From an optimization exercise on the open Yosys and OpenROAD flow, aimed at small area, a short achievable clock period and few clock cycles per item; shortcuts taken in it are not production practice.
At most, simulation tests tie the RTL to the original design; equivalence was not proved.
Not every run is shown, and edits may drop behaviour that the tests do not exercise.
For runs 4 and 5, only the layout was checked, not whether the RTL still works.
Power and IR drop assume default switching activity.

==> design.v <==
`timescale 1ns / 1ps
module COMP_Control(
    input clock,
    input rst,
    input start_trigger,
    input reset_act,
    input reset_data,
    input signed [15:0] K0,
    input signed [15:0] K1,
    input signed [15:0] K2,
    input signed [17:0] setPoint,
    input signed [17:0] data,
    output reg busy,
    output wire signed [15:0] COMP_output
    );
    reg [2:0] state;
    wire signed [16:0] K0_sign;
    wire signed [16:0] K1_sign;
    wire signed [16:0] K2_sign;
    assign K0_sign[16:0] = {1'b0,K0[15:0]};
    assign K1_sign[16:0] = {1'b0,K1[15:0]};
    assign K2_sign[16:0] = {1'b0,K2[15:0]};
    reg signed [20:0] difference;
    reg signed [20:0] difference_buf;
    reg signed [20:0] difference_buf2;
    reg signed [47:0] COMP_output_buf;
    assign COMP_output[15:0] = {COMP_output_buf[47],COMP_output_buf[29:15]};
    parameter STANDBY=0,
               CAL1=1,
               CAL2=2,
               RST=3,
               END_OF_CYCLE=4;
    always@ (posedge clock) begin
        if(rst==1'b1)begin
            state <= STANDBY;
            busy <= 1'b0;
            difference<=0;
            difference_buf<=0;
            difference_buf2<=0;
            COMP_output_buf<=0;
        end
        else if(reset_act==1'b1)begin
            if(reset_data==1'b1)begin
                difference<=0;
                difference_buf<=0;
                difference_buf2<=0;
                COMP_output_buf<=0;
            end
            else begin
                difference<=0;
                COMP_output_buf<=COMP_output_buf;
            end
            busy <= 1'b0;
        end
        else begin
            case(state)
                STANDBY: begin
                    if (start_trigger == 1'b1) begin
                        state <= CAL1;
                        busy <= 1'b1;
                    end
                    else begin
                        busy <= 1'b0;
                    end
                end
                CAL1: begin
                    state <= CAL2;
                    difference <= setPoint-data;
                    difference_buf <=difference;
                    difference_buf2 <= difference_buf;
                end
                CAL2: begin
                    state <= END_OF_CYCLE;
                    COMP_output_buf <= COMP_output_buf + difference * K0_sign- difference_buf * K1_sign+ difference_buf2 * K2_sign;
                end
                END_OF_CYCLE: begin
                    state <= STANDBY;
                end
                default:
                    state <= STANDBY;
            endcase
        end
    end
endmodule
==> run.sh <==
#!/bin/bash
# synth_recipe.tcl (not shown) runs the flow's synth.tcl, then flattens the netlist and writes it again
# the make line also repeats each setting of config.mk as NAME=value (left out here)
make -C /OpenROAD-flow-scripts/flow DESIGN_CONFIG=/design/flow/config.mk WORK_HOME=/design/flow/orfs CLKGATE_MAP_FILE= SYNTH_SCRIPT=/design/flow/synth_recipe.tcl finish
==> config.mk <==
export PLATFORM = sky130hd
export DESIGN_NAME = COMP_Control
export DESIGN_NICKNAME = COMP_Control
export VERILOG_FILES = /design/flow/design.v
export SDC_FILE = /design/flow/constraint.sdc
export NUM_CORES = 4
export LEC_CHECK = 0
export CAP_MARGIN = 20
export CORE_MARGIN = 2
export CORE_UTILIZATION = 40
export SLEW_MARGIN = 20
==> constraint.sdc <==
create_clock -name core_clock -period 12.0 [get_ports {clock}]
set_input_delay 2.4000 -clock core_clock [delete_from_list [all_inputs] [get_ports {clock}]]
set_output_delay 2.4000 -clock core_clock [all_outputs]
set_load 0.01 [all_outputs]
### Met1 routing, run 1

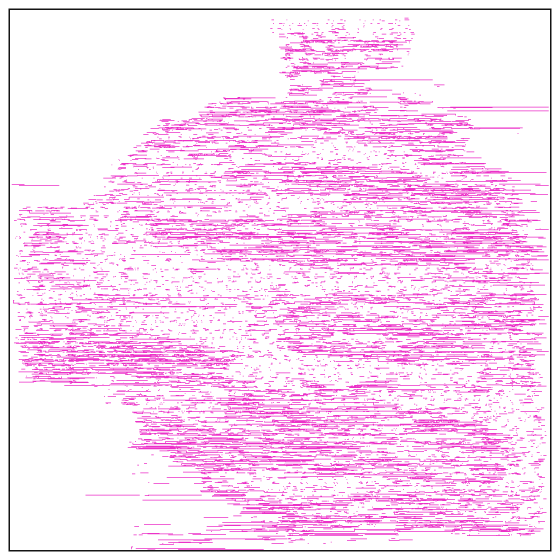
The longest straight run is 78.9 um. The wires run mostly horizontal. 5686 nets have wire on it. The layer carries 43.0 mm of wire.

### Met2 routing, run 1

The bar under the picture is 100 um long. Cells faint in the background.
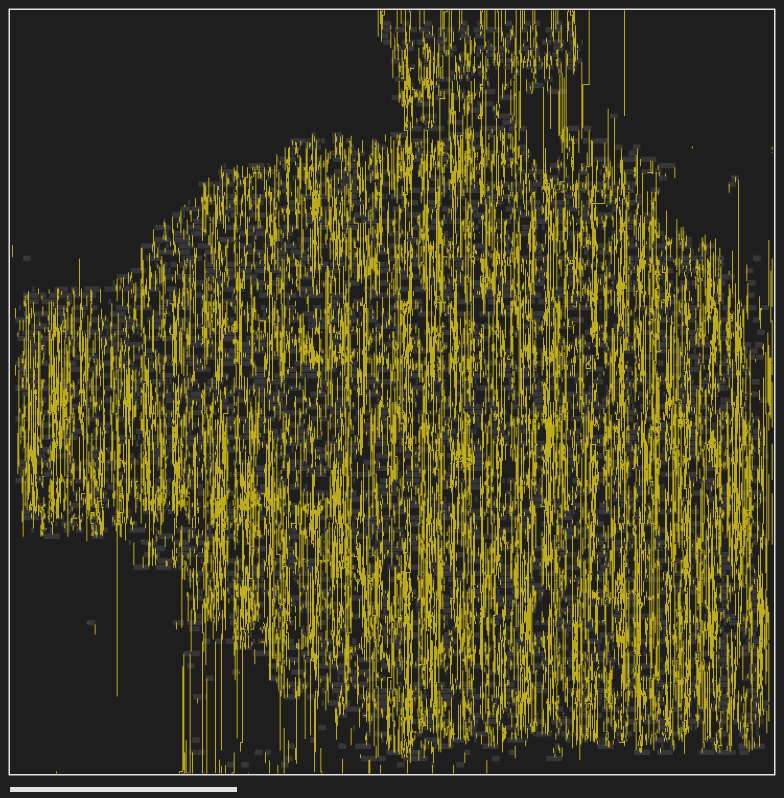
The longest straight run is 122 um. The layer carries 60.3 mm of wire. The wires run mostly vertical. 5446 nets have wire on it.
via count: 29800
drt total wl: 113000 um
met2 usage: 38.2%

### Metal 4, run 1

Cells faint in the background.
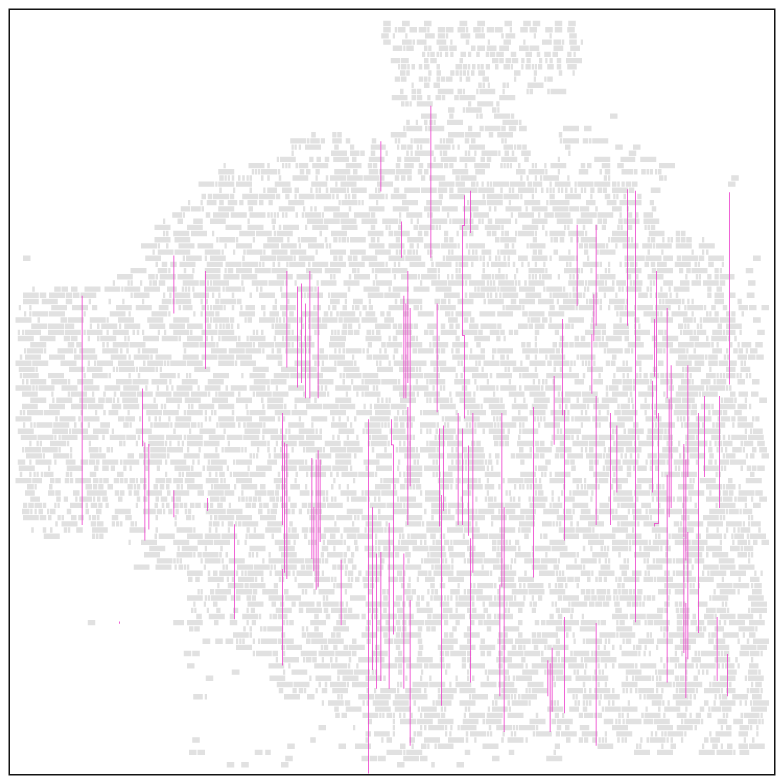
The layer holds 4.3% of the routed length. The longest straight run is 190 um. The layer carries 4810 um of wire. The wires run mostly vertical. 86 nets have wire on it.

==> flow_summary_export.csv, run 1 <==
group,metric,value,unit
setup_path,path_buf_inv,7,
route,drtPass1Iterations,5,
cts,clkTransAtPathRegs,0.09,ns
layout,final_cell_mix,"1366 x inv_1, 1219 x fa_1, 534 x nand2_1",
power_and_ir_drop,p_sw,5.61,mW
layout,instances_no_fill,6151,
layout,drive_gt1_share,1.97,%
power_and_ir_drop,ir_drop,527,uV
timing,relSlewSlack,31.6,%
yosys,synth_seq_area_share,4.94,%
floorplanning,start_util,40.4,%
layout,final_common_cell,"inv_1",
setup_path,crit_path_end,"COMP_output_buf[45]",
layout,nMultiInputCombCells,3027,
grt,grt_pass1_vias,32600,
floorplanning,rows,121,
power_and_ir_drop,power.largest_group,"combinational cells",
grt,grt_pass1_wl,183000,um
timing,finalSetupTns,0,ns
setup_path,r2r_cells,26,
route,drt-wirelength-per-cell,18.4,um
flow_run,maxCapViolCount,0,
timing,worst_pin_slew,1.02,ns
yosys,syn_inst,4696,
yosys,syn_area,44200,um2
yosys,ys_seq_elements,109,
yosys,yosys.area.top_type,"fa_1",
power_and_ir_drop,p_clk,0.343,mW
timing,fmax,0.0905,GHz
setup_path,cpMaxStageDelayCell,"clkdlybuf4s50_1",
grt,gr-usage-met3,2.55,%
route,wl_met3,5040,um
route,routed-wl-met2,60300,um
cts,cts_root_buf,"clkbuf_16",
yosys,syn_area_per_cell,9.41,um2
route,detail_route.vias_per_cell,4.85,
floorplanning,nWellTaps,1476,
floorplanning,die-area,113000,um2
yosys,ys.flop_type,"dfxtp_1",
power_and_ir_drop,p_per_area,204,nW/um2
layout,largest_cell_class,"multi-input gates",
setup_path,arrival,11.37,ns
setup_path,worstSetupPathType,"in -> reg",
power_and_ir_drop,pg_seq,0.412,mW
yosys,synth_area_leaders,"fa_1 55%, inv_1 12%, ha_1 7.6%",
power_and_ir_drop,intPower,3.99,mW
setup_path,cp.required,12.32,ns
yosys,yosys.area_share.simple,13.1,%
cts,insertion_delay,0.44,ns
layout,postLayoutCoreUtil,43.1,%
power_and_ir_drop,leakage,22.1,nW
layout,largest_reg_flops,48,
setup_path,r2r_start,"difference_buf[19]",
cts,hold_buffers,0,
setup_path,crit_top_cell,"fa_1",
grt,grtUsageTotal,21.3,%
yosys,synth_compound_area_share,4.38,%
timing,period_share,92.1,%
route,drt_iter0_markers,1543,
layout,clock_buffers,9,
yosys,synth_commonest_cells,"1366 x inv_1, 1219 x fa_1, 535 x nand2_1",
yosys,synth.distinct_cells,56,
timing,rsz0062_at_grt,"false",
layout,nFlopsAndLatches,109,
layout,syn_to_final_growth,6.46,%
placed_design,pre_cts_ws,0.665,ns
grt,antenna_found_initial,3,
route,drc,0,
timing,finalSetupViolCount,0,
grt,grt_overflow,0,
placed_design,place_hpwl,98100,um
cts,postCtsResizedCells,0,
layout,num_antenna_cells,1,
power_and_ir_drop,switching_share,58.4,%
yosys,synthMuxAreaShare,0.0906,%
min_path,min_to,"COMP_output_buf[33]",
timing,hold_ws,0.465,ns
layout,fill_cells,10800,
placed_design,dp_cells,6134,
layout,multi_input_area,36200,um2
yosys,synth_most_common_cell,"inv_1",
layout,final_area,47100,um2
placed_design,gp_congestion,0.910,
setup_path,cp_top_family,"adder cells",
setup_path,max_stage_delay,0.84,ns
cts,clk_path_buf_depth,2,
setup_path,r2r_setup_slack,2.99,ns
floorplanning,die_y,336,um
yosys,synth_xor_area_share,1.35,%
timing,worst_slack,0.951,ns
run_status,outcome,"timing/DRC/antenna clean",
grt,grt.busiest_layer,"met2",
layout,multi_input_area_share,76.8,%
layout,n_all_buffers,157,
route,ant_nets,0,
cts,cts_post_setup_buffers_inserted,0,
cts,cts_buffers,9,
placed_design,placed_cell_area,46700,um2
floorplanning,pin_count,106,
setup_path,crit_fanout,19,
yosys,synthAdderAreaFrac,62.8,%
layout,nonClockInverterCount,1366,
setup_path,end_kind,"flop",
layout,nets,6247,
yosys,synth_edf_count,0,
timing,hold_viol,0,
Testbench counts for the RTL of run 1, summed over its fixed seeds: cycles 120,000, items 24,000.
--- run 2 (changed files replaced; the others as in run 1) ---
removed: run.sh
==> design.v <==
module COMP_Control(
    input clock,
    input rst,
    input start_trigger,
    input reset_act,
    input reset_data,
    input signed [15:0] K0,
    input signed [15:0] K1,
    input signed [15:0] K2,
    input signed [17:0] setPoint,
    input signed [17:0] data,
    output reg busy,
    output wire signed [15:0] COMP_output
    );
    reg [18:0] e0, e1, e2;
    reg [47:0] S, C;
    reg [15:0] Kr;
    reg sB, sC, sD;    
    wire load = start_trigger & ~busy & ~reset_act & ~rst;
    wire clr_all = rst | (reset_act & reset_data);
    wire [18:0] diff = {setPoint[17], setPoint} - {data[17], data};
    wire [47:0] acc = S + C;
    assign COMP_output = {acc[47], acc[29:15]};
    wire d0_one = e2[0] ^ 1'b0;
    wire d0_two = (e2[1] & ~e2[0] & ~1'b0) | (~e2[1] & e2[0] & 1'b0);
    wire d0_neg = (e2[1] & ~(e2[0] & 1'b0)) ^ sC;
    wire d0_pp0 = ((d0_one & Kr[0])) ^ d0_neg;
    wire d0_pp1 = ((d0_one & Kr[1]) | (d0_two & Kr[0])) ^ d0_neg;
    wire d0_pp2 = ((d0_one & Kr[2]) | (d0_two & Kr[1])) ^ d0_neg;
    wire d0_pp3 = ((d0_one & Kr[3]) | (d0_two & Kr[2])) ^ d0_neg;
    wire d0_pp4 = ((d0_one & Kr[4]) | (d0_two & Kr[3])) ^ d0_neg;
    wire d0_pp5 = ((d0_one & Kr[5]) | (d0_two & Kr[4])) ^ d0_neg;
    wire d0_pp6 = ((d0_one & Kr[6]) | (d0_two & Kr[5])) ^ d0_neg;
    wire d0_pp7 = ((d0_one & Kr[7]) | (d0_two & Kr[6])) ^ d0_neg;
    wire d0_pp8 = ((d0_one & Kr[8]) | (d0_two & Kr[7])) ^ d0_neg;
    wire d0_pp9 = ((d0_one & Kr[9]) | (d0_two & Kr[8])) ^ d0_neg;
    wire d0_pp10 = ((d0_one & Kr[10]) | (d0_two & Kr[9])) ^ d0_neg;
    wire d0_pp11 = ((d0_one & Kr[11]) | (d0_two & Kr[10])) ^ d0_neg;
    wire d0_pp12 = ((d0_one & Kr[12]) | (d0_two & Kr[11])) ^ d0_neg;
    wire d0_pp13 = ((d0_one & Kr[13]) | (d0_two & Kr[12])) ^ d0_neg;
    wire d0_pp14 = ((d0_one & Kr[14]) | (d0_two & Kr[13])) ^ d0_neg;
    wire d0_pp15 = ((d0_one & Kr[15]) | (d0_two & Kr[14])) ^ d0_neg;
    wire d0_pp16 = ((d0_two & Kr[15])) ^ d0_neg;
    wire d1_one = e2[2] ^ e2[1];
    wire d1_two = (e2[3] & ~e2[2] & ~e2[1]) | (~e2[3] & e2[2] & e2[1]);
    wire d1_neg = (e2[3] & ~(e2[2] & e2[1])) ^ sC;
    wire d1_pp0 = ((d1_one & Kr[0])) ^ d1_neg;
    wire d1_pp1 = ((d1_one & Kr[1]) | (d1_two & Kr[0])) ^ d1_neg;
    wire d1_pp2 = ((d1_one & Kr[2]) | (d1_two & Kr[1])) ^ d1_neg;
    wire d1_pp3 = ((d1_one & Kr[3]) | (d1_two & Kr[2])) ^ d1_neg;
    wire d1_pp4 = ((d1_one & Kr[4]) | (d1_two & Kr[3])) ^ d1_neg;
    wire d1_pp5 = ((d1_one & Kr[5]) | (d1_two & Kr[4])) ^ d1_neg;
    wire d1_pp6 = ((d1_one & Kr[6]) | (d1_two & Kr[5])) ^ d1_neg;
    wire d1_pp7 = ((d1_one & Kr[7]) | (d1_two & Kr[6])) ^ d1_neg;
    wire d1_pp8 = ((d1_one & Kr[8]) | (d1_two & Kr[7])) ^ d1_neg;
    wire d1_pp9 = ((d1_one & Kr[9]) | (d1_two & Kr[8])) ^ d1_neg;
    wire d1_pp10 = ((d1_one & Kr[10]) | (d1_two & Kr[9])) ^ d1_neg;
    wire d1_pp11 = ((d1_one & Kr[11]) | (d1_two & Kr[10])) ^ d1_neg;
    wire d1_pp12 = ((d1_one & Kr[12]) | (d1_two & Kr[11])) ^ d1_neg;
    wire d1_pp13 = ((d1_one & Kr[13]) | (d1_two & Kr[12])) ^ d1_neg;
    wire d1_pp14 = ((d1_one & Kr[14]) | (d1_two & Kr[13])) ^ d1_neg;
    wire d1_pp15 = ((d1_one & Kr[15]) | (d1_two & Kr[14])) ^ d1_neg;
    wire d1_pp16 = ((d1_two & Kr[15])) ^ d1_neg;
    wire d2_one = e2[4] ^ e2[3];
    wire d2_two = (e2[5] & ~e2[4] & ~e2[3]) | (~e2[5] & e2[4] & e2[3]);
    wire d2_neg = (e2[5] & ~(e2[4] & e2[3])) ^ sC;
    wire d2_pp0 = ((d2_one & Kr[0])) ^ d2_neg;
    wire d2_pp1 = ((d2_one & Kr[1]) | (d2_two & Kr[0])) ^ d2_neg;
    wire d2_pp2 = ((d2_one & Kr[2]) | (d2_two & Kr[1])) ^ d2_neg;
    wire d2_pp3 = ((d2_one & Kr[3]) | (d2_two & Kr[2])) ^ d2_neg;
    wire d2_pp4 = ((d2_one & Kr[4]) | (d2_two & Kr[3])) ^ d2_neg;
    wire d2_pp5 = ((d2_one & Kr[5]) | (d2_two & Kr[4])) ^ d2_neg;
    wire d2_pp6 = ((d2_one & Kr[6]) | (d2_two & Kr[5])) ^ d2_neg;
    wire d2_pp7 = ((d2_one & Kr[7]) | (d2_two & Kr[6])) ^ d2_neg;
    wire d2_pp8 = ((d2_one & Kr[8]) | (d2_two & Kr[7])) ^ d2_neg;
    wire d2_pp9 = ((d2_one & Kr[9]) | (d2_two & Kr[8])) ^ d2_neg;
    wire d2_pp10 = ((d2_one & Kr[10]) | (d2_two & Kr[9])) ^ d2_neg;
    wire d2_pp11 = ((d2_one & Kr[11]) | (d2_two & Kr[10])) ^ d2_neg;
    wire d2_pp12 = ((d2_one & Kr[12]) | (d2_two & Kr[11])) ^ d2_neg;
    wire d2_pp13 = ((d2_one & Kr[13]) | (d2_two & Kr[12])) ^ d2_neg;
    wire d2_pp14 = ((d2_one & Kr[14]) | (d2_two & Kr[13])) ^ d2_neg;
    wire d2_pp15 = ((d2_one & Kr[15]) | (d2_two & Kr[14])) ^ d2_neg;
    wire d2_pp16 = ((d2_two & Kr[15])) ^ d2_neg;
    wire d3_one = e2[6] ^ e2[5];
    wire d3_two = (e2[7] & ~e2[6] & ~e2[5]) | (~e2[7] & e2[6] & e2[5]);
    wire d3_neg = (e2[7] & ~(e2[6] & e2[5])) ^ sC;
    wire d3_pp0 = ((d3_one & Kr[0])) ^ d3_neg;
    wire d3_pp1 = ((d3_one & Kr[1]) | (d3_two & Kr[0])) ^ d3_neg;
    wire d3_pp2 = ((d3_one & Kr[2]) | (d3_two & Kr[1])) ^ d3_neg;
    wire d3_pp3 = ((d3_one & Kr[3]) | (d3_two & Kr[2])) ^ d3_neg;
    wire d3_pp4 = ((d3_one & Kr[4]) | (d3_two & Kr[3])) ^ d3_neg;
    wire d3_pp5 = ((d3_one & Kr[5]) | (d3_two & Kr[4])) ^ d3_neg;
    wire d3_pp6 = ((d3_one & Kr[6]) | (d3_two & Kr[5])) ^ d3_neg;
    wire d3_pp7 = ((d3_one & Kr[7]) | (d3_two & Kr[6])) ^ d3_neg;
    wire d3_pp8 = ((d3_one & Kr[8]) | (d3_two & Kr[7])) ^ d3_neg;
    wire d3_pp9 = ((d3_one & Kr[9]) | (d3_two & Kr[8])) ^ d3_neg;
    wire d3_pp10 = ((d3_one & Kr[10]) | (d3_two & Kr[9])) ^ d3_neg;
    wire d3_pp11 = ((d3_one & Kr[11]) | (d3_two & Kr[10])) ^ d3_neg;
    wire d3_pp12 = ((d3_one & Kr[12]) | (d3_two & Kr[11])) ^ d3_neg;
    wire d3_pp13 = ((d3_one & Kr[13]) | (d3_two & Kr[12])) ^ d3_neg;
    wire d3_pp14 = ((d3_one & Kr[14]) | (d3_two & Kr[13])) ^ d3_neg;
    wire d3_pp15 = ((d3_one & Kr[15]) | (d3_two & Kr[14])) ^ d3_neg;
    wire d3_pp16 = ((d3_two & Kr[15])) ^ d3_neg;
    wire d4_one = e2[8] ^ e2[7];
    wire d4_two = (e2[9] & ~e2[8] & ~e2[7]) | (~e2[9] & e2[8] & e2[7]);
    wire d4_neg = (e2[9] & ~(e2[8] & e2[7])) ^ sC;
    wire d4_pp0 = ((d4_one & Kr[0])) ^ d4_neg;
    wire d4_pp1 = ((d4_one & Kr[1]) | (d4_two & Kr[0])) ^ d4_neg;
    wire d4_pp2 = ((d4_one & Kr[2]) | (d4_two & Kr[1])) ^ d4_neg;
    wire d4_pp3 = ((d4_one & Kr[3]) | (d4_two & Kr[2])) ^ d4_neg;
    wire d4_pp4 = ((d4_one & Kr[4]) | (d4_two & Kr[3])) ^ d4_neg;
    wire d4_pp5 = ((d4_one & Kr[5]) | (d4_two & Kr[4])) ^ d4_neg;
    wire d4_pp6 = ((d4_one & Kr[6]) | (d4_two & Kr[5])) ^ d4_neg;
    wire d4_pp7 = ((d4_one & Kr[7]) | (d4_two & Kr[6])) ^ d4_neg;
    wire d4_pp8 = ((d4_one & Kr[8]) | (d4_two & Kr[7])) ^ d4_neg;
    wire d4_pp9 = ((d4_one & Kr[9]) | (d4_two & Kr[8])) ^ d4_neg;
    wire d4_pp10 = ((d4_one & Kr[10]) | (d4_two & Kr[9])) ^ d4_neg;
    wire d4_pp11 = ((d4_one & Kr[11]) | (d4_two & Kr[10])) ^ d4_neg;
    wire d4_pp12 = ((d4_one & Kr[12]) | (d4_two & Kr[11])) ^ d4_neg;
    wire d4_pp13 = ((d4_one & Kr[13]) | (d4_two & Kr[12])) ^ d4_neg;
    wire d4_pp14 = ((d4_one & Kr[14]) | (d4_two & Kr[13])) ^ d4_neg;
    wire d4_pp15 = ((d4_one & Kr[15]) | (d4_two & Kr[14])) ^ d4_neg;
    wire d4_pp16 = ((d4_two & Kr[15])) ^ d4_neg;
    wire d5_one = e2[10] ^ e2[9];
    wire d5_two = (e2[11] & ~e2[10] & ~e2[9]) | (~e2[11] & e2[10] & e2[9]);
    wire d5_neg = (e2[11] & ~(e2[10] & e2[9])) ^ sC;
    wire d5_pp0 = ((d5_one & Kr[0])) ^ d5_neg;
    wire d5_pp1 = ((d5_one & Kr[1]) | (d5_two & Kr[0])) ^ d5_neg;
    wire d5_pp2 = ((d5_one & Kr[2]) | (d5_two & Kr[1])) ^ d5_neg;
    wire d5_pp3 = ((d5_one & Kr[3]) | (d5_two & Kr[2])) ^ d5_neg;
    wire d5_pp4 = ((d5_one & Kr[4]) | (d5_two & Kr[3])) ^ d5_neg;
    wire d5_pp5 = ((d5_one & Kr[5]) | (d5_two & Kr[4])) ^ d5_neg;
    wire d5_pp6 = ((d5_one & Kr[6]) | (d5_two & Kr[5])) ^ d5_neg;
    wire d5_pp7 = ((d5_one & Kr[7]) | (d5_two & Kr[6])) ^ d5_neg;
    wire d5_pp8 = ((d5_one & Kr[8]) | (d5_two & Kr[7])) ^ d5_neg;
    wire d5_pp9 = ((d5_one & Kr[9]) | (d5_two & Kr[8])) ^ d5_neg;
    wire d5_pp10 = ((d5_one & Kr[10]) | (d5_two & Kr[9])) ^ d5_neg;
    wire d5_pp11 = ((d5_one & Kr[11]) | (d5_two & Kr[10])) ^ d5_neg;
    wire d5_pp12 = ((d5_one & Kr[12]) | (d5_two & Kr[11])) ^ d5_neg;
    wire d5_pp13 = ((d5_one & Kr[13]) | (d5_two & Kr[12])) ^ d5_neg;
    wire d5_pp14 = ((d5_one & Kr[14]) | (d5_two & Kr[13])) ^ d5_neg;
    wire d5_pp15 = ((d5_one & Kr[15]) | (d5_two & Kr[14])) ^ d5_neg;
    wire d5_pp16 = ((d5_two & Kr[15])) ^ d5_neg;
    wire d6_one = e2[12] ^ e2[11];
    wire d6_two = (e2[13] & ~e2[12] & ~e2[11]) | (~e2[13] & e2[12] & e2[11]);
    wire d6_neg = (e2[13] & ~(e2[12] & e2[11])) ^ sC;
    wire d6_pp0 = ((d6_one & Kr[0])) ^ d6_neg;
    wire d6_pp1 = ((d6_one & Kr[1]) | (d6_two & Kr[0])) ^ d6_neg;
    wire d6_pp2 = ((d6_one & Kr[2]) | (d6_two & Kr[1])) ^ d6_neg;
    wire d6_pp3 = ((d6_one & Kr[3]) | (d6_two & Kr[2])) ^ d6_neg;
    wire d6_pp4 = ((d6_one & Kr[4]) | (d6_two & Kr[3])) ^ d6_neg;
    wire d6_pp5 = ((d6_one & Kr[5]) | (d6_two & Kr[4])) ^ d6_neg;
    wire d6_pp6 = ((d6_one & Kr[6]) | (d6_two & Kr[5])) ^ d6_neg;
    wire d6_pp7 = ((d6_one & Kr[7]) | (d6_two & Kr[6])) ^ d6_neg;
    wire d6_pp8 = ((d6_one & Kr[8]) | (d6_two & Kr[7])) ^ d6_neg;
    wire d6_pp9 = ((d6_one & Kr[9]) | (d6_two & Kr[8])) ^ d6_neg;
    wire d6_pp10 = ((d6_one & Kr[10]) | (d6_two & Kr[9])) ^ d6_neg;
    wire d6_pp11 = ((d6_one & Kr[11]) | (d6_two & Kr[10])) ^ d6_neg;
    wire d6_pp12 = ((d6_one & Kr[12]) | (d6_two & Kr[11])) ^ d6_neg;
    wire d6_pp13 = ((d6_one & Kr[13]) | (d6_two & Kr[12])) ^ d6_neg;
    wire d6_pp14 = ((d6_one & Kr[14]) | (d6_two & Kr[13])) ^ d6_neg;
    wire d6_pp15 = ((d6_one & Kr[15]) | (d6_two & Kr[14])) ^ d6_neg;
    wire d6_pp16 = ((d6_two & Kr[15])) ^ d6_neg;
    wire d7_one = e2[14] ^ e2[13];
    wire d7_two = (e2[15] & ~e2[14] & ~e2[13]) | (~e2[15] & e2[14] & e2[13]);
    wire d7_neg = (e2[15] & ~(e2[14] & e2[13])) ^ sC;
    wire d7_pp0 = ((d7_one & Kr[0])) ^ d7_neg;
    wire d7_pp1 = ((d7_one & Kr[1]) | (d7_two & Kr[0])) ^ d7_neg;
    wire d7_pp2 = ((d7_one & Kr[2]) | (d7_two & Kr[1])) ^ d7_neg;
    wire d7_pp3 = ((d7_one & Kr[3]) | (d7_two & Kr[2])) ^ d7_neg;
    wire d7_pp4 = ((d7_one & Kr[4]) | (d7_two & Kr[3])) ^ d7_neg;
    wire d7_pp5 = ((d7_one & Kr[5]) | (d7_two & Kr[4])) ^ d7_neg;
    wire d7_pp6 = ((d7_one & Kr[6]) | (d7_two & Kr[5])) ^ d7_neg;
    wire d7_pp7 = ((d7_one & Kr[7]) | (d7_two & Kr[6])) ^ d7_neg;
    wire d7_pp8 = ((d7_one & Kr[8]) | (d7_two & Kr[7])) ^ d7_neg;
    wire d7_pp9 = ((d7_one & Kr[9]) | (d7_two & Kr[8])) ^ d7_neg;
    wire d7_pp10 = ((d7_one & Kr[10]) | (d7_two & Kr[9])) ^ d7_neg;
    wire d7_pp11 = ((d7_one & Kr[11]) | (d7_two & Kr[10])) ^ d7_neg;
    wire d7_pp12 = ((d7_one & Kr[12]) | (d7_two & Kr[11])) ^ d7_neg;
    wire d7_pp13 = ((d7_one & Kr[13]) | (d7_two & Kr[12])) ^ d7_neg;
    wire d7_pp14 = ((d7_one & Kr[14]) | (d7_two & Kr[13])) ^ d7_neg;
    wire d7_pp15 = ((d7_one & Kr[15]) | (d7_two & Kr[14])) ^ d7_neg;
    wire d7_pp16 = ((d7_two & Kr[15])) ^ d7_neg;
    wire d8_one = e2[16] ^ e2[15];
    wire d8_two = (e2[17] & ~e2[16] & ~e2[15]) | (~e2[17] & e2[16] & e2[15]);
    wire d8_neg = (e2[17] & ~(e2[16] & e2[15])) ^ sC;
    wire d8_pp0 = ((d8_one & Kr[0])) ^ d8_neg;
    wire d8_pp1 = ((d8_one & Kr[1]) | (d8_two & Kr[0])) ^ d8_neg;
    wire d8_pp2 = ((d8_one & Kr[2]) | (d8_two & Kr[1])) ^ d8_neg;
    wire d8_pp3 = ((d8_one & Kr[3]) | (d8_two & Kr[2])) ^ d8_neg;
    wire d8_pp4 = ((d8_one & Kr[4]) | (d8_two & Kr[3])) ^ d8_neg;
    wire d8_pp5 = ((d8_one & Kr[5]) | (d8_two & Kr[4])) ^ d8_neg;
    wire d8_pp6 = ((d8_one & Kr[6]) | (d8_two & Kr[5])) ^ d8_neg;
    wire d8_pp7 = ((d8_one & Kr[7]) | (d8_two & Kr[6])) ^ d8_neg;
    wire d8_pp8 = ((d8_one & Kr[8]) | (d8_two & Kr[7])) ^ d8_neg;
    wire d8_pp9 = ((d8_one & Kr[9]) | (d8_two & Kr[8])) ^ d8_neg;
    wire d8_pp10 = ((d8_one & Kr[10]) | (d8_two & Kr[9])) ^ d8_neg;
    wire d8_pp11 = ((d8_one & Kr[11]) | (d8_two & Kr[10])) ^ d8_neg;
    wire d8_pp12 = ((d8_one & Kr[12]) | (d8_two & Kr[11])) ^ d8_neg;
    wire d8_pp13 = ((d8_one & Kr[13]) | (d8_two & Kr[12])) ^ d8_neg;
    wire d8_pp14 = ((d8_one & Kr[14]) | (d8_two & Kr[13])) ^ d8_neg;
    wire d8_pp15 = ((d8_one & Kr[15]) | (d8_two & Kr[14])) ^ d8_neg;
    wire d8_pp16 = ((d8_two & Kr[15])) ^ d8_neg;
    wire d9_one = e2[18] ^ e2[17];
    wire d9_two = (e2[18] & ~e2[18] & ~e2[17]) | (~e2[18] & e2[18] & e2[17]);
    wire d9_neg = (e2[18] & ~(e2[18] & e2[17])) ^ sC;
    wire d9_pp0 = ((d9_one & Kr[0])) ^ d9_neg;
    wire d9_pp1 = ((d9_one & Kr[1]) | (d9_two & Kr[0])) ^ d9_neg;
    wire d9_pp2 = ((d9_one & Kr[2]) | (d9_two & Kr[1])) ^ d9_neg;
    wire d9_pp3 = ((d9_one & Kr[3]) | (d9_two & Kr[2])) ^ d9_neg;
    wire d9_pp4 = ((d9_one & Kr[4]) | (d9_two & Kr[3])) ^ d9_neg;
    wire d9_pp5 = ((d9_one & Kr[5]) | (d9_two & Kr[4])) ^ d9_neg;
    wire d9_pp6 = ((d9_one & Kr[6]) | (d9_two & Kr[5])) ^ d9_neg;
    wire d9_pp7 = ((d9_one & Kr[7]) | (d9_two & Kr[6])) ^ d9_neg;
    wire d9_pp8 = ((d9_one & Kr[8]) | (d9_two & Kr[7])) ^ d9_neg;
    wire d9_pp9 = ((d9_one & Kr[9]) | (d9_two & Kr[8])) ^ d9_neg;
    wire d9_pp10 = ((d9_one & Kr[10]) | (d9_two & Kr[9])) ^ d9_neg;
    wire d9_pp11 = ((d9_one & Kr[11]) | (d9_two & Kr[10])) ^ d9_neg;
    wire d9_pp12 = ((d9_one & Kr[12]) | (d9_two & Kr[11])) ^ d9_neg;
    wire d9_pp13 = ((d9_one & Kr[13]) | (d9_two & Kr[12])) ^ d9_neg;
    wire d9_pp14 = ((d9_one & Kr[14]) | (d9_two & Kr[13])) ^ d9_neg;
    wire d9_pp15 = ((d9_one & Kr[15]) | (d9_two & Kr[14])) ^ d9_neg;
    wire d9_pp16 = ((d9_two & Kr[15])) ^ d9_neg;
    wire f1_s, f1_c;
    FA u1 (.a(S[0]), .b(C[0]), .c(d0_pp0), .s(f1_s), .co(f1_c));
    wire f2_s, f2_c;
    FA u2 (.a(S[1]), .b(C[1]), .c(d0_pp1), .s(f2_s), .co(f2_c));
    wire f3_s, f3_c;
    FA u3 (.a(S[2]), .b(C[2]), .c(d0_pp2), .s(f3_s), .co(f3_c));
    wire f4_s, f4_c;
    FA u4 (.a(d1_pp0), .b(d1_neg), .c(f2_c), .s(f4_s), .co(f4_c));
    wire f5_s, f5_c;
    FA u5 (.a(S[3]), .b(C[3]), .c(d0_pp3), .s(f5_s), .co(f5_c));
    wire f6_s, f6_c;
    FA u6 (.a(d1_pp1), .b(f3_c), .c(f5_s), .s(f6_s), .co(f6_c));
    wire f7_s, f7_c;
    FA u7 (.a(S[4]), .b(C[4]), .c(d0_pp4), .s(f7_s), .co(f7_c));
    wire f8_s, f8_c;
    FA u8 (.a(d1_pp2), .b(d2_pp0), .c(d2_neg), .s(f8_s), .co(f8_c));
    wire f9_s, f9_c;
    FA u9 (.a(f5_c), .b(f7_s), .c(f8_s), .s(f9_s), .co(f9_c));
    wire f10_s, f10_c;
    FA u10 (.a(S[5]), .b(C[5]), .c(d0_pp5), .s(f10_s), .co(f10_c));
    wire f11_s, f11_c;
    FA u11 (.a(d1_pp3), .b(d2_pp1), .c(f7_c), .s(f11_s), .co(f11_c));
    wire f12_s, f12_c;
    FA u12 (.a(f8_c), .b(f10_s), .c(f9_c), .s(f12_s), .co(f12_c));
    wire f13_s, f13_c;
    FA u13 (.a(S[6]), .b(C[6]), .c(d0_pp6), .s(f13_s), .co(f13_c));
    wire f14_s, f14_c;
    FA u14 (.a(d1_pp4), .b(d2_pp2), .c(d3_pp0), .s(f14_s), .co(f14_c));
    wire f15_s, f15_c;
    FA u15 (.a(d3_neg), .b(f10_c), .c(f13_s), .s(f15_s), .co(f15_c));
    wire f16_s, f16_c;
    FA u16 (.a(f14_s), .b(f11_c), .c(f15_s), .s(f16_s), .co(f16_c));
    wire f17_s, f17_c;
    FA u17 (.a(S[7]), .b(C[7]), .c(d0_pp7), .s(f17_s), .co(f17_c));
    wire f18_s, f18_c;
    FA u18 (.a(d1_pp5), .b(d2_pp3), .c(d3_pp1), .s(f18_s), .co(f18_c));
    wire f19_s, f19_c;
    FA u19 (.a(f13_c), .b(f14_c), .c(f17_s), .s(f19_s), .co(f19_c));
    wire f20_s, f20_c;
    FA u20 (.a(f18_s), .b(f15_c), .c(f19_s), .s(f20_s), .co(f20_c));
    wire f21_s, f21_c;
    FA u21 (.a(S[8]), .b(C[8]), .c(d0_pp8), .s(f21_s), .co(f21_c));
    wire f22_s, f22_c;
    FA u22 (.a(d1_pp6), .b(d2_pp4), .c(d3_pp2), .s(f22_s), .co(f22_c));
    wire f23_s, f23_c;
    FA u23 (.a(d4_pp0), .b(d4_neg), .c(f17_c), .s(f23_s), .co(f23_c));
    wire f24_s, f24_c;
    FA u24 (.a(f18_c), .b(f21_s), .c(f22_s), .s(f24_s), .co(f24_c));
    wire f25_s, f25_c;
    FA u25 (.a(f19_c), .b(f23_s), .c(f24_s), .s(f25_s), .co(f25_c));
    wire f26_s, f26_c;
    FA u26 (.a(S[9]), .b(C[9]), .c(d0_pp9), .s(f26_s), .co(f26_c));
    wire f27_s, f27_c;
    FA u27 (.a(d1_pp7), .b(d2_pp5), .c(d3_pp3), .s(f27_s), .co(f27_c));
    wire f28_s, f28_c;
    FA u28 (.a(d4_pp1), .b(f21_c), .c(f22_c), .s(f28_s), .co(f28_c));
    wire f29_s, f29_c;
    FA u29 (.a(f26_s), .b(f27_s), .c(f23_c), .s(f29_s), .co(f29_c));
    wire f30_s, f30_c;
    FA u30 (.a(f24_c), .b(f28_s), .c(f29_s), .s(f30_s), .co(f30_c));
    wire f31_s, f31_c;
    FA u31 (.a(S[10]), .b(C[10]), .c(d0_pp10), .s(f31_s), .co(f31_c));
    wire f32_s, f32_c;
    FA u32 (.a(d1_pp8), .b(d2_pp6), .c(d3_pp4), .s(f32_s), .co(f32_c));
    wire f33_s, f33_c;
    FA u33 (.a(d4_pp2), .b(d5_pp0), .c(d5_neg), .s(f33_s), .co(f33_c));
    wire f34_s, f34_c;
    FA u34 (.a(f26_c), .b(f27_c), .c(f31_s), .s(f34_s), .co(f34_c));
    wire f35_s, f35_c;
    FA u35 (.a(f32_s), .b(f33_s), .c(f28_c), .s(f35_s), .co(f35_c));
    wire f36_s, f36_c;
    FA u36 (.a(f34_s), .b(f29_c), .c(f35_s), .s(f36_s), .co(f36_c));
    wire f37_s, f37_c;
    FA u37 (.a(S[11]), .b(C[11]), .c(d0_pp11), .s(f37_s), .co(f37_c));
    wire f38_s, f38_c;
    FA u38 (.a(d1_pp9), .b(d2_pp7), .c(d3_pp5), .s(f38_s), .co(f38_c));
    wire f39_s, f39_c;
    FA u39 (.a(d4_pp3), .b(d5_pp1), .c(f31_c), .s(f39_s), .co(f39_c));
    wire f40_s, f40_c;
    FA u40 (.a(f32_c), .b(f33_c), .c(f37_s), .s(f40_s), .co(f40_c));
    wire f41_s, f41_c;
    FA u41 (.a(f38_s), .b(f34_c), .c(f39_s), .s(f41_s), .co(f41_c));
    wire f42_s, f42_c;
    FA u42 (.a(f40_s), .b(f35_c), .c(f41_s), .s(f42_s), .co(f42_c));
    wire f43_s, f43_c;
    FA u43 (.a(S[12]), .b(C[12]), .c(d0_pp12), .s(f43_s), .co(f43_c));
    wire f44_s, f44_c;
    FA u44 (.a(d1_pp10), .b(d2_pp8), .c(d3_pp6), .s(f44_s), .co(f44_c));
    wire f45_s, f45_c;
    FA u45 (.a(d4_pp4), .b(d5_pp2), .c(d6_pp0), .s(f45_s), .co(f45_c));
    wire f46_s, f46_c;
    FA u46 (.a(d6_neg), .b(f37_c), .c(f38_c), .s(f46_s), .co(f46_c));
    wire f47_s, f47_c;
    FA u47 (.a(f43_s), .b(f44_s), .c(f45_s), .s(f47_s), .co(f47_c));
    wire f48_s, f48_c;
    FA u48 (.a(f39_c), .b(f40_c), .c(f46_s), .s(f48_s), .co(f48_c));
    wire f49_s, f49_c;
    FA u49 (.a(f47_s), .b(f41_c), .c(f48_s), .s(f49_s), .co(f49_c));
    wire f50_s, f50_c;
    FA u50 (.a(S[13]), .b(C[13]), .c(d0_pp13), .s(f50_s), .co(f50_c));
    wire f51_s, f51_c;
    FA u51 (.a(d1_pp11), .b(d2_pp9), .c(d3_pp7), .s(f51_s), .co(f51_c));
    wire f52_s, f52_c;
    FA u52 (.a(d4_pp5), .b(d5_pp3), .c(d6_pp1), .s(f52_s), .co(f52_c));
    wire f53_s, f53_c;
    FA u53 (.a(f43_c), .b(f44_c), .c(f45_c), .s(f53_s), .co(f53_c));
    wire f54_s, f54_c;
    FA u54 (.a(f50_s), .b(f51_s), .c(f52_s), .s(f54_s), .co(f54_c));
    wire f55_s, f55_c;
    FA u55 (.a(f46_c), .b(f47_c), .c(f53_s), .s(f55_s), .co(f55_c));
    wire f56_s, f56_c;
    FA u56 (.a(f54_s), .b(f48_c), .c(f55_s), .s(f56_s), .co(f56_c));
    wire f57_s, f57_c;
    FA u57 (.a(S[14]), .b(C[14]), .c(d0_pp14), .s(f57_s), .co(f57_c));
    wire f58_s, f58_c;
    FA u58 (.a(d1_pp12), .b(d2_pp10), .c(d3_pp8), .s(f58_s), .co(f58_c));
    wire f59_s, f59_c;
    FA u59 (.a(d4_pp6), .b(d5_pp4), .c(d6_pp2), .s(f59_s), .co(f59_c));
    wire f60_s, f60_c;
    FA u60 (.a(d7_pp0), .b(d7_neg), .c(f50_c), .s(f60_s), .co(f60_c));
    wire f61_s, f61_c;
    FA u61 (.a(f51_c), .b(f52_c), .c(f57_s), .s(f61_s), .co(f61_c));
    wire f62_s, f62_c;
    FA u62 (.a(f58_s), .b(f59_s), .c(f53_c), .s(f62_s), .co(f62_c));
    wire f63_s, f63_c;
    FA u63 (.a(f54_c), .b(f60_s), .c(f61_s), .s(f63_s), .co(f63_c));
    wire f64_s, f64_c;
    FA u64 (.a(f55_c), .b(f62_s), .c(f63_s), .s(f64_s), .co(f64_c));
    wire f65_s, f65_c;
    FA u65 (.a(S[15]), .b(C[15]), .c(d0_pp15), .s(f65_s), .co(f65_c));
    wire f66_s, f66_c;
    FA u66 (.a(d1_pp13), .b(d2_pp11), .c(d3_pp9), .s(f66_s), .co(f66_c));
    wire f67_s, f67_c;
    FA u67 (.a(d4_pp7), .b(d5_pp5), .c(d6_pp3), .s(f67_s), .co(f67_c));
    wire f68_s, f68_c;
    FA u68 (.a(d7_pp1), .b(f57_c), .c(f58_c), .s(f68_s), .co(f68_c));
    wire f69_s, f69_c;
    FA u69 (.a(f59_c), .b(f65_s), .c(f66_s), .s(f69_s), .co(f69_c));
    wire f70_s, f70_c;
    FA u70 (.a(f67_s), .b(f60_c), .c(f61_c), .s(f70_s), .co(f70_c));
    wire f71_s, f71_c;
    FA u71 (.a(f68_s), .b(f69_s), .c(f62_c), .s(f71_s), .co(f71_c));
    wire f72_s, f72_c;
    FA u72 (.a(f63_c), .b(f70_s), .c(f71_s), .s(f72_s), .co(f72_c));
    wire f73_s, f73_c;
    FA u73 (.a(S[16]), .b(C[16]), .c(d0_pp16), .s(f73_s), .co(f73_c));
    wire f74_s, f74_c;
    FA u74 (.a(d1_pp14), .b(d2_pp12), .c(d3_pp10), .s(f74_s), .co(f74_c));
    wire f75_s, f75_c;
    FA u75 (.a(d4_pp8), .b(d5_pp6), .c(d6_pp4), .s(f75_s), .co(f75_c));
    wire f76_s, f76_c;
    FA u76 (.a(d7_pp2), .b(d8_pp0), .c(d8_neg), .s(f76_s), .co(f76_c));
    wire f77_s, f77_c;
    FA u77 (.a(f65_c), .b(f66_c), .c(f67_c), .s(f77_s), .co(f77_c));
    wire f78_s, f78_c;
    FA u78 (.a(f73_s), .b(f74_s), .c(f75_s), .s(f78_s), .co(f78_c));
    wire f79_s, f79_c;
    FA u79 (.a(f76_s), .b(f68_c), .c(f69_c), .s(f79_s), .co(f79_c));
    wire f80_s, f80_c;
    FA u80 (.a(f77_s), .b(f78_s), .c(f70_c), .s(f80_s), .co(f80_c));
    wire f81_s, f81_c;
    FA u81 (.a(f79_s), .b(f71_c), .c(f80_s), .s(f81_s), .co(f81_c));
    wire f82_s, f82_c;
    FA u82 (.a(1'b1), .b(S[17]), .c(C[17]), .s(f82_s), .co(f82_c));
    wire f83_s, f83_c;
    FA u83 (.a(f82_s), .b(~d0_neg), .c(d1_pp15), .s(f83_s), .co(f83_c));
    wire f84_s, f84_c;
    FA u84 (.a(d2_pp13), .b(d3_pp11), .c(d4_pp9), .s(f84_s), .co(f84_c));
    wire f85_s, f85_c;
    FA u85 (.a(d5_pp7), .b(d6_pp5), .c(d7_pp3), .s(f85_s), .co(f85_c));
    wire f86_s, f86_c;
    FA u86 (.a(d8_pp1), .b(f73_c), .c(f74_c), .s(f86_s), .co(f86_c));
    wire f87_s, f87_c;
    FA u87 (.a(f75_c), .b(f76_c), .c(f83_s), .s(f87_s), .co(f87_c));
    wire f88_s, f88_c;
    FA u88 (.a(f84_s), .b(f85_s), .c(f77_c), .s(f88_s), .co(f88_c));
    wire f89_s, f89_c;
    FA u89 (.a(f78_c), .b(f86_s), .c(f87_s), .s(f89_s), .co(f89_c));
    wire f90_s, f90_c;
    FA u90 (.a(f79_c), .b(f88_s), .c(f89_s), .s(f90_s), .co(f90_c));
    wire h91_s = f80_c ^ f90_s;
    wire h91_c = f80_c & f90_s;
    wire f92_s, f92_c;
    FA u92 (.a(1'b1), .b(S[18]), .c(C[18]), .s(f92_s), .co(f92_c));
    wire f93_s, f93_c;
    FA u93 (.a(f82_c), .b(f92_s), .c(d1_pp16), .s(f93_s), .co(f93_c));
    wire f94_s, f94_c;
    FA u94 (.a(d2_pp14), .b(d3_pp12), .c(d4_pp10), .s(f94_s), .co(f94_c));
    wire f95_s, f95_c;
    FA u95 (.a(d5_pp8), .b(d6_pp6), .c(d7_pp4), .s(f95_s), .co(f95_c));
    wire f96_s, f96_c;
    FA u96 (.a(d8_pp2), .b(d9_pp0), .c(d9_neg), .s(f96_s), .co(f96_c));
    wire f97_s, f97_c;
    FA u97 (.a(f83_c), .b(f84_c), .c(f85_c), .s(f97_s), .co(f97_c));
    wire f98_s, f98_c;
    FA u98 (.a(f93_s), .b(f94_s), .c(f95_s), .s(f98_s), .co(f98_c));
    wire f99_s, f99_c;
    FA u99 (.a(f96_s), .b(f86_c), .c(f87_c), .s(f99_s), .co(f99_c));
    wire f100_s, f100_c;
    FA u100 (.a(f97_s), .b(f98_s), .c(f88_c), .s(f100_s), .co(f100_c));
    wire f101_s, f101_c;
    FA u101 (.a(f89_c), .b(f99_s), .c(f100_s), .s(f101_s), .co(f101_c));
    wire h102_s = f90_c ^ h91_c;
    wire h102_c = f90_c & h91_c;
    wire f103_s, f103_c;
    FA u103 (.a(S[19]), .b(C[19]), .c(f92_c), .s(f103_s), .co(f103_c));
    wire f104_s, f104_c;
    FA u104 (.a(~d1_neg), .b(d2_pp15), .c(d3_pp13), .s(f104_s), .co(f104_c));
    wire f105_s, f105_c;
    FA u105 (.a(d4_pp11), .b(d5_pp9), .c(d6_pp7), .s(f105_s), .co(f105_c));
    wire f106_s, f106_c;
    FA u106 (.a(d7_pp5), .b(d8_pp3), .c(d9_pp1), .s(f106_s), .co(f106_c));
    wire f107_s, f107_c;
    FA u107 (.a(f103_s), .b(f93_c), .c(f94_c), .s(f107_s), .co(f107_c));
    wire f108_s, f108_c;
    FA u108 (.a(f95_c), .b(f96_c), .c(f104_s), .s(f108_s), .co(f108_c));
    wire f109_s, f109_c;
    FA u109 (.a(f105_s), .b(f106_s), .c(f97_c), .s(f109_s), .co(f109_c));
    wire f110_s, f110_c;
    FA u110 (.a(f98_c), .b(f107_s), .c(f108_s), .s(f110_s), .co(f110_c));
    wire f111_s, f111_c;
    FA u111 (.a(f99_c), .b(f109_s), .c(f110_s), .s(f111_s), .co(f111_c));
    wire f112_s, f112_c;
    FA u112 (.a(f100_c), .b(f111_s), .c(f101_c), .s(f112_s), .co(f112_c));
    wire f113_s, f113_c;
    FA u113 (.a(1'b1), .b(S[20]), .c(C[20]), .s(f113_s), .co(f113_c));
    wire f114_s, f114_c;
    FA u114 (.a(f113_s), .b(d2_pp16), .c(d3_pp14), .s(f114_s), .co(f114_c));
    wire f115_s, f115_c;
    FA u115 (.a(d4_pp12), .b(d5_pp10), .c(d6_pp8), .s(f115_s), .co(f115_c));
    wire f116_s, f116_c;
    FA u116 (.a(d7_pp6), .b(d8_pp4), .c(d9_pp2), .s(f116_s), .co(f116_c));
    wire f117_s, f117_c;
    FA u117 (.a(f103_c), .b(f104_c), .c(f105_c), .s(f117_s), .co(f117_c));
    wire f118_s, f118_c;
    FA u118 (.a(f106_c), .b(f114_s), .c(f115_s), .s(f118_s), .co(f118_c));
    wire f119_s, f119_c;
    FA u119 (.a(f116_s), .b(f107_c), .c(f108_c), .s(f119_s), .co(f119_c));
    wire f120_s, f120_c;
    FA u120 (.a(f117_s), .b(f118_s), .c(f109_c), .s(f120_s), .co(f120_c));
    wire f121_s, f121_c;
    FA u121 (.a(f110_c), .b(f119_s), .c(f120_s), .s(f121_s), .co(f121_c));
    wire h122_s = f111_c ^ f121_s;
    wire h122_c = f111_c & f121_s;
    wire f123_s, f123_c;
    FA u123 (.a(S[21]), .b(C[21]), .c(f113_c), .s(f123_s), .co(f123_c));
    wire f124_s, f124_c;
    FA u124 (.a(~d2_neg), .b(d3_pp15), .c(d4_pp13), .s(f124_s), .co(f124_c));
    wire f125_s, f125_c;
    FA u125 (.a(d5_pp11), .b(d6_pp9), .c(d7_pp7), .s(f125_s), .co(f125_c));
    wire f126_s, f126_c;
    FA u126 (.a(d8_pp5), .b(d9_pp3), .c(f123_s), .s(f126_s), .co(f126_c));
    wire f127_s, f127_c;
    FA u127 (.a(f114_c), .b(f115_c), .c(f116_c), .s(f127_s), .co(f127_c));
    wire f128_s, f128_c;
    FA u128 (.a(f124_s), .b(f125_s), .c(f126_s), .s(f128_s), .co(f128_c));
    wire f129_s, f129_c;
    FA u129 (.a(f117_c), .b(f118_c), .c(f127_s), .s(f129_s), .co(f129_c));
    wire f130_s, f130_c;
    FA u130 (.a(f128_s), .b(f119_c), .c(f129_s), .s(f130_s), .co(f130_c));
    wire f131_s, f131_c;
    FA u131 (.a(f120_c), .b(f130_s), .c(f121_c), .s(f131_s), .co(f131_c));
    wire f132_s, f132_c;
    FA u132 (.a(1'b1), .b(S[22]), .c(C[22]), .s(f132_s), .co(f132_c));
    wire f133_s, f133_c;
    FA u133 (.a(f132_s), .b(d3_pp16), .c(d4_pp14), .s(f133_s), .co(f133_c));
    wire f134_s, f134_c;
    FA u134 (.a(d5_pp12), .b(d6_pp10), .c(d7_pp8), .s(f134_s), .co(f134_c));
    wire f135_s, f135_c;
    FA u135 (.a(d8_pp6), .b(d9_pp4), .c(f123_c), .s(f135_s), .co(f135_c));
    wire f136_s, f136_c;
    FA u136 (.a(f124_c), .b(f125_c), .c(f126_c), .s(f136_s), .co(f136_c));
    wire f137_s, f137_c;
    FA u137 (.a(f133_s), .b(f134_s), .c(f135_s), .s(f137_s), .co(f137_c));
    wire f138_s, f138_c;
    FA u138 (.a(f127_c), .b(f128_c), .c(f136_s), .s(f138_s), .co(f138_c));
    wire f139_s, f139_c;
    FA u139 (.a(f137_s), .b(f129_c), .c(f138_s), .s(f139_s), .co(f139_c));
    wire h140_s = f130_c ^ f139_s;
    wire h140_c = f130_c & f139_s;
    wire f141_s, f141_c;
    FA u141 (.a(S[23]), .b(C[23]), .c(f132_c), .s(f141_s), .co(f141_c));
    wire f142_s, f142_c;
    FA u142 (.a(~d3_neg), .b(d4_pp15), .c(d5_pp13), .s(f142_s), .co(f142_c));
    wire f143_s, f143_c;
    FA u143 (.a(d6_pp11), .b(d7_pp9), .c(d8_pp7), .s(f143_s), .co(f143_c));
    wire f144_s, f144_c;
    FA u144 (.a(d9_pp5), .b(f141_s), .c(f133_c), .s(f144_s), .co(f144_c));
    wire f145_s, f145_c;
    FA u145 (.a(f134_c), .b(f135_c), .c(f142_s), .s(f145_s), .co(f145_c));
    wire f146_s, f146_c;
    FA u146 (.a(f143_s), .b(f136_c), .c(f137_c), .s(f146_s), .co(f146_c));
    wire f147_s, f147_c;
    FA u147 (.a(f144_s), .b(f145_s), .c(f138_c), .s(f147_s), .co(f147_c));
    wire f148_s, f148_c;
    FA u148 (.a(f146_s), .b(f139_c), .c(f147_s), .s(f148_s), .co(f148_c));
    wire f149_s, f149_c;
    FA u149 (.a(1'b1), .b(S[24]), .c(C[24]), .s(f149_s), .co(f149_c));
    wire f150_s, f150_c;
    FA u150 (.a(f149_s), .b(d4_pp16), .c(d5_pp14), .s(f150_s), .co(f150_c));
    wire f151_s, f151_c;
    FA u151 (.a(d6_pp12), .b(d7_pp10), .c(d8_pp8), .s(f151_s), .co(f151_c));
    wire f152_s, f152_c;
    FA u152 (.a(d9_pp6), .b(f141_c), .c(f142_c), .s(f152_s), .co(f152_c));
    wire f153_s, f153_c;
    FA u153 (.a(f143_c), .b(f150_s), .c(f151_s), .s(f153_s), .co(f153_c));
    wire f154_s, f154_c;
    FA u154 (.a(f144_c), .b(f145_c), .c(f152_s), .s(f154_s), .co(f154_c));
    wire f155_s, f155_c;
    FA u155 (.a(f153_s), .b(f146_c), .c(f154_s), .s(f155_s), .co(f155_c));
    wire h156_s = f147_c ^ f155_s;
    wire h156_c = f147_c & f155_s;
    wire f157_s, f157_c;
    FA u157 (.a(S[25]), .b(C[25]), .c(f149_c), .s(f157_s), .co(f157_c));
    wire f158_s, f158_c;
    FA u158 (.a(~d4_neg), .b(d5_pp15), .c(d6_pp13), .s(f158_s), .co(f158_c));
    wire f159_s, f159_c;
    FA u159 (.a(d7_pp11), .b(d8_pp9), .c(d9_pp7), .s(f159_s), .co(f159_c));
    wire f160_s, f160_c;
    FA u160 (.a(f157_s), .b(f150_c), .c(f151_c), .s(f160_s), .co(f160_c));
    wire f161_s, f161_c;
    FA u161 (.a(f158_s), .b(f159_s), .c(f152_c), .s(f161_s), .co(f161_c));
    wire f162_s, f162_c;
    FA u162 (.a(f153_c), .b(f160_s), .c(f154_c), .s(f162_s), .co(f162_c));
    wire f163_s, f163_c;
    FA u163 (.a(f161_s), .b(f155_c), .c(f162_s), .s(f163_s), .co(f163_c));
    wire f164_s, f164_c;
    FA u164 (.a(1'b1), .b(S[26]), .c(C[26]), .s(f164_s), .co(f164_c));
    wire f165_s, f165_c;
    FA u165 (.a(f164_s), .b(d5_pp16), .c(d6_pp14), .s(f165_s), .co(f165_c));
    wire f166_s, f166_c;
    FA u166 (.a(d7_pp12), .b(d8_pp10), .c(d9_pp8), .s(f166_s), .co(f166_c));
    wire f167_s, f167_c;
    FA u167 (.a(f157_c), .b(f158_c), .c(f159_c), .s(f167_s), .co(f167_c));
    wire f168_s, f168_c;
    FA u168 (.a(f165_s), .b(f166_s), .c(f160_c), .s(f168_s), .co(f168_c));
    wire f169_s, f169_c;
    FA u169 (.a(f167_s), .b(f161_c), .c(f168_s), .s(f169_s), .co(f169_c));
    wire h170_s = f162_c ^ f169_s;
    wire h170_c = f162_c & f169_s;
    wire f171_s, f171_c;
    FA u171 (.a(S[27]), .b(C[27]), .c(f164_c), .s(f171_s), .co(f171_c));
    wire f172_s, f172_c;
    FA u172 (.a(~d5_neg), .b(d6_pp15), .c(d7_pp13), .s(f172_s), .co(f172_c));
    wire f173_s, f173_c;
    FA u173 (.a(d8_pp11), .b(d9_pp9), .c(f171_s), .s(f173_s), .co(f173_c));
    wire f174_s, f174_c;
    FA u174 (.a(f165_c), .b(f166_c), .c(f172_s), .s(f174_s), .co(f174_c));
    wire f175_s, f175_c;
    FA u175 (.a(f173_s), .b(f167_c), .c(f174_s), .s(f175_s), .co(f175_c));
    wire f176_s, f176_c;
    FA u176 (.a(f168_c), .b(f175_s), .c(f169_c), .s(f176_s), .co(f176_c));
    wire f177_s, f177_c;
    FA u177 (.a(1'b1), .b(S[28]), .c(C[28]), .s(f177_s), .co(f177_c));
    wire f178_s, f178_c;
    FA u178 (.a(f177_s), .b(d6_pp16), .c(d7_pp14), .s(f178_s), .co(f178_c));
    wire f179_s, f179_c;
    FA u179 (.a(d8_pp12), .b(d9_pp10), .c(f171_c), .s(f179_s), .co(f179_c));
    wire f180_s, f180_c;
    FA u180 (.a(f172_c), .b(f173_c), .c(f178_s), .s(f180_s), .co(f180_c));
    wire f181_s, f181_c;
    FA u181 (.a(f179_s), .b(f174_c), .c(f180_s), .s(f181_s), .co(f181_c));
    wire h182_s = f175_c ^ f181_s;
    wire h182_c = f175_c & f181_s;
    wire f183_s, f183_c;
    FA u183 (.a(S[29]), .b(C[29]), .c(f177_c), .s(f183_s), .co(f183_c));
    wire f184_s, f184_c;
    FA u184 (.a(~d6_neg), .b(d7_pp15), .c(d8_pp13), .s(f184_s), .co(f184_c));
    wire f185_s, f185_c;
    FA u185 (.a(d9_pp11), .b(f183_s), .c(f178_c), .s(f185_s), .co(f185_c));
    wire f186_s, f186_c;
    FA u186 (.a(f179_c), .b(f184_s), .c(f180_c), .s(f186_s), .co(f186_c));
    wire f187_s, f187_c;
    FA u187 (.a(f185_s), .b(f181_c), .c(f186_s), .s(f187_s), .co(f187_c));
    wire f188_s, f188_c;
    FA u188 (.a(1'b1), .b(S[30]), .c(C[30]), .s(f188_s), .co(f188_c));
    wire f189_s, f189_c;
    FA u189 (.a(f188_s), .b(d7_pp16), .c(d8_pp14), .s(f189_s), .co(f189_c));
    wire f190_s, f190_c;
    FA u190 (.a(d9_pp12), .b(f183_c), .c(f184_c), .s(f190_s), .co(f190_c));
    wire f191_s, f191_c;
    FA u191 (.a(f189_s), .b(f185_c), .c(f190_s), .s(f191_s), .co(f191_c));
    wire h192_s = f186_c ^ f191_s;
    wire h192_c = f186_c & f191_s;
    wire f193_s, f193_c;
    FA u193 (.a(S[31]), .b(C[31]), .c(f188_c), .s(f193_s), .co(f193_c));
    wire f194_s, f194_c;
    FA u194 (.a(~d7_neg), .b(d8_pp15), .c(d9_pp13), .s(f194_s), .co(f194_c));
    wire f195_s, f195_c;
    FA u195 (.a(f193_s), .b(f189_c), .c(f194_s), .s(f195_s), .co(f195_c));
    wire f196_s, f196_c;
    FA u196 (.a(f190_c), .b(f195_s), .c(f191_c), .s(f196_s), .co(f196_c));
    wire f197_s, f197_c;
    FA u197 (.a(1'b1), .b(S[32]), .c(C[32]), .s(f197_s), .co(f197_c));
    wire f198_s, f198_c;
    FA u198 (.a(f197_s), .b(d8_pp16), .c(d9_pp14), .s(f198_s), .co(f198_c));
    wire f199_s, f199_c;
    FA u199 (.a(f193_c), .b(f194_c), .c(f198_s), .s(f199_s), .co(f199_c));
    wire h200_s = f195_c ^ f199_s;
    wire h200_c = f195_c & f199_s;
    wire f201_s, f201_c;
    FA u201 (.a(S[33]), .b(C[33]), .c(f197_c), .s(f201_s), .co(f201_c));
    wire f202_s, f202_c;
    FA u202 (.a(~d8_neg), .b(d9_pp15), .c(f201_s), .s(f202_s), .co(f202_c));
    wire f203_s, f203_c;
    FA u203 (.a(f198_c), .b(f202_s), .c(f199_c), .s(f203_s), .co(f203_c));
    wire f204_s, f204_c;
    FA u204 (.a(1'b1), .b(S[34]), .c(C[34]), .s(f204_s), .co(f204_c));
    wire f205_s, f205_c;
    FA u205 (.a(f204_s), .b(d9_pp16), .c(f201_c), .s(f205_s), .co(f205_c));
    wire h206_s = f202_c ^ f205_s;
    wire h206_c = f202_c & f205_s;
    wire f207_s, f207_c;
    FA u207 (.a(S[35]), .b(C[35]), .c(f204_c), .s(f207_s), .co(f207_c));
    wire f208_s, f208_c;
    FA u208 (.a(~d9_neg), .b(f207_s), .c(f205_c), .s(f208_s), .co(f208_c));
    wire f209_s, f209_c;
    FA u209 (.a(1'b1), .b(S[36]), .c(C[36]), .s(f209_s), .co(f209_c));
    wire h210_s = f209_s ^ f207_c;
    wire h210_c = f209_s & f207_c;
    wire f211_s, f211_c;
    FA u211 (.a(1'b1), .b(S[37]), .c(C[37]), .s(f211_s), .co(f211_c));
    wire h212_s = f209_c ^ f211_s;
    wire h212_c = f209_c & f211_s;
    wire f213_s, f213_c;
    FA u213 (.a(1'b1), .b(S[38]), .c(C[38]), .s(f213_s), .co(f213_c));
    wire h214_s = f211_c ^ f213_s;
    wire h214_c = f211_c & f213_s;
    wire f215_s, f215_c;
    FA u215 (.a(1'b1), .b(S[39]), .c(C[39]), .s(f215_s), .co(f215_c));
    wire h216_s = f213_c ^ f215_s;
    wire h216_c = f213_c & f215_s;
    wire f217_s, f217_c;
    FA u217 (.a(1'b1), .b(S[40]), .c(C[40]), .s(f217_s), .co(f217_c));
    wire h218_s = f215_c ^ f217_s;
    wire h218_c = f215_c & f217_s;
    wire f219_s, f219_c;
    FA u219 (.a(1'b1), .b(S[41]), .c(C[41]), .s(f219_s), .co(f219_c));
    wire h220_s = f217_c ^ f219_s;
    wire h220_c = f217_c & f219_s;
    wire f221_s, f221_c;
    FA u221 (.a(1'b1), .b(S[42]), .c(C[42]), .s(f221_s), .co(f221_c));
    wire h222_s = f219_c ^ f221_s;
    wire h222_c = f219_c & f221_s;
    wire f223_s, f223_c;
    FA u223 (.a(1'b1), .b(S[43]), .c(C[43]), .s(f223_s), .co(f223_c));
    wire h224_s = f221_c ^ f223_s;
    wire h224_c = f221_c & f223_s;
    wire f225_s, f225_c;
    FA u225 (.a(1'b1), .b(S[44]), .c(C[44]), .s(f225_s), .co(f225_c));
    wire h226_s = f223_c ^ f225_s;
    wire h226_c = f223_c & f225_s;
    wire f227_s, f227_c;
    FA u227 (.a(1'b1), .b(S[45]), .c(C[45]), .s(f227_s), .co(f227_c));
    wire h228_s = f225_c ^ f227_s;
    wire h228_c = f225_c & f227_s;
    wire f229_s, f229_c;
    FA u229 (.a(1'b1), .b(S[46]), .c(C[46]), .s(f229_s), .co(f229_c));
    wire h230_s = f227_c ^ f229_s;
    wire h230_c = f227_c & f229_s;
    wire f231_s, f231_c;
    FA u231 (.a(1'b1), .b(S[47]), .c(C[47]), .s(f231_s), .co(f231_c));
    wire h232_s = f229_c ^ f231_s;
    wire h232_c = f229_c & f231_s;
    wire [47:0] S_n, C_n;
    assign S_n[0] = d0_neg;
    assign C_n[0] = f1_s;
    assign S_n[1] = f1_c;
    assign C_n[1] = f2_s;
    assign S_n[2] = f3_s;
    assign C_n[2] = f4_s;
    assign S_n[3] = f4_c;
    assign C_n[3] = f6_s;
    assign S_n[4] = f6_c;
    assign C_n[4] = f9_s;
    assign S_n[5] = f11_s;
    assign C_n[5] = f12_s;
    assign S_n[6] = f12_c;
    assign C_n[6] = f16_s;
    assign S_n[7] = f16_c;
    assign C_n[7] = f20_s;
    assign S_n[8] = f20_c;
    assign C_n[8] = f25_s;
    assign S_n[9] = f25_c;
    assign C_n[9] = f30_s;
    assign S_n[10] = f30_c;
    assign C_n[10] = f36_s;
    assign S_n[11] = f36_c;
    assign C_n[11] = f42_s;
    assign S_n[12] = f42_c;
    assign C_n[12] = f49_s;
    assign S_n[13] = f49_c;
    assign C_n[13] = f56_s;
    assign S_n[14] = f56_c;
    assign C_n[14] = f64_s;
    assign S_n[15] = f64_c;
    assign C_n[15] = f72_s;
    assign S_n[16] = f72_c;
    assign C_n[16] = f81_s;
    assign S_n[17] = f81_c;
    assign C_n[17] = h91_s;
    assign S_n[18] = f101_s;
    assign C_n[18] = h102_s;
    assign S_n[19] = h102_c;
    assign C_n[19] = f112_s;
    assign S_n[20] = h122_s;
    assign C_n[20] = f112_c;
    assign S_n[21] = h122_c;
    assign C_n[21] = f131_s;
    assign S_n[22] = h140_s;
    assign C_n[22] = f131_c;
    assign S_n[23] = h140_c;
    assign C_n[23] = f148_s;
    assign S_n[24] = h156_s;
    assign C_n[24] = f148_c;
    assign S_n[25] = h156_c;
    assign C_n[25] = f163_s;
    assign S_n[26] = h170_s;
    assign C_n[26] = f163_c;
    assign S_n[27] = h170_c;
    assign C_n[27] = f176_s;
    assign S_n[28] = h182_s;
    assign C_n[28] = f176_c;
    assign S_n[29] = h182_c;
    assign C_n[29] = f187_s;
    assign S_n[30] = h192_s;
    assign C_n[30] = f187_c;
    assign S_n[31] = h192_c;
    assign C_n[31] = f196_s;
    assign S_n[32] = h200_s;
    assign C_n[32] = f196_c;
    assign S_n[33] = h200_c;
    assign C_n[33] = f203_s;
    assign S_n[34] = h206_s;
    assign C_n[34] = f203_c;
    assign S_n[35] = h206_c;
    assign C_n[35] = f208_s;
    assign S_n[36] = h210_s;
    assign C_n[36] = f208_c;
    assign S_n[37] = h212_s;
    assign C_n[37] = h210_c;
    assign S_n[38] = h212_c;
    assign C_n[38] = h214_s;
    assign S_n[39] = h214_c;
    assign C_n[39] = h216_s;
    assign S_n[40] = h216_c;
    assign C_n[40] = h218_s;
    assign S_n[41] = h218_c;
    assign C_n[41] = h220_s;
    assign S_n[42] = h220_c;
    assign C_n[42] = h222_s;
    assign S_n[43] = h222_c;
    assign C_n[43] = h224_s;
    assign S_n[44] = h224_c;
    assign C_n[44] = h226_s;
    assign S_n[45] = h226_c;
    assign C_n[45] = h228_s;
    assign S_n[46] = h228_c;
    assign C_n[46] = h230_s;
    assign S_n[47] = h230_c;
    assign C_n[47] = h232_s;
    always @(posedge clock) begin
        if (load)
            Kr <= K2;
        else if (sB & ~rst)
            Kr <= K1;
        else if (sC & ~rst)
            Kr <= K0;
        else
            Kr <= 16'd0;
        if (rst) begin
            busy <= 1'b0;
            sB <= 1'b0;
            sC <= 1'b0;
            sD <= 1'b0;
        end else begin
            busy <= load | sB | sC;
            sB <= load;
            sC <= sB;
            sD <= sC;
        end
        if (clr_all) begin
            S <= 48'd0;
            C <= 48'd0;
            e0 <= 19'd0;
            e1 <= 19'd0;
            e2 <= 19'd0;
        end else begin
            S <= S_n;
            C <= C_n;
            if (reset_act) begin
                e0 <= 19'd0;
            end else if (load) begin
                e0 <= diff;
                e1 <= e0;
                e2 <= e1;
            end else if (busy) begin
                e0 <= e2;
                e1 <= e0;
                e2 <= e1;
            end
        end
    end
endmodule
module FA(input a, input b, input c, output s, output co);
    assign s = a ^ b ^ c;
    assign co = (a & b) | (a & c) | (b & c);
endmodule
==> flow/run.sh <==
#!/bin/bash
# The standard layout (standard.sh: the standard flow's synthesis, floorplan, placement,
# CTS, routing) at the design's clock period and constraints, with two
# changes to how hard the resizer works:
#  - repair_timing aims for a setup slack of SETUP_MARGIN ns instead of 0,
#    so the critical paths get sized and buffered although the 12 ns clock
#    would already be met;
#  - the port buffers are buf_4 cells rather than the resizer's pick.
set -euo pipefail
cd "$(dirname "$0")/.."
SETUP_MARGIN=$(cat flow/setup_margin.txt)
bash standard.sh "SETUP_SLACK_MARGIN=$SETUP_MARGIN" \
  "BUFFER_PORTS_ARGS=-buffer_cell sky130_fd_sc_hd__buf_4" finish > standard_make.log 2>&1
==> flow/setup_margin.txt <==
7.5
==> standard.sh <==
#!/bin/bash
# synth_recipe.tcl (not shown) runs the flow's synth.tcl, then flattens the netlist and writes it again
# the make line also repeats each setting of config.mk as NAME=value (left out here)
make -C /OpenROAD-flow-scripts/flow DESIGN_CONFIG=/design/flow/config.mk WORK_HOME=/design/flow/orfs CLKGATE_MAP_FILE= SYNTH_SCRIPT=/design/flow/synth_recipe.tcl "${@:-finish}"
==> config.mk <==
export PLATFORM = sky130hd
export DESIGN_NAME = COMP_Control
export DESIGN_NICKNAME = COMP_Control
export VERILOG_FILES = /design/flow/design.v
export SDC_FILE = /design/flow/constraint.sdc
export NUM_CORES = 4
export LEC_CHECK = 0
export CAP_MARGIN = 20
export CORE_MARGIN = 2
export CORE_UTILIZATION = 40
export SLEW_MARGIN = 20
export SYNTH_HIERARCHICAL = 1
export SYNTH_MINIMUM_KEEP_SIZE = 0
### Placed standard cells, run 2

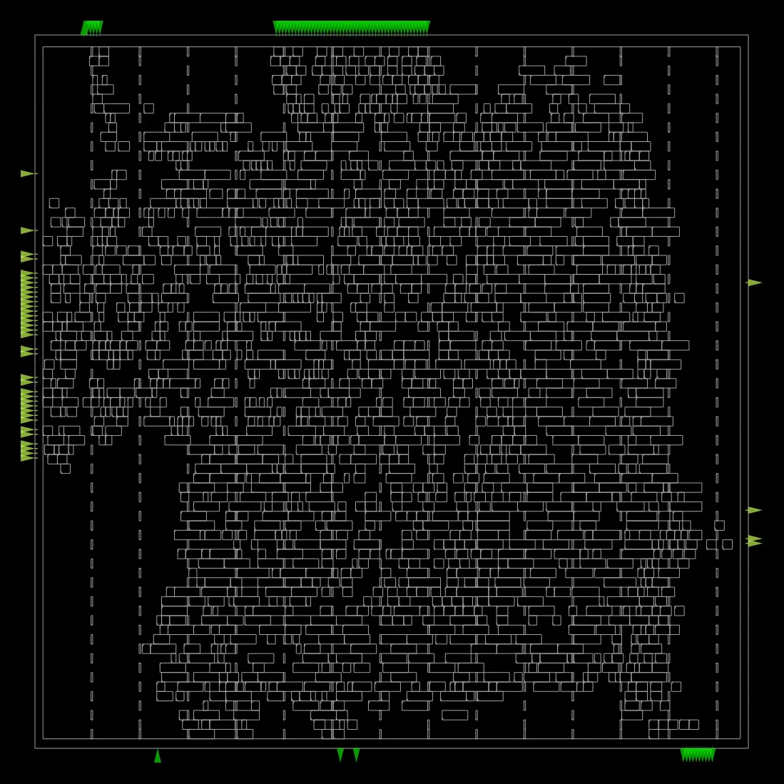
Tapcells: 525
post-layout util: 47.5%

### Pin placement, run 2

The bar under the picture is 50 um long. Pins as bars across the die edge, other pins in grey.
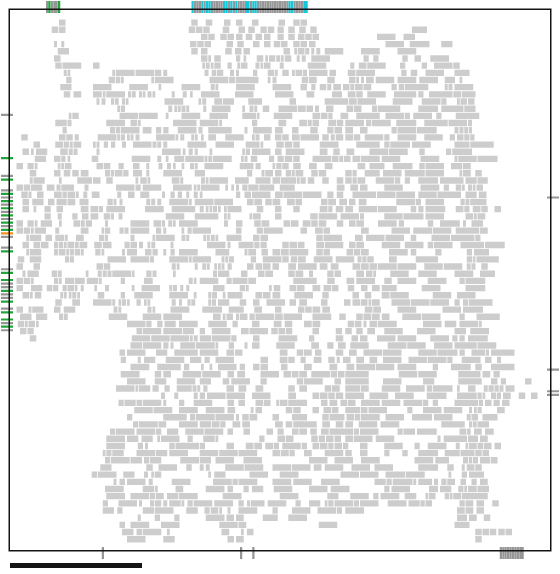
Orange marks reset_data, pins 1, direction input, edge left. Green marks setPoint, pins 18, direction input, edge 16 left, 2 top. Cyan marks K0, pins 16, direction input, edge top.

==> run 2 against run 1 <==
Net effect: still clean; register-to-register slack better by 4.7 ns; power down 76%; via count down 59%; sequential power up 77%; count of clock-buffer cells in the layout up 8; first-iteration DRC count down 48%; worst hold slack worse by 0.013 ns.
==> flow_summary_export.csv, run 2 <==
group,metric,value,unit
layout,final_cell_mix,"211 x fa_1, 175 x xnor2_1, 157 x nand2_1",
floorplanning,die-area,41900,um2
power_and_ir_drop,switching_share,38.1,%
grt,gr-usage-met3,2.77,%
timing,hold_ws,0.452,ns
yosys,ys_seq_elements,172,
route,drt-wirelength-per-cell,18.5,um
layout,largest_cell_class,"multi-input gates",
grt,grt_overflow,0,
yosys,synth_edf_count,0,
cts,clk_path_buf_depth,2,
yosys,syn_inst,1665,
placed_design,place_hpwl,31000,um
power_and_ir_drop,pg_seq,0.731,mW
layout,num_antenna_cells,0,
setup_path,crit_path_end,"COMP_output[7]",
cts,clkTransAtPathRegs,0.07,ns
setup_path,arrival,2.44,ns
setup_path,r2r_start,"e2[14]",
route,routed-wl-met2,19900,um
cts,cts_buffers,17,
grt,grt.busiest_layer,"met2",
yosys,synth_most_common_cell,"fa_1",
grt,antenna_found_initial,0,
timing,worst_slack,7.16,ns
yosys,synthMuxAreaShare,0.443,%
grt,grtUsageTotal,20.4,%
floorplanning,core,39700,um2
flow_run,maxCapViolCount,0,
setup_path,start_kind,"flop",
yosys,synth_xor_area_share,12.0,%
power_and_ir_drop,p_total,2.32,mW
setup_path,r2r_cells,10,
setup_path,cpMaxStageDelayCell,"dfxtp_2",
setup_path,end_kind,"primary output",
setup_path,cp_top_family,"compound AO/OA/AOI/OAI gates",
cts,cts_root_buf,"clkbuf_16",
power_and_ir_drop,leakage,7.73,nW
yosys,yosys.area.top_type,"fa_1",
layout,bufAreaShareNonClock,6.20,%
yosys,syn_area,16100,um2
cts,insertion_delay,0.46,ns
timing,hold_viol,0,
layout,final_area,18900,um2
route,drt_iter0_markers,809,
yosys,synth_commonest_cells,"211 x fa_1, 185 x xnor2_1, 172 x dfxtp_1",
timing,worst_pin_slew,0.961,ns
cts,cts_post_setup_buffers_inserted,11,
yosys,yosys.area_share.simple,12.8,%
setup_path,crit_fanout,5,
layout,clock_buffers,17,
cts,hold_buffers,0,
timing,rsz0062_at_grt,"true",
route,ant_nets,0,
setup_path,max_stage_delay,0.35,ns
setup_path,r2r_setup_slack,7.70,ns
floorplanning,start_util,40.5,%
yosys,ys_warn_count,7,
yosys,syn_area_per_cell,9.68,um2
setup_path,crit_start,"C[13]",
timing,finalSetupViolCount,0,
floorplanning,rows,73,
grt,use_met1,28.7,%
floorplanning,die_y,205,um
layout,fill_cells,3709,
yosys,ys.flop_type,"dfxtp_1",
power_and_ir_drop,power.largest_group,"combinational cells",
cts,postCtsResizedCells,133,
yosys,synth_seq_area_share,21.4,%
power_and_ir_drop,intPower,1.43,mW
yosys,synth_compound_area_share,15.7,%
layout,nonClockInverterCount,43,
route,detail_route.vias_per_cell,5.39,
grt,grt_use_met2,32.5,%
layout,nets,2134,
layout,instances_no_fill,2278,
grt,grt_pass1_wl,67400,um
placed_design,dp_cells,2217,
layout,n_all_buffers,153,
route,vias,12300,
setup_path,crit_top_cell,"a21oi_2",
yosys,synth.distinct_cells,70,
power_and_ir_drop,p_clk,0.573,mW
timing,relSlewSlack,35.6,%
layout,syn_to_final_growth,17.2,%
placed_design,placed_cell_area,17300,um2
yosys,synth_area_leaders,"fa_1 26%, dfxtp_1 21%, xnor2_1 10%",
layout,final_common_cell,"fa_1",
floorplanning,chipWidth,205,um
route,wirelength,42200,um
layout,nMultiInputCombCells,1353,
layout,multi_input_area_share,67.4,%
route,wl_met3,2420,um
min_path,min_to,"e2[11]",
layout,nFlopsAndLatches,172,
power_and_ir_drop,p_per_area,123,nW/um2
timing,finalSetupTns,0,ns
timing,skew,0.0175,ns
route,drtPass1Iterations,5,
run_status,outcome,"timing/DRC/antenna clean",
grt,grt_pass1_vias,12300,
setup_path,cp.required,9.60,ns
yosys,synthAdderAreaFrac,33.5,%
placed_design,gp_congestion,0.862,
layout,drive_gt1_share,19.7,%
placed_design,pre_cts_ws,6.79,ns
setup_path,path_buf_inv,2,
setup_path,worstSetupPathType,"reg -> out",
floorplanning,pin_count,106,
layout,multi_input_area,12700,um2
power_and_ir_drop,p_sw,0.884,mW
placed_design,numPortBuffers,105,
power_and_ir_drop,ir_drop,84.1,uV
timing,period_share,40.3,%
min_path,hold_depth,2,
route,drc,0,
timing,fmax,0.207,GHz
Testbench counts for the RTL of run 2, summed over its fixed seeds: cycles 96,000, items 24,000.
### Met2 routing, run 2

The bar under the picture is 50 um long. Cells faint in the background.
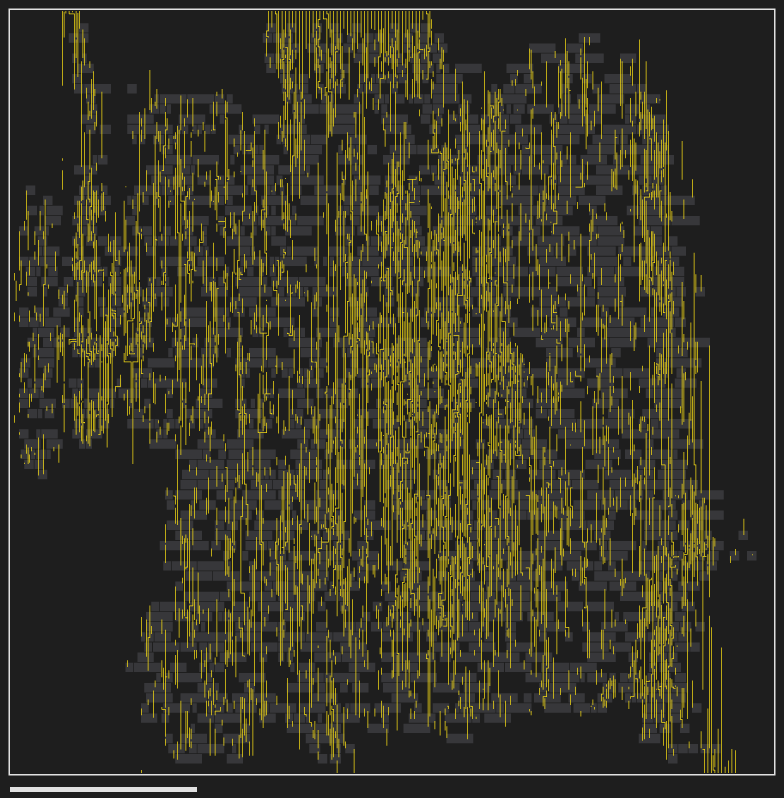
The longest straight run is 99.3 um. The wires run mostly vertical.

==> run 2 -> run 3 <==
==> run.sh (new file) <==
#!/bin/bash
# synth_recipe.tcl (not shown) runs the flow's synth.tcl, then flattens the netlist and writes it again
# the make line also repeats each setting of config.mk as NAME=value (left out here)
make -C /OpenROAD-flow-scripts/flow DESIGN_CONFIG=/design/flow/config.mk WORK_HOME=/design/flow/orfs CLKGATE_MAP_FILE= SYNTH_SCRIPT=/design/flow/synth_recipe.tcl finish
removed: flow/run.sh
removed: flow/setup_margin.txt
removed: standard.sh
### Met2 routing, run 3

The bar under the picture is 50 um long. Cells faint in the background.
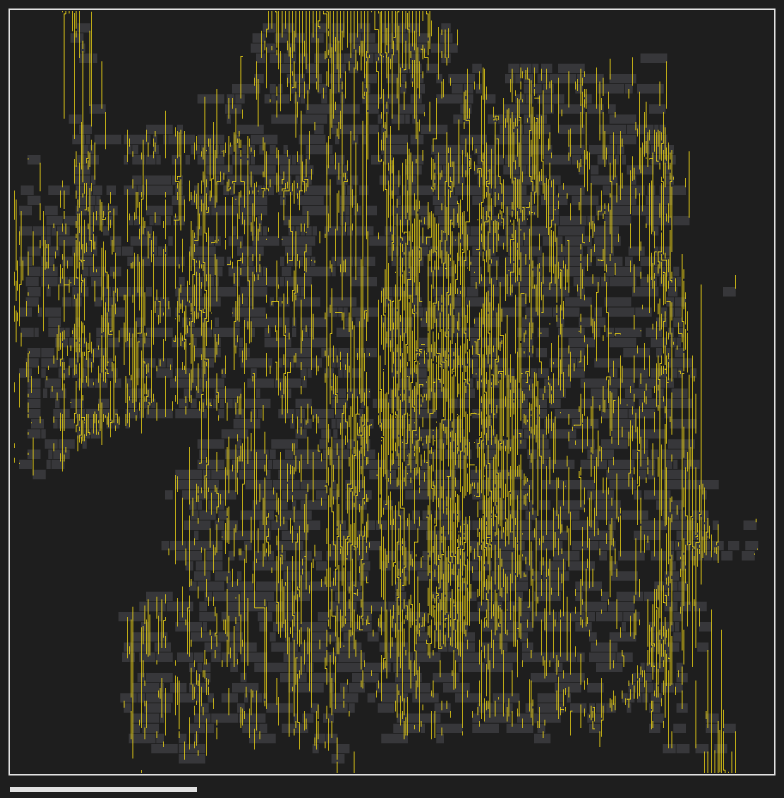
The wires run mostly vertical. The layer carries 19500 um of wire. 1662 nets have wire on it. The longest straight run is 91.1 um.
via count: 12100
drt total wl: 41700 um

### Metal 4, run 3

Cells faint in the background.
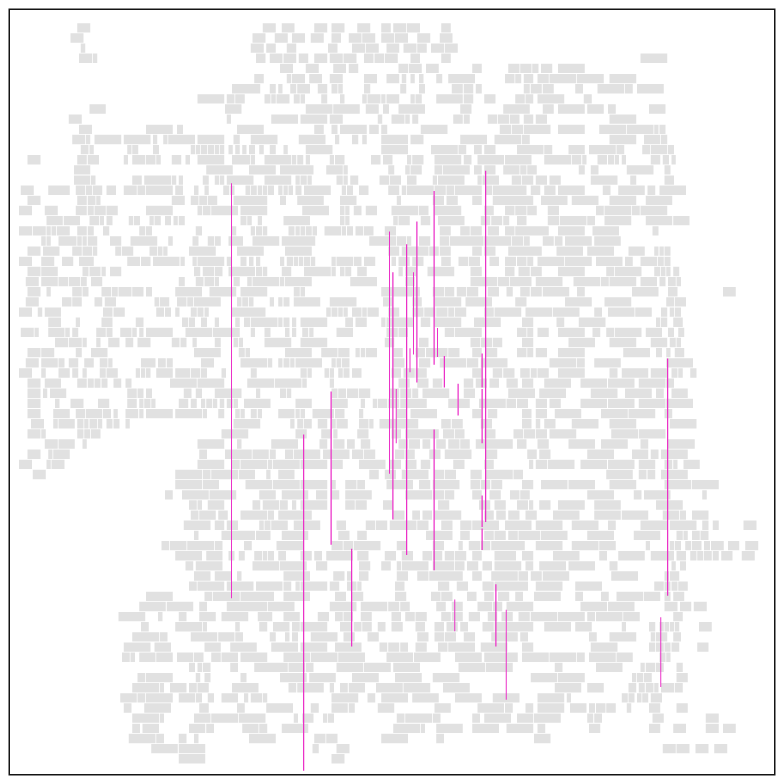
22 nets have wire on it. The wires run mostly vertical. The layer holds 2.2% of the routed length.

==> run 3 against run 2 <==
Net effect: register-to-register slack worse by 0.77 ns; die area stayed put; combinational power is 6% lower; synthesized cell count stayed put; sequential share of layout area is 0.35 points higher; core utilization is 1.7 points lower; cell count is 1.2% lower; worst hold slack worse by 0.0066 ns; maximum frequency is 20% lower; critical path type unchanged; highest routed layer unchanged.
==> flow_summary_export.csv, run 3 <==
group,metric,value,unit
yosys,synth_xor_area_share,12.0,%
power_and_ir_drop,power.largest_group,"combinational cells",
setup_path,cpMaxStageDelayCell,"a41oi_1",
yosys,synth.distinct_cells,70,
layout,seq_area,3440,um2
setup_path,crit_chain,"ha_1 -> a21oi_1 -> a21oi_1 -> o21ai_0 -> nand3_1 -> a41oi_1 -> o21ai_0 -> xnor2_1 -> clkdlybuf4s50_1",
yosys,syn_inst,1665,
cts,cts_sinks,172,
setup_path,r2r_end,"C[21]",
power_and_ir_drop,pg_seq,0.716,mW
setup_path,worstSetupPathType,"reg -> out",
route,drtPass1Iterations,6,
power_and_ir_drop,power_frac_comb,41.9,%
power_and_ir_drop,clkPwrFrac,26.6,%
placed_design,dp_cells,2219,
timing,skew,0.0160,ns
min_path,worstHoldStart,"e1[12]",
yosys,synthArstFlopShare,0,%
setup_path,max_stage_delay,0.63,ns
yosys,synth.top_cell.area_share,26.2,%
layout,multi_input_area,12100,um2
route,highest_layer,"met4",
min_path,min_to,"e2[12]",
timing,hold_viol,0,
power_and_ir_drop,p_per_area,125,nW/um2
setup_path,r2r_cells,12,
grt,gr-usage-met3,2.62,%
placed_design,pre_cts_ws,6.17,ns
grt,grt_pass1_vias,12300,
yosys,synth_edf_count,0,
placed_design,place_hpwl,30900,um
route,ant_nets,0,
cts,clkTransAtPathRegs,0.08,ns
cts,cts_root_buf,"clkbuf_16",
setup_path,cp.required,9.60,ns
timing,hold_ws,0.445,ns
layout,clk_share,3.50,%
layout,largest_cell_class,"multi-input gates",
timing,fmax,0.165,GHz
grt,grt_use_met2,32.3,%
power_and_ir_drop,p_total,2.27,mW
timing,min_period,6.05,ns
placed_design,gp_congestion,0.868,
yosys,synth_commonest_cells,"211 x fa_1, 185 x xnor2_1, 172 x dfxtp_1",
yosys,synth_compound_area_share,15.7,%
floorplanning,pin_count,106,
yosys,yosys.area.top_type,"fa_1",
floorplanning,nWellTaps,525,
grt,grt_max_degree,95,
yosys,yosys.area_share.simple,12.8,%
power_and_ir_drop,pg_comb,0.950,mW
yosys,ys.flop_type,"dfxtp_1",
route,wirelength_met1,18800,um
cts,clk_path_buf_depth,2,
setup_path,r2r_setup_slack,6.93,ns
grt,grt.busiest_layer,"met2",
timing,relSlewSlack,29.7,%
floorplanning,start_util,40.5,%
floorplanning,die_y,205,um
timing,finalSetupTns,0,ns
layout,final_cell_mix,"211 x fa_1, 185 x xnor2_1, 171 x dfxtp_1",
yosys,ys_warn_count,7,
yosys,syn_area,16100,um2
grt,grt_pass1_wl,67400,um
route,drt-wirelength-per-cell,18.5,um
layout,bufAreaShareNonClock,6.64,%
grt,grt_overflow,0,
setup_path,cp_top_family,"compound AO/OA/AOI/OAI gates",
cts,cts_tree,"done",
layout,nonClockInverterCount,43,
layout,num_antenna_cells,0,
route,drt_iter0_markers,867,
min_path,hold_depth,2,
yosys,synthAdderAreaFrac,33.5,%
power_and_ir_drop,switching_share,36.6,%
floorplanning,chipWidth,205,um
floorplanning,die-area,41900,um2
layout,nMultiInputCombCells,1353,
setup_path,crit_start,"C[2]",
power_and_ir_drop,p_sw,0.830,mW
cts,postCtsResizedCells,0,
run_status,outcome,"timing/DRC/antenna clean",
layout,syn_to_final_growth,12.9,%
setup_path,crit_fanout,3,
floorplanning,rows,73,
power_and_ir_drop,p_clk,0.603,mW
setup_path,cp.depth,9,
timing,finalSetupViolCount,0,
power_and_ir_drop,power_frac_seq,31.6,%
layout,drive_gt1_share,4.81,%
placed_design,placed_cell_area,17600,um2
grt,use_met1,28.8,%
layout,final_common_cell,"fa_1",
route,wl_met3,2530,um
power_and_ir_drop,ir_drop,58.7,uV
cts,cts_buffers,17,
layout,postLayoutCoreUtil,45.8,%
layout,nets,2107,
min_path,hp-class,"reg -> reg",
yosys,ys_seq_elements,172,
setup_path,start_kind,"flop",
timing,worst_slack,5.95,ns
flow_run,maxCapViolCount,0,
route,routed-wl-met2,19500,um
yosys,syn_area_per_cell,9.68,um2
grt,grtUsageTotal,20.4,%
cts,cts_post_setup_buffers_inserted,0,
yosys,synth_top_family_by_area,"adder cells",
timing,period_share,50.4,%
power_and_ir_drop,leakage,7.45,nW
yosys,synth_most_common_cell,"fa_1",
route,detail_route.vias_per_cell,5.39,
cts,htreeDepth,4,
timing,drv_slew,0,
placed_design,numPortBuffers,105,
timing,worst_pin_slew,1.05,ns
yosys,synthMuxAreaShare,0.443,%
setup_path,r2r_start,"e2[3]",
layout,clock_buffers,18,
cts,insertion_delay,0.45,ns
yosys,synth_seq_area_share,21.4,%
setup_path,end_kind,"primary output",
cts,hold_buffers,0,
route,drc,0,
timing,rsz0062_at_grt,"false",
setup_path,path_buf_inv,1,
layout,multi_input_area_share,66.4,%
yosys,synth_area_leaders,"fa_1 26%, dfxtp_1 21%, xnor2_1 10%",
setup_path,crit_path_end,"COMP_output[15]",
layout,final_area,18200,um2
power_and_ir_drop,intPower,1.44,mW
layout,n_all_buffers,126,
layout,largestRegisters,"C x48, S x48",
grt,antenna_found_initial,0,
setup_path,arrival,3.65,ns
### Placed standard cells, run 3

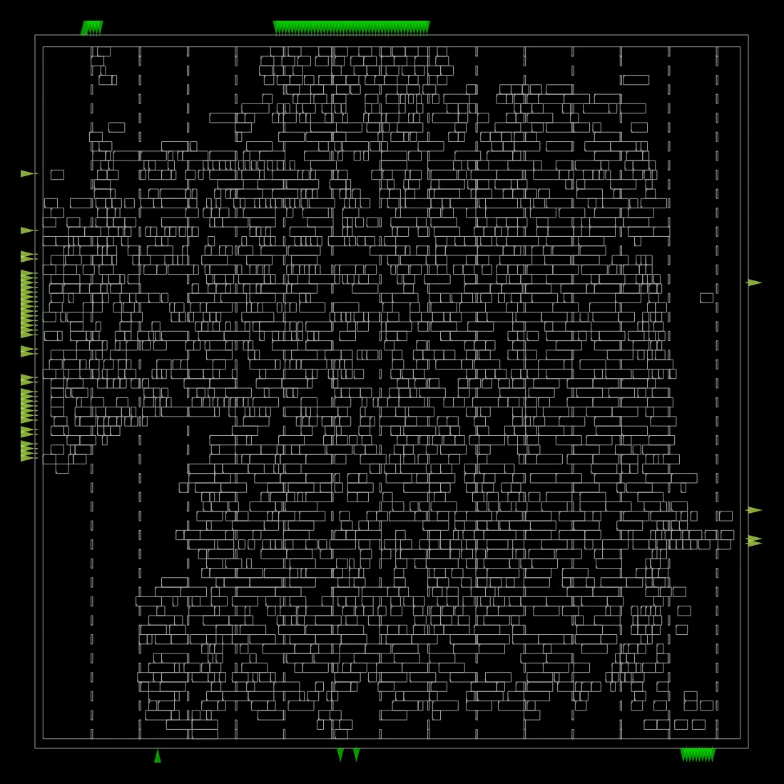
Core ar.: 39700 um2
Seq/total area: 18.9%
fillers: 3806
seq_cells: 172
Finished Layout Cells: 2251

==> run 4: too many edits to list; what changed since run 3 <==
design.v: 831 -> 865 lines; modules unchanged: 1
  COMP_Control: edited, 827 -> 861 lines
==> flow/run.sh (new file) <==
#!/bin/bash
# The standard layout (standard.sh: the standard flow's synthesis, floorplan, placement,
# CTS, routing) at the design's clock period and constraints, with two
# changes to how hard the resizer works:
#  - repair_timing aims for a setup slack of SETUP_MARGIN ns instead of 0,
#    so the critical paths get sized and buffered although the 12 ns clock
#    would already be met;
#  - the port buffers are buf_2 cells rather than the resizer's pick.
set -euo pipefail
cd "$(dirname "$0")/.."
SETUP_MARGIN=$(cat flow/setup_margin.txt)
bash standard.sh "SETUP_SLACK_MARGIN=$SETUP_MARGIN" \
  "BUFFER_PORTS_ARGS=-buffer_cell sky130_fd_sc_hd__buf_2" finish > standard_make.log 2>&1
==> flow/setup_margin.txt (new file) <==
7.5
==> standard.sh (new file) <==
#!/bin/bash
# synth_recipe.tcl (not shown) runs the flow's synth.tcl, then flattens the netlist and writes it again
# the make line also repeats each setting of config.mk as NAME=value (left out here)
make -C /OpenROAD-flow-scripts/flow DESIGN_CONFIG=/design/flow/config.mk WORK_HOME=/design/flow/orfs CLKGATE_MAP_FILE= SYNTH_SCRIPT=/design/flow/synth_recipe.tcl "${@:-finish}"
removed: run.sh
==> run 4 against run 3 <==
Net effect: sequential power up 4.1%; largest cell class unchanged; non-clock buffer count up 14; highest routed layer unchanged; core utilization down 0.093 points; synthesized cell count up 0.18%; count of clock-buffer cells in the layout down 1; maximum frequency up 13%; sequential cell count unchanged; worst hold slack better by 0.0056 ns; via count up 0.29%; still clean on timing, DRC and antenna; clock skew down 0.0017 ns.
==> flow_summary_export.csv, run 4 <==
group,metric,value,unit
run_status,outcome,"timing/DRC/antenna clean",
route,drtPass1Iterations,6,
grt,grt_overflow,0,
layout,final_cell_mix,"211 x fa_1, 176 x xnor2_1, 161 x dfxtp_1",
power_and_ir_drop,p_per_area,127,nW/um2
setup_path,cp_top_family,"compound AO/OA/AOI/OAI gates",
setup_path,crit_fanout,3,
power_and_ir_drop,switching_share,39.4,%
power_and_ir_drop,ir_drop,95.2,uV
route,vias,12200,
setup_path,max_stage_delay,0.33,ns
setup_path,crit_start,"S[1]",
yosys,synthAdderAreaFrac,33.4,%
yosys,ys_warn_count,7,
power_and_ir_drop,leakage,7.43,nW
grt,grt_pass1_wl,69600,um
timing,fmax,0.187,GHz
yosys,synth_seq_area_share,21.5,%
grt,gr-usage-met3,3.28,%
layout,nets,2104,
layout,n_all_buffers,140,
floorplanning,die_y,204,um
cts,htreeDepth,4,
setup_path,arrival,2.94,ns
floorplanning,pin_count,106,
cts,cts_sinks,172,
setup_path,cp.depth,11,
power_and_ir_drop,p_clk,0.568,mW
layout,clk_share,3.30,%
layout,fill_cells,3747,
timing,worst_slack,6.66,ns
yosys,synth_most_common_cell,"fa_1",
layout,nonClockInverterCount,58,
setup_path,r2r_start,"sC",
route,detail_route.vias_per_cell,5.41,
layout,final_area,18100,um2
layout,drive_gt1_share,14.9,%
yosys,syn_area,16000,um2
setup_path,end_kind,"primary output",
layout,nFlopsAndLatches,172,
power_and_ir_drop,p_sw,0.908,mW
power_and_ir_drop,power.largest_group,"combinational cells",
cts,insertion_delay,0.45,ns
route,highest_layer,"met4",
placed_design,numPortBuffers,105,
layout,bufAreaShareNonClock,4.48,%
grt,grt_max_degree,96,
flow_run,maxCapViolCount,0,
layout,final_common_cell,"fa_1",
yosys,ys_seq_elements,172,
placed_design,place_hpwl,31100,um
setup_path,cpMaxStageDelayCell,"dfxtp_2",
layout,largest_cell_class,"multi-input gates",
yosys,synth_xor_area_share,12.2,%
cts,clk_path_buf_depth,2,
yosys,synth_compound_area_share,15.9,%
grt,grt_use_met2,34.6,%
min_path,hp-class,"reg -> reg",
yosys,synth_area_leaders,"fa_1 26%, dfxtp_1 21%, xnor2_1 10%",
placed_design,pre_cts_ws,6.54,ns
yosys,ys.flop_type,"dfxtp_1",
route,drt-wirelength-per-cell,18.6,um
grt,grt.busiest_layer,"met2",
timing,finalSetupTns,0,ns
min_path,worstHoldStart,"e0[12]",
timing,hold_viol,0,
cts,postCtsResizedCells,46,
setup_path,crit_path_end,"COMP_output[7]",
setup_path,crit_chain,"ha_4 -> a211oi_4 -> o21ai_2 -> a31o_1 -> a211o_1 -> a221oi_4 -> buf_6 -> nor3_2 -> a221oi_2 -> o31a_1 -> buf_2",
layout,seq_area,3460,um2
cts,cts_buffers,17,
yosys,synth.distinct_cells,64,
placed_design,dp_cells,2208,
layout,largestRegisters,"C x48, S x48",
floorplanning,start_util,40.4,%
layout,multi_input_area,12400,um2
grt,use_met1,28.7,%
min_path,min_to,"e1[12]",
timing,min_period,5.34,ns
setup_path,r2r_setup_slack,7.60,ns
yosys,synth_commonest_cells,"211 x fa_1, 185 x xnor2_1, 172 x dfxtp_1",
yosys,synth_top_family_by_area,"adder cells",
placed_design,placed_cell_area,16900,um2
setup_path,worstSetupPathType,"reg -> out",
timing,period_share,44.5,%
yosys,synthArstFlopShare,0,%
layout,nMultiInputCombCells,1325,
yosys,synthMuxAreaShare,0.312,%
power_and_ir_drop,power_frac_comb,43.1,%
cts,cts_tree,"done",
cts,cts_root_buf,"clkbuf_16",
power_and_ir_drop,intPower,1.40,mW
layout,syn_to_final_growth,13.0,%
floorplanning,nWellTaps,525,
route,wl_met3,2320,um
route,wirelength_met1,18700,um
yosys,yosys.area.top_type,"fa_1",
cts,cts_post_setup_buffers_inserted,4,
timing,skew,0.0143,ns
placed_design,gp_congestion,0.850,
setup_path,start_kind,"flop",
timing,drv_slew,0,
timing,finalSetupViolCount,0,
cts,clkTransAtPathRegs,0.08,ns
### Pin placement, run 4

The bar under the picture is 50 um long. Pins as bars across the die edge, other pins in grey.
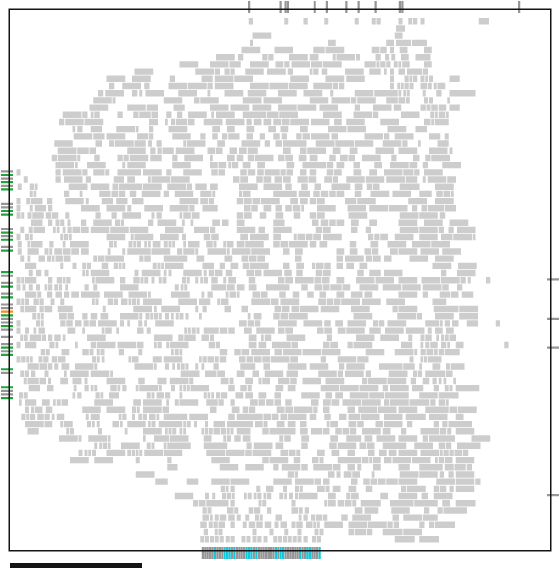
Green marks setPoint, pins 18, direction input, edge left. Orange marks reset_data, pins 1, direction input, edge left. Cyan marks K0, pins 16, direction input, edge bottom.
All pins by edge: 49 bottom, 41 left, 12 top, 4 right.

### Placed standard cells, run 4

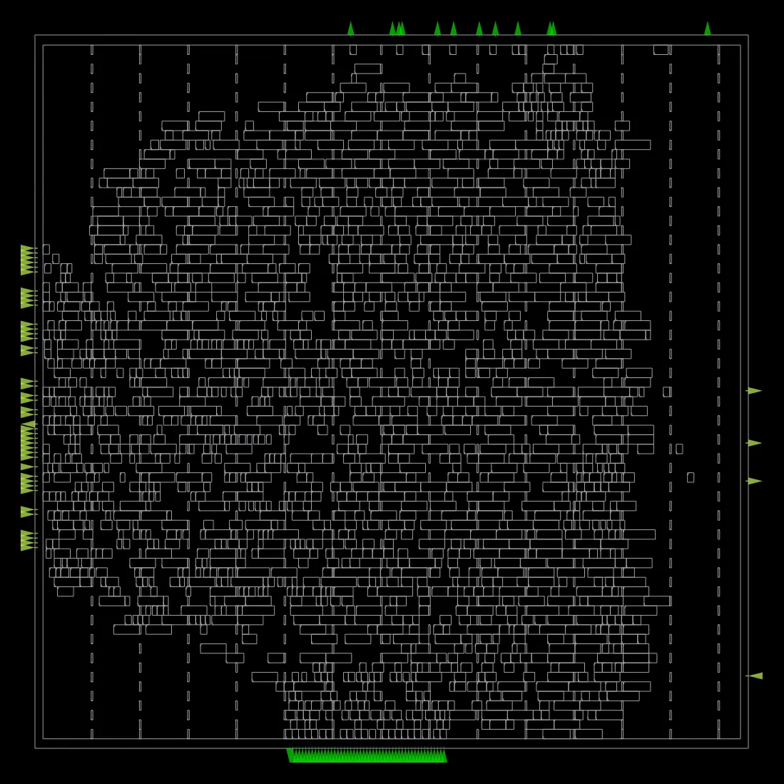
Finished Layout Cells: 2252
Core ar.: 39600 um2
Seq/total area: 19.1%

### Met2 routing, run 4

The bar under the picture is 50 um long. Cells faint in the background.
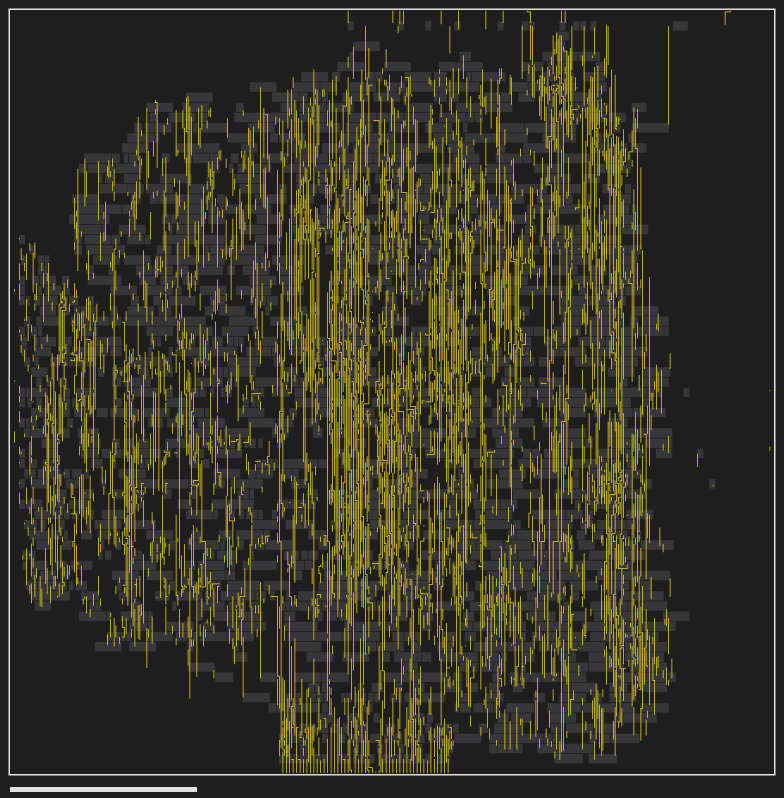
The wires run mostly vertical. The longest straight run is 62.9 um. The layer carries 19700 um of wire. 1750 nets have wire on it.

==> run 5: too many edits to list; what changed since run 4 <==
design.v: 865 -> 861 lines; modules unchanged: 1
  COMP_Control: edited, 861 -> 857 lines
==> flow/setup_margin.txt (replaced) <==
7.0
### Placed standard cells, run 5

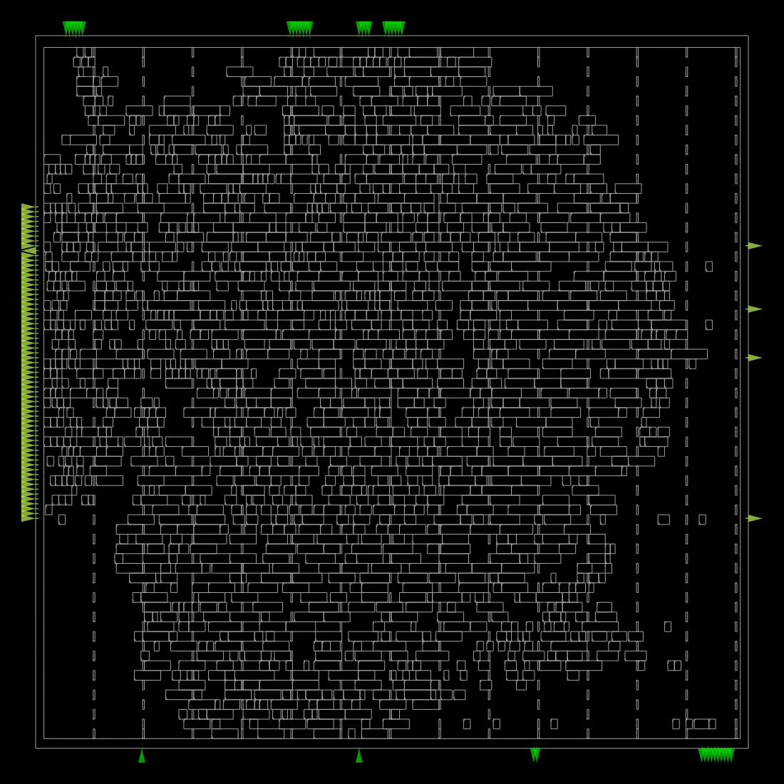
Tapcells: 511
fillers: 3338
Seq/total area: 15.8%
num rows: 71

### Pin placement, run 5

The bar under the picture is 50 um long. Pins as bars across the die edge, other pins in grey.
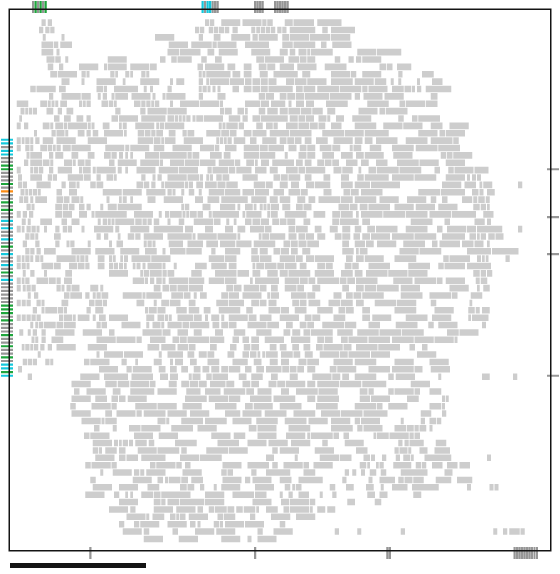
Green marks setPoint, pins 18, direction input, edge 15 left, 3 top. Orange marks reset_data, pins 1, direction input, edge left. Cyan marks K0, pins 16, direction input, edge 13 left, 3 top.
All pins by edge: 65 left, 23 top, 14 bottom, 4 right.

### Metal 4, run 5

Cells faint in the background.
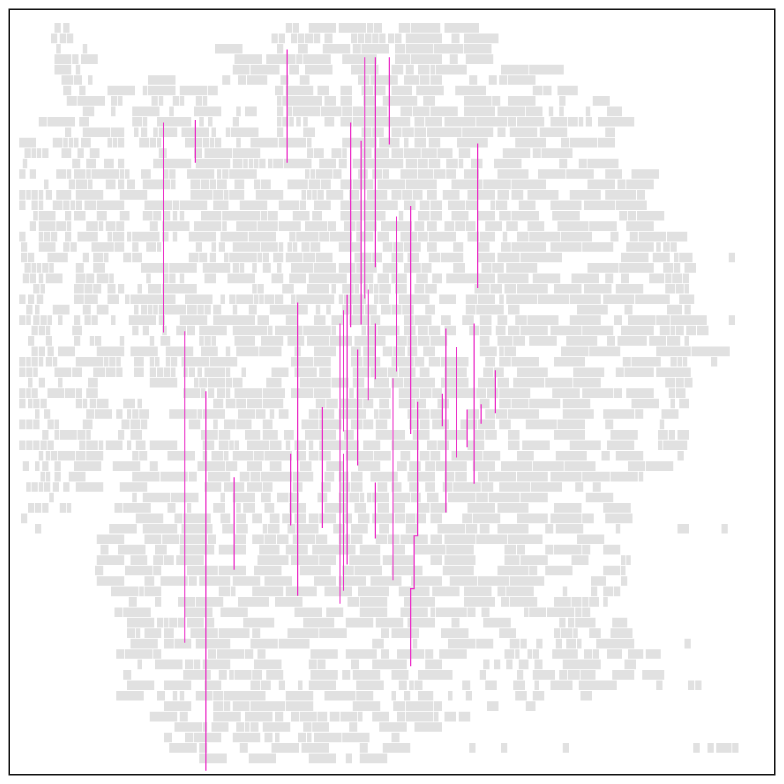
The longest straight run is 98.6 um. The layer carries 1370 um of wire. 29 nets have wire on it.

==> run 5 against run 4 <==
Net effect: still clean; cell count down 0.84%; core utilization is 5.8 points higher; critical path depth increased by 5; combinational power grew about 40%; sequential share of layout area is 3.3 points lower; global-route usage increased by 2.1 points; largest cell class unchanged; maximum frequency shrank 11%; via count fell by 0.47%; routed wire length up 6.8%; power up 15%.
==> flow_summary_export.csv, run 5 <==
group,metric,value,unit
power_and_ir_drop,intPower,1.62,mW
cts,insertion_delay,0.46,ns
power_and_ir_drop,p_clk,0.578,mW
grt,grt_overflow,0,
layout,clock_buffers,19,
timing,rsz0062_at_grt,"true",
setup_path,end_kind,"flop",
grt,gr-usage-met3,3.46,%
grt,grtUsageTotal,23.3,%
setup_path,r2r_cells,10,
timing,relSlewSlack,34.5,%
layout,postLayoutCoreUtil,51.5,%
placed_design,place_hpwl,32600,um
yosys,syn_area,15200,um2
timing,min_period,5.97,ns
power_and_ir_drop,switching_share,39.1,%
layout,multi_input_area_share,67.4,%
floorplanning,chipWidth,199,um
layout,nMultiInputCombCells,1263,
cts,cts_post_setup_buffers_inserted,81,
power_and_ir_drop,clkPwrFrac,21.7,%
yosys,synth_edf_count,0,
placed_design,gp_congestion,0.892,
power_and_ir_drop,p_per_area,137,nW/um2
setup_path,arrival,6.31,ns
power_and_ir_drop,power_frac_seq,26.0,%
route,detail_route.vias_per_cell,5.43,
floorplanning,pin_count,106,
yosys,synthArstFlopShare,0,%
timing,finalSetupTns,0,ns
cts,cts_buffers,17,
setup_path,r2r_start,"sB",
flow_run,maxCapViolCount,0,
setup_path,worstSetupPathType,"in -> reg",
layout,seq_area,3060,um2
timing,hold_ws,0.451,ns
layout,largestRegisters,"C x48, S x48",
grt,antenna_found_initial,0,
floorplanning,core,37600,um2
route,drtPass1Iterations,5,
layout,clk_share,3.22,%
layout,nFlopsAndLatches,152,
timing,drv_slew,0,
power_and_ir_drop,power.largest_group,"combinational cells",
route,vias,12100,
grt,grt_pass1_vias,12500,
route,wirelength_met1,19900,um
setup_path,cp.required,12.34,ns
setup_path,cpMaxStageDelayCell,"fa_1",
grt,grt_use_met2,37.3,%
power_and_ir_drop,pg_seq,0.693,mW
yosys,syn_area_per_cell,9.80,um2
setup_path,crit_start,"rst",
timing,worst_pin_slew,0.982,ns
power_and_ir_drop,p_total,2.66,mW
floorplanning,die-area,39700,um2
layout,final_cell_mix,"170 x xnor2_1, 144 x dfxtp_1, 128 x nand2_1",
route,routed-wl-met2,21100,um
timing,fmax,0.167,GHz
cts,htreeDepth,4,
min_path,hp-class,"reg -> reg",
yosys,synthMuxAreaShare,0.131,%
setup_path,path_buf_inv,5,
cts,cts_root_buf,"clkbuf_16",
yosys,synth_area_leaders,"fa_1 28%, dfxtp_1 20%, xnor2_1 12%",
yosys,yosys.area.top_type,"fa_1",
placed_design,dp_cells,2099,
yosys,synth.distinct_cells,59,
setup_path,start_kind,"input port",
timing,skew,0.0231,ns
floorplanning,die_y,199,um
layout,bufAreaShareNonClock,9.21,%
layout,final_common_cell,"xnor2_1",
route,ant_nets,0,
setup_path,max_stage_delay,0.57,ns
grt,grt_max_degree,96,
timing,hold_viol,0,
route,drc,0,
setup_path,r2r_end,"C[19]",
min_path,worstHoldStart,"e0[5]",
cts,clk_path_buf_depth,2,
yosys,synth.top_cell.area_share,27.7,%
yosys,synthAdderAreaFrac,35.1,%
yosys,synth_top_family_by_area,"adder cells",
route,wl_met3,2280,um
layout,syn_to_final_growth,27.1,%
yosys,syn_inst,1555,
setup_path,cp_top_family,"adder cells",
layout,n_all_buffers,222,
layout,multi_input_area,13100,um2
setup_path,crit_fanout,6,
yosys,synth_most_common_cell,"fa_1",
cts,clkTransAtPathRegs,0.07,ns
layout,num_antenna_cells,0,
yosys,synth_seq_area_share,20.0,%
placed_design,numPortBuffers,105,
power_and_ir_drop,p_sw,1.04,mW
yosys,yosys.area_share.simple,11.0,%
run_status,outcome,"timing/DRC/antenna clean",
cts,cts_sinks,152,
yosys,synth_commonest_cells,"211 x fa_1, 209 x xnor2_1, 152 x dfxtp_1",
setup_path,r2r_setup_slack,6.78,ns
floorplanning,start_util,40.5,%
setup_path,cp.depth,16,
placed_design,pre_cts_ws,4.50,ns
layout,nets,2099,
layout,drive_gt1_share,31.9,%
placed_design,placed_cell_area,16500,um2
==> run 5 -> run 6 <==
--- a/design.v
+++ b/design.v
@@ -19,7 +19,8 @@
     wire load = start_trigger & ~busy & ~reset_act & ~rst;
     wire clr_all = rst | (reset_act & reset_data);
     wire [18:0] diff = {setPoint[17], setPoint} - {data[17], data};
-    wire [15:0] Km = Kr | (K2 & {16{load}});
+    wire [15:0] Km = busy ? Kr : K2;
+    wire acc_en = load | busy;
     wire [47:0] acc = S + C;
     assign COMP_output = {acc[47], acc[29:15]};
     wire d0_one = e1[0] ^ 1'b0;
@@ -818,12 +819,7 @@
     assign S_n[47] = f248_c;
     assign C_n[47] = f249_s;
     always @(posedge clock) begin
-        if (load)
-            Kr <= K1;
-        else if (sB & ~rst)
-            Kr <= K0;
-        else
-            Kr <= 16'd0;
+        Kr <= sB ? K0 : K1;
         if (rst) begin
             busy <= 1'b0;
             sB <= 1'b0;
@@ -840,8 +836,10 @@
             e1 <= 19'd0;
             e2 <= 19'd0;
         end else begin
-            S <= S_n;
-            C <= C_n;
+            if (acc_en) begin
+                S <= S_n;
+                C <= C_n;
+            end
             if (reset_act) begin
                 e0 <= 19'd0;
             end else if (load) begin
==> flow/setup_margin.txt (replaced) <==
7.5
### Pin placement, run 6

The bar under the picture is 50 um long. Pins as bars across the die edge, other pins in grey.
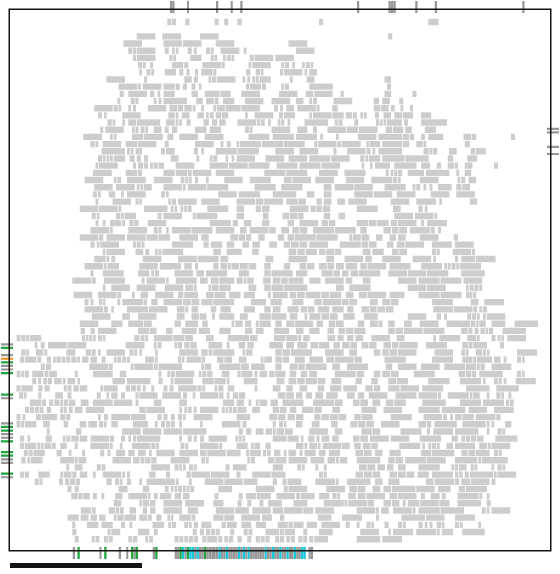
Orange marks reset_data, pins 1, direction input, edge left. Cyan marks K0, pins 16, direction input, edge bottom. Green marks setPoint, pins 18, direction input, edge 10 left, 8 bottom.
die height: 204 um
die width: 204 um
IO buf count: 105

### Placed standard cells, run 6

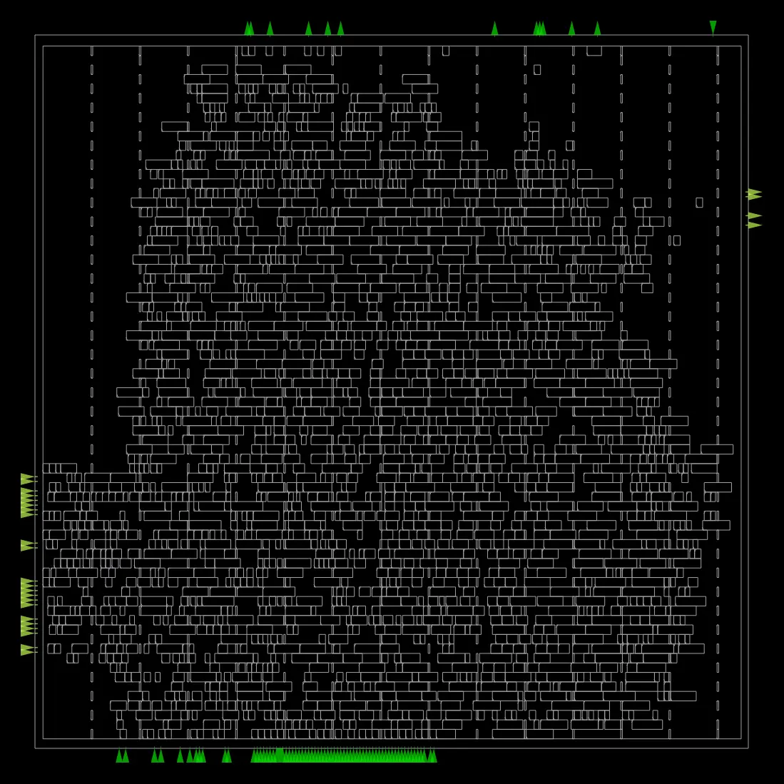
Tapcells: 525
num rows: 73
post-layout util: 48.6%
Core ar.: 39700 um2

### Met2 routing, run 6

The bar under the picture is 50 um long. Cells faint in the background.
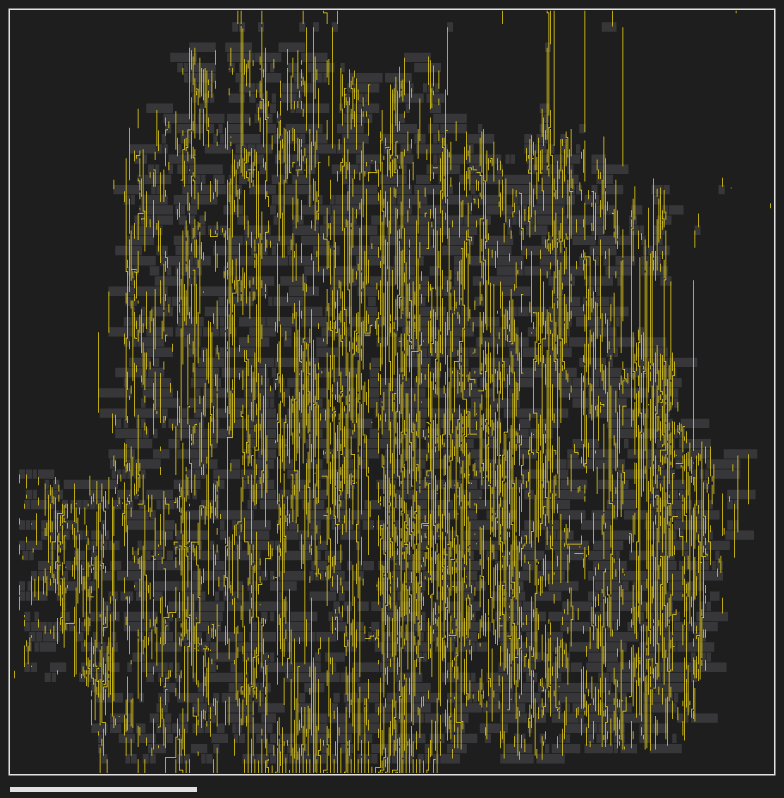
The layer carries 22.1 mm of wire. The wires run mostly vertical.
drt total wl: 45800 um
via count: 13200
met2 usage: 37.9%

==> run 6 against run 5 <==
Net effect: sequential cell count is the same; via count grew 8.5%; final area shrank 0.37%; highest routed layer unchanged; synthesized area grew 5.5%; setup slack gained 0.53 ns; global-route usage shrank 0.50 points; power shrank 14%; critical path depth shrank 4; routed wire length grew 2.5%.
==> flow_summary_export.csv, run 6 <==
group,metric,value,unit
layout,multi_input_area,13500,um2
grt,grt_pass1_wl,74800,um
yosys,syn_area_per_cell,9.12,um2
power_and_ir_drop,pg_seq,0.609,mW
yosys,yosys.area_share.simple,11.2,%
route,wl_met3,2380,um
power_and_ir_drop,leakage,7.51,nW
layout,seq_area,3100,um2
setup_path,max_stage_delay,0.55,ns
setup_path,cp.depth,12,
layout,final_area,19300,um2
layout,clk_share,3.09,%
timing,finalSetupViolCount,0,
placed_design,placed_cell_area,17300,um2
layout,largest_cell_class,"multi-input gates",
setup_path,crit_path_end,"C[15]",
route,wirelength_met1,19600,um
timing,drv_slew,0,
grt,use_met1,29.8,%
floorplanning,start_util,40.5,%
power_and_ir_drop,p_sw,0.912,mW
power_and_ir_drop,intPower,1.38,mW
power_and_ir_drop,clkPwrFrac,24.5,%
layout,nonClockInverterCount,62,
timing,rsz0062_at_grt,"true",
power_and_ir_drop,p_per_area,119,nW/um2
layout,multi_input_area_share,70.0,%
power_and_ir_drop,pg_comb,1.12,mW
yosys,synth_edf_count,0,
setup_path,arrival,5.76,ns
cts,clk_path_buf_depth,2,
yosys,synthAdderAreaFrac,33.3,%
setup_path,cp_top_family,"adder cells",
power_and_ir_drop,ir_drop,75.5,uV
cts,postCtsResizedCells,162,
timing,relSlewSlack,27.4,%
grt,grt_max_degree,99,
route,drt-wirelength-per-cell,19.1,um
run_status,outcome,"timing/DRC/antenna clean",
setup_path,worstSetupPathType,"in -> reg",
placed_design,gp_congestion,0.873,
power_and_ir_drop,power.largest_group,"combinational cells",
min_path,hold_depth,2,
layout,clock_buffers,18,
grt,grt_pass1_vias,13500,
cts,hold_buffers,0,
setup_path,end_kind,"flop",
yosys,synth_seq_area_share,18.9,%
cts,cts_sinks,152,
setup_path,cp.required,12.31,ns
layout,num_antenna_cells,1,
layout,final_common_cell,"nand2_1",
cts,cts_buffers,17,
cts,cts_tree,"done",
timing,hold_viol,0,
timing,period_share,45.3,%
timing,worst_pin_slew,1.09,ns
grt,gr-usage-met3,3.22,%
setup_path,start_kind,"input port",
layout,drive_gt1_share,26.2,%
layout,nets,2244,
route,routed-wl-met2,22100,um
placed_design,dp_cells,2303,
yosys,synth.top_cell.area_share,26.3,%
grt,grt.busiest_layer,"met2",
grt,grtUsageTotal,22.8,%
Testbench counts for the RTL of run 6, summed over its fixed seeds: cycles 72,000, items 24,000.
### Metal 4, run 6

Cells faint in the background.
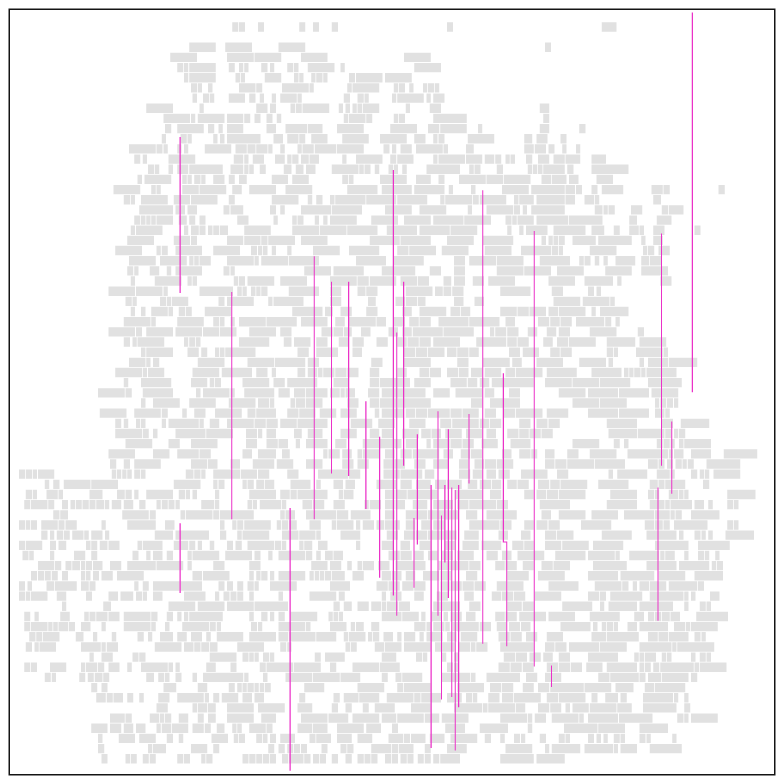

==> run 6 -> run 7 <==
==> flow/setup_margin.txt (replaced) <==
7.0
### Metal 4, run 7

Cells faint in the background.
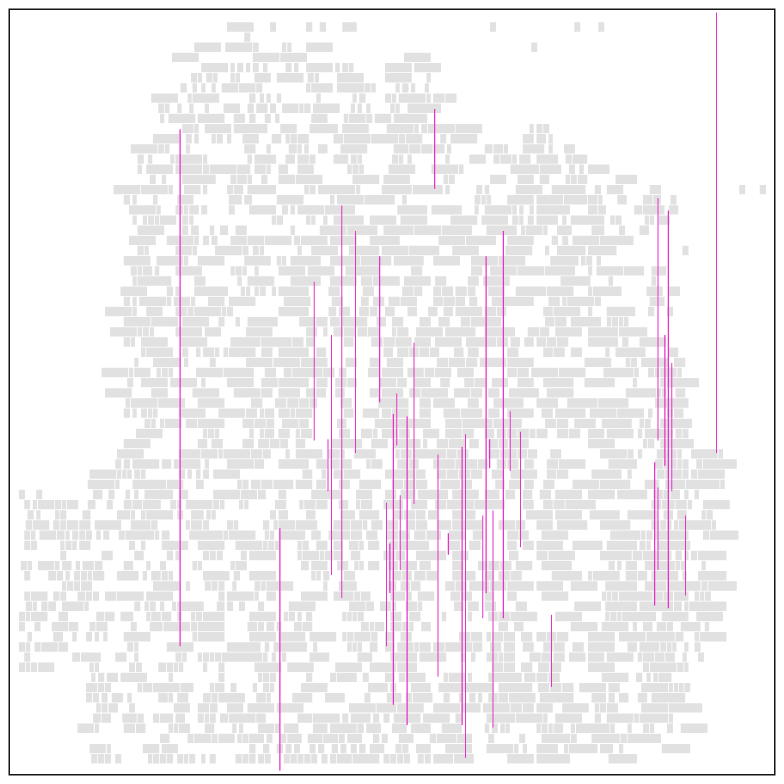
The layer carries 1850 um of wire. The wires run mostly vertical. The longest straight run is 138 um. The layer holds 4.0% of the routed length.

### Met1 routing, run 7

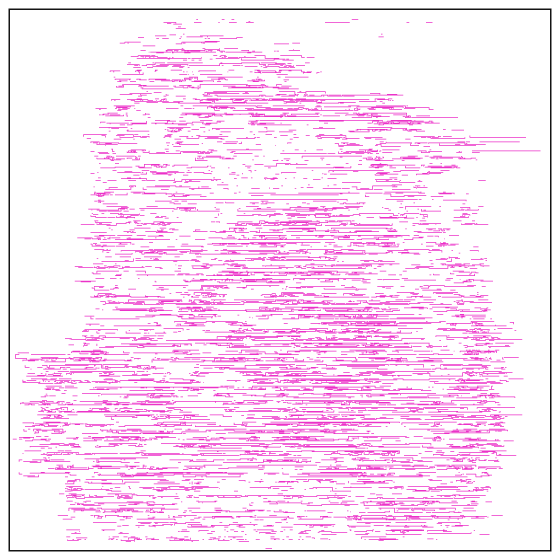
The layer carries 19600 um of wire. The wires run mostly horizontal. 2072 nets have wire on it. The layer holds 43% of the routed length.

### Met2 routing, run 7

The bar under the picture is 50 um long. Cells faint in the background.
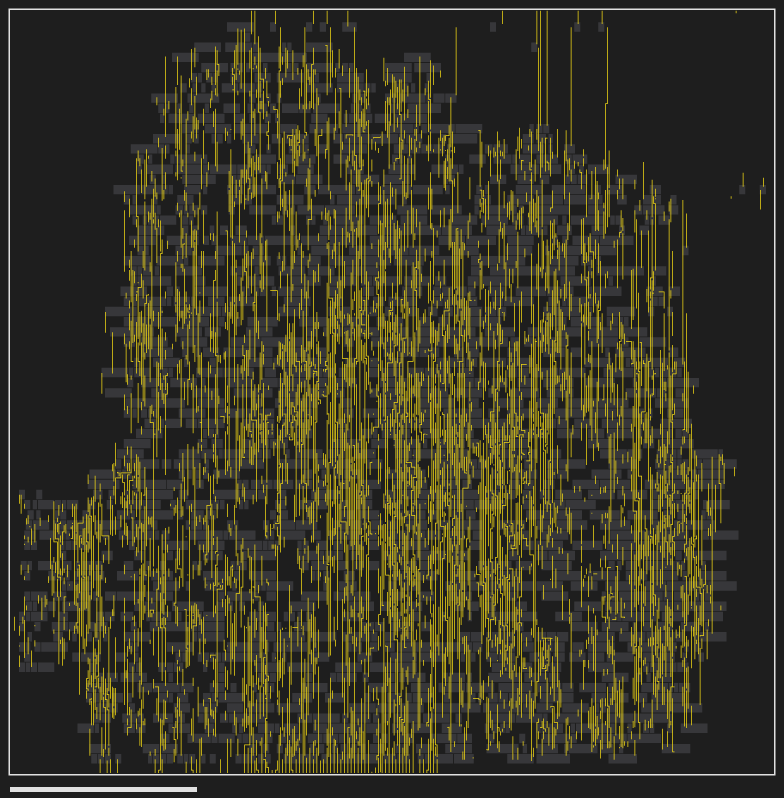
The layer carries 22.1 mm of wire. The longest straight run is 98.9 um.

==> run 7 against run 6 <==
Net effect: still clean; clock skew is 0.0024 ns lower; synthesized cell count stayed put; cell count hardly changed; count of clock-buffer cells in the layout stayed put; critical endpoint unchanged; largest power group unchanged.
==> flow_summary_export.csv, run 7 <==
group,metric,value,unit
grt,use_met1,30.4,%
setup_path,r2r_end,"C[19]",
setup_path,r2r_cells,13,
setup_path,cpMaxStageDelayCell,"fa_2",
floorplanning,nWellTaps,525,
floorplanning,start_util,40.5,%
layout,bufAreaShareNonClock,5.91,%
route,highest_layer,"met4",
timing,worst_slack,6.54,ns
min_path,worstHoldStart,"e0[5]",
route,wirelength_met1,19600,um
setup_path,cp.required,12.32,ns
power_and_ir_drop,leakage,7.51,nW
cts,insertion_delay,0.46,ns
cts,hold_buffers,0,
power_and_ir_drop,p_total,2.29,mW
layout,drive_gt1_share,25.7,%
grt,grt_overflow,0,
floorplanning,core,39700,um2
layout,largestRegisters,"C x48, S x48",
layout,final_common_cell,"nand2_1",
layout,nFlopsAndLatches,152,
yosys,ys.flop_type,"dfxtp_1",
yosys,synth_edf_count,0,
setup_path,cp_top_family,"adder cells",
power_and_ir_drop,power_frac_seq,26.5,%
grt,grtUsageTotal,23.0,%
timing,worst_pin_slew,1.10,ns
yosys,synth.distinct_cells,61,
timing,drv_slew,0,
power_and_ir_drop,power_frac_comb,49.3,%
power_and_ir_drop,ir_drop,83.1,uV
floorplanning,pin_count,106,
setup_path,worstSetupPathType,"in -> reg",
grt,grt_use_met2,38.0,%
timing,finalSetupViolCount,0,
grt,grt_pass1_vias,13700,
route,drt-wirelength-per-cell,19.2,um
grt,grt.busiest_layer,"met2",
timing,min_period,5.46,ns
layout,multi_input_area,13500,um2
power_and_ir_drop,p_per_area,119,nW/um2
yosys,synth_most_common_cell,"nand2_1",
layout,instances_no_fill,2394,
route,drc,0,
power_and_ir_drop,pg_comb,1.13,mW
run_status,outcome,"timing/DRC/antenna clean",
yosys,synth_xor_area_share,12.1,%
power_and_ir_drop,p_clk,0.553,mW
layout,fill_cells,3667,
setup_path,crit_top_cell,"fa_2",
yosys,ys_seq_elements,152,
layout,largest_cell_class,"multi-input gates",
setup_path,max_stage_delay,0.55,ns
cts,cts_buffers,17,
layout,clock_buffers,18,
yosys,syn_area,16100,um2
layout,syn_to_final_growth,19.7,%
yosys,syn_inst,1763,
floorplanning,die_y,204,um
yosys,ys_warn_count,7,

==> layout pictures side by side <==
Pin placement.
(a)
The bar under the picture is 50 um long. Pins as bars across the die edge, other pins in grey.
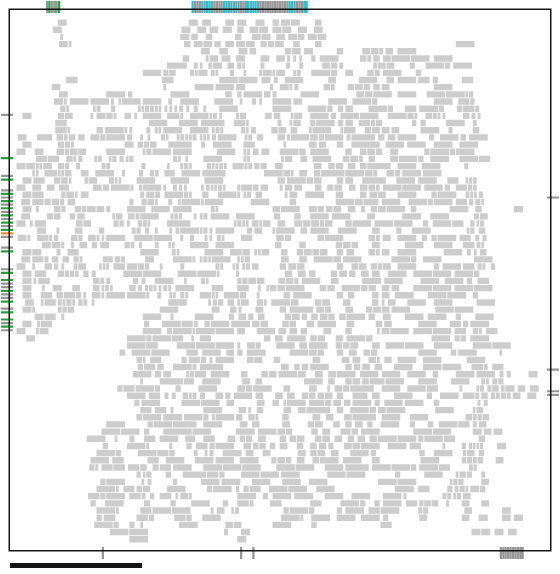
(b)
The bar under the picture is 100 um long. Pins as bars across the die edge, other pins in grey.
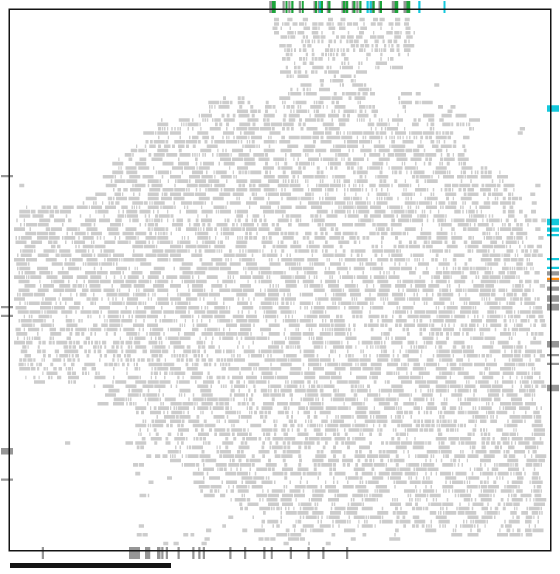
(c)
The bar under the picture is 50 um long. Pins as bars across the die edge, other pins in grey.
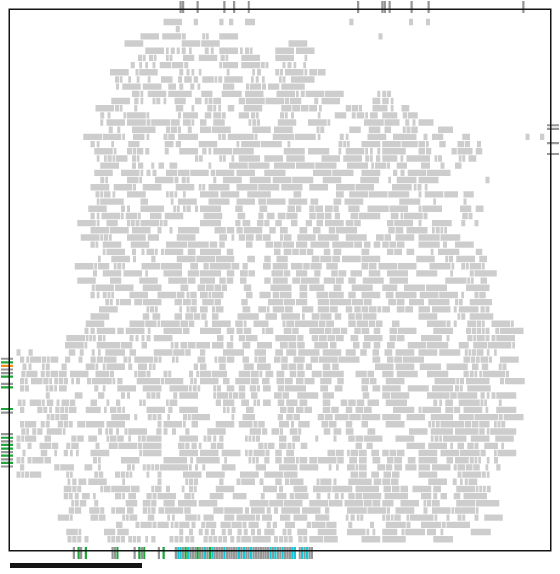
(a) comes from run 3.
(c) comes from run 7.
(b) comes from run 1.
The one with the largest die is (b).

Key to (b):
Orange marks reset_data, pins 1, direction input, edge right. Cyan marks K0, pins 16, direction input, edge 11 right, 5 top. Green marks setPoint, pins 18, direction input, edge top.
All pins by edge: 41 top, 31 right, 27 bottom, 7 left.


==> notes/layouts.md <==
Pictures saved along the way, in no particular order.

Met1 routing.
Plate I
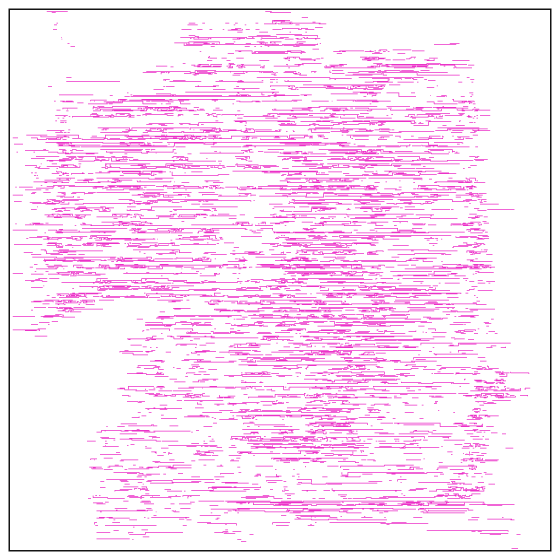
Plate II
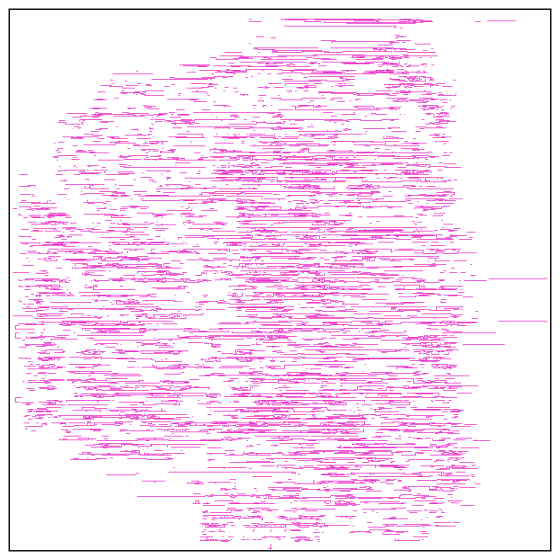
Plate III
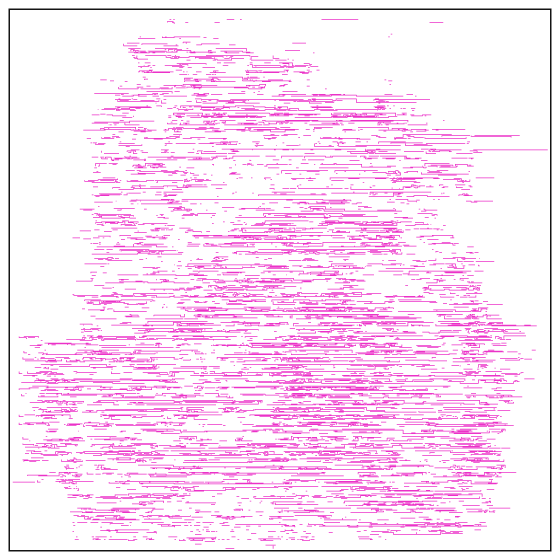
Plate IV
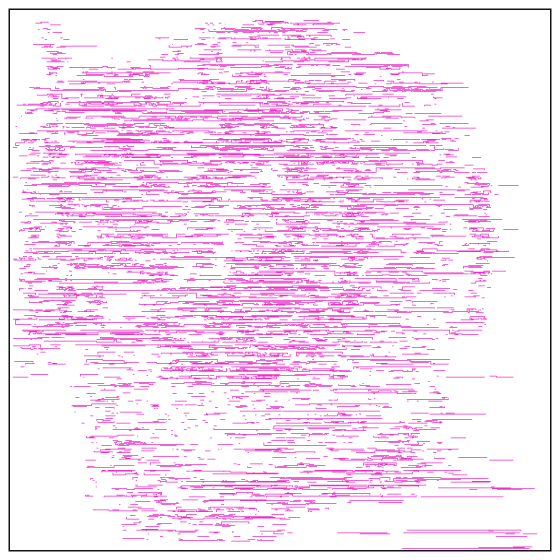
- run 6 = Plate III
- run 3 = Plate I
- run 4 = Plate II
- run 5 = Plate IV

Key to Plate II:
1903 nets have wire on it. The wires run mostly horizontal.

-- static timing again, ports no longer ideal --
The results above use ideal ports. As a check the final layouts listed here were re-extracted and re-timed, cells and wires unchanged. Step 1 assumes that a clkbuf_16 drives the clock port and a buf_2 every other input. Step 2, shift: input delay + t, output delay - t, t = (earliest + latest rising clock arrival at the registers) / 2. This alone moves slack from input paths to output paths. a / b / c = ideal / step 1 / step 2; a / b = the first two.
run	shift t [ns]	slack for setup (ns)	hold WS [ns]	worst setup path after step 2
run 1	0.491	0.951 / 0.988 / 0.496	0.465 / 0.465 / 0.465	input to register
run 2	0.495	7.159 / 7.111 / 7.340	0.452 / 0.452 / 0.452	input to register
run 3	0.491	5.948 / 5.899 / 6.162	0.445 / 0.445 / 0.445	input to register
run 4	0.504	6.660 / 6.603 / 7.106	0.451 / 0.451 / 0.451	register to output
run 5	0.502	6.030 / 6.034 / 5.533	0.451 / 0.451 / 0.451	input to register
run 6	0.514	6.558 / 6.577 / 6.063	0.458 / 0.458 / 0.458	input to register
run 7	0.514	6.542 / 6.547 / 6.033	0.451 / 0.451 / 0.451	input to register
After both steps setup and hold are still met in every run listed. For run 7, which loses most, drivers alone change the setup slack by +0.005 ns; drivers and shift together by -0.509 ns.
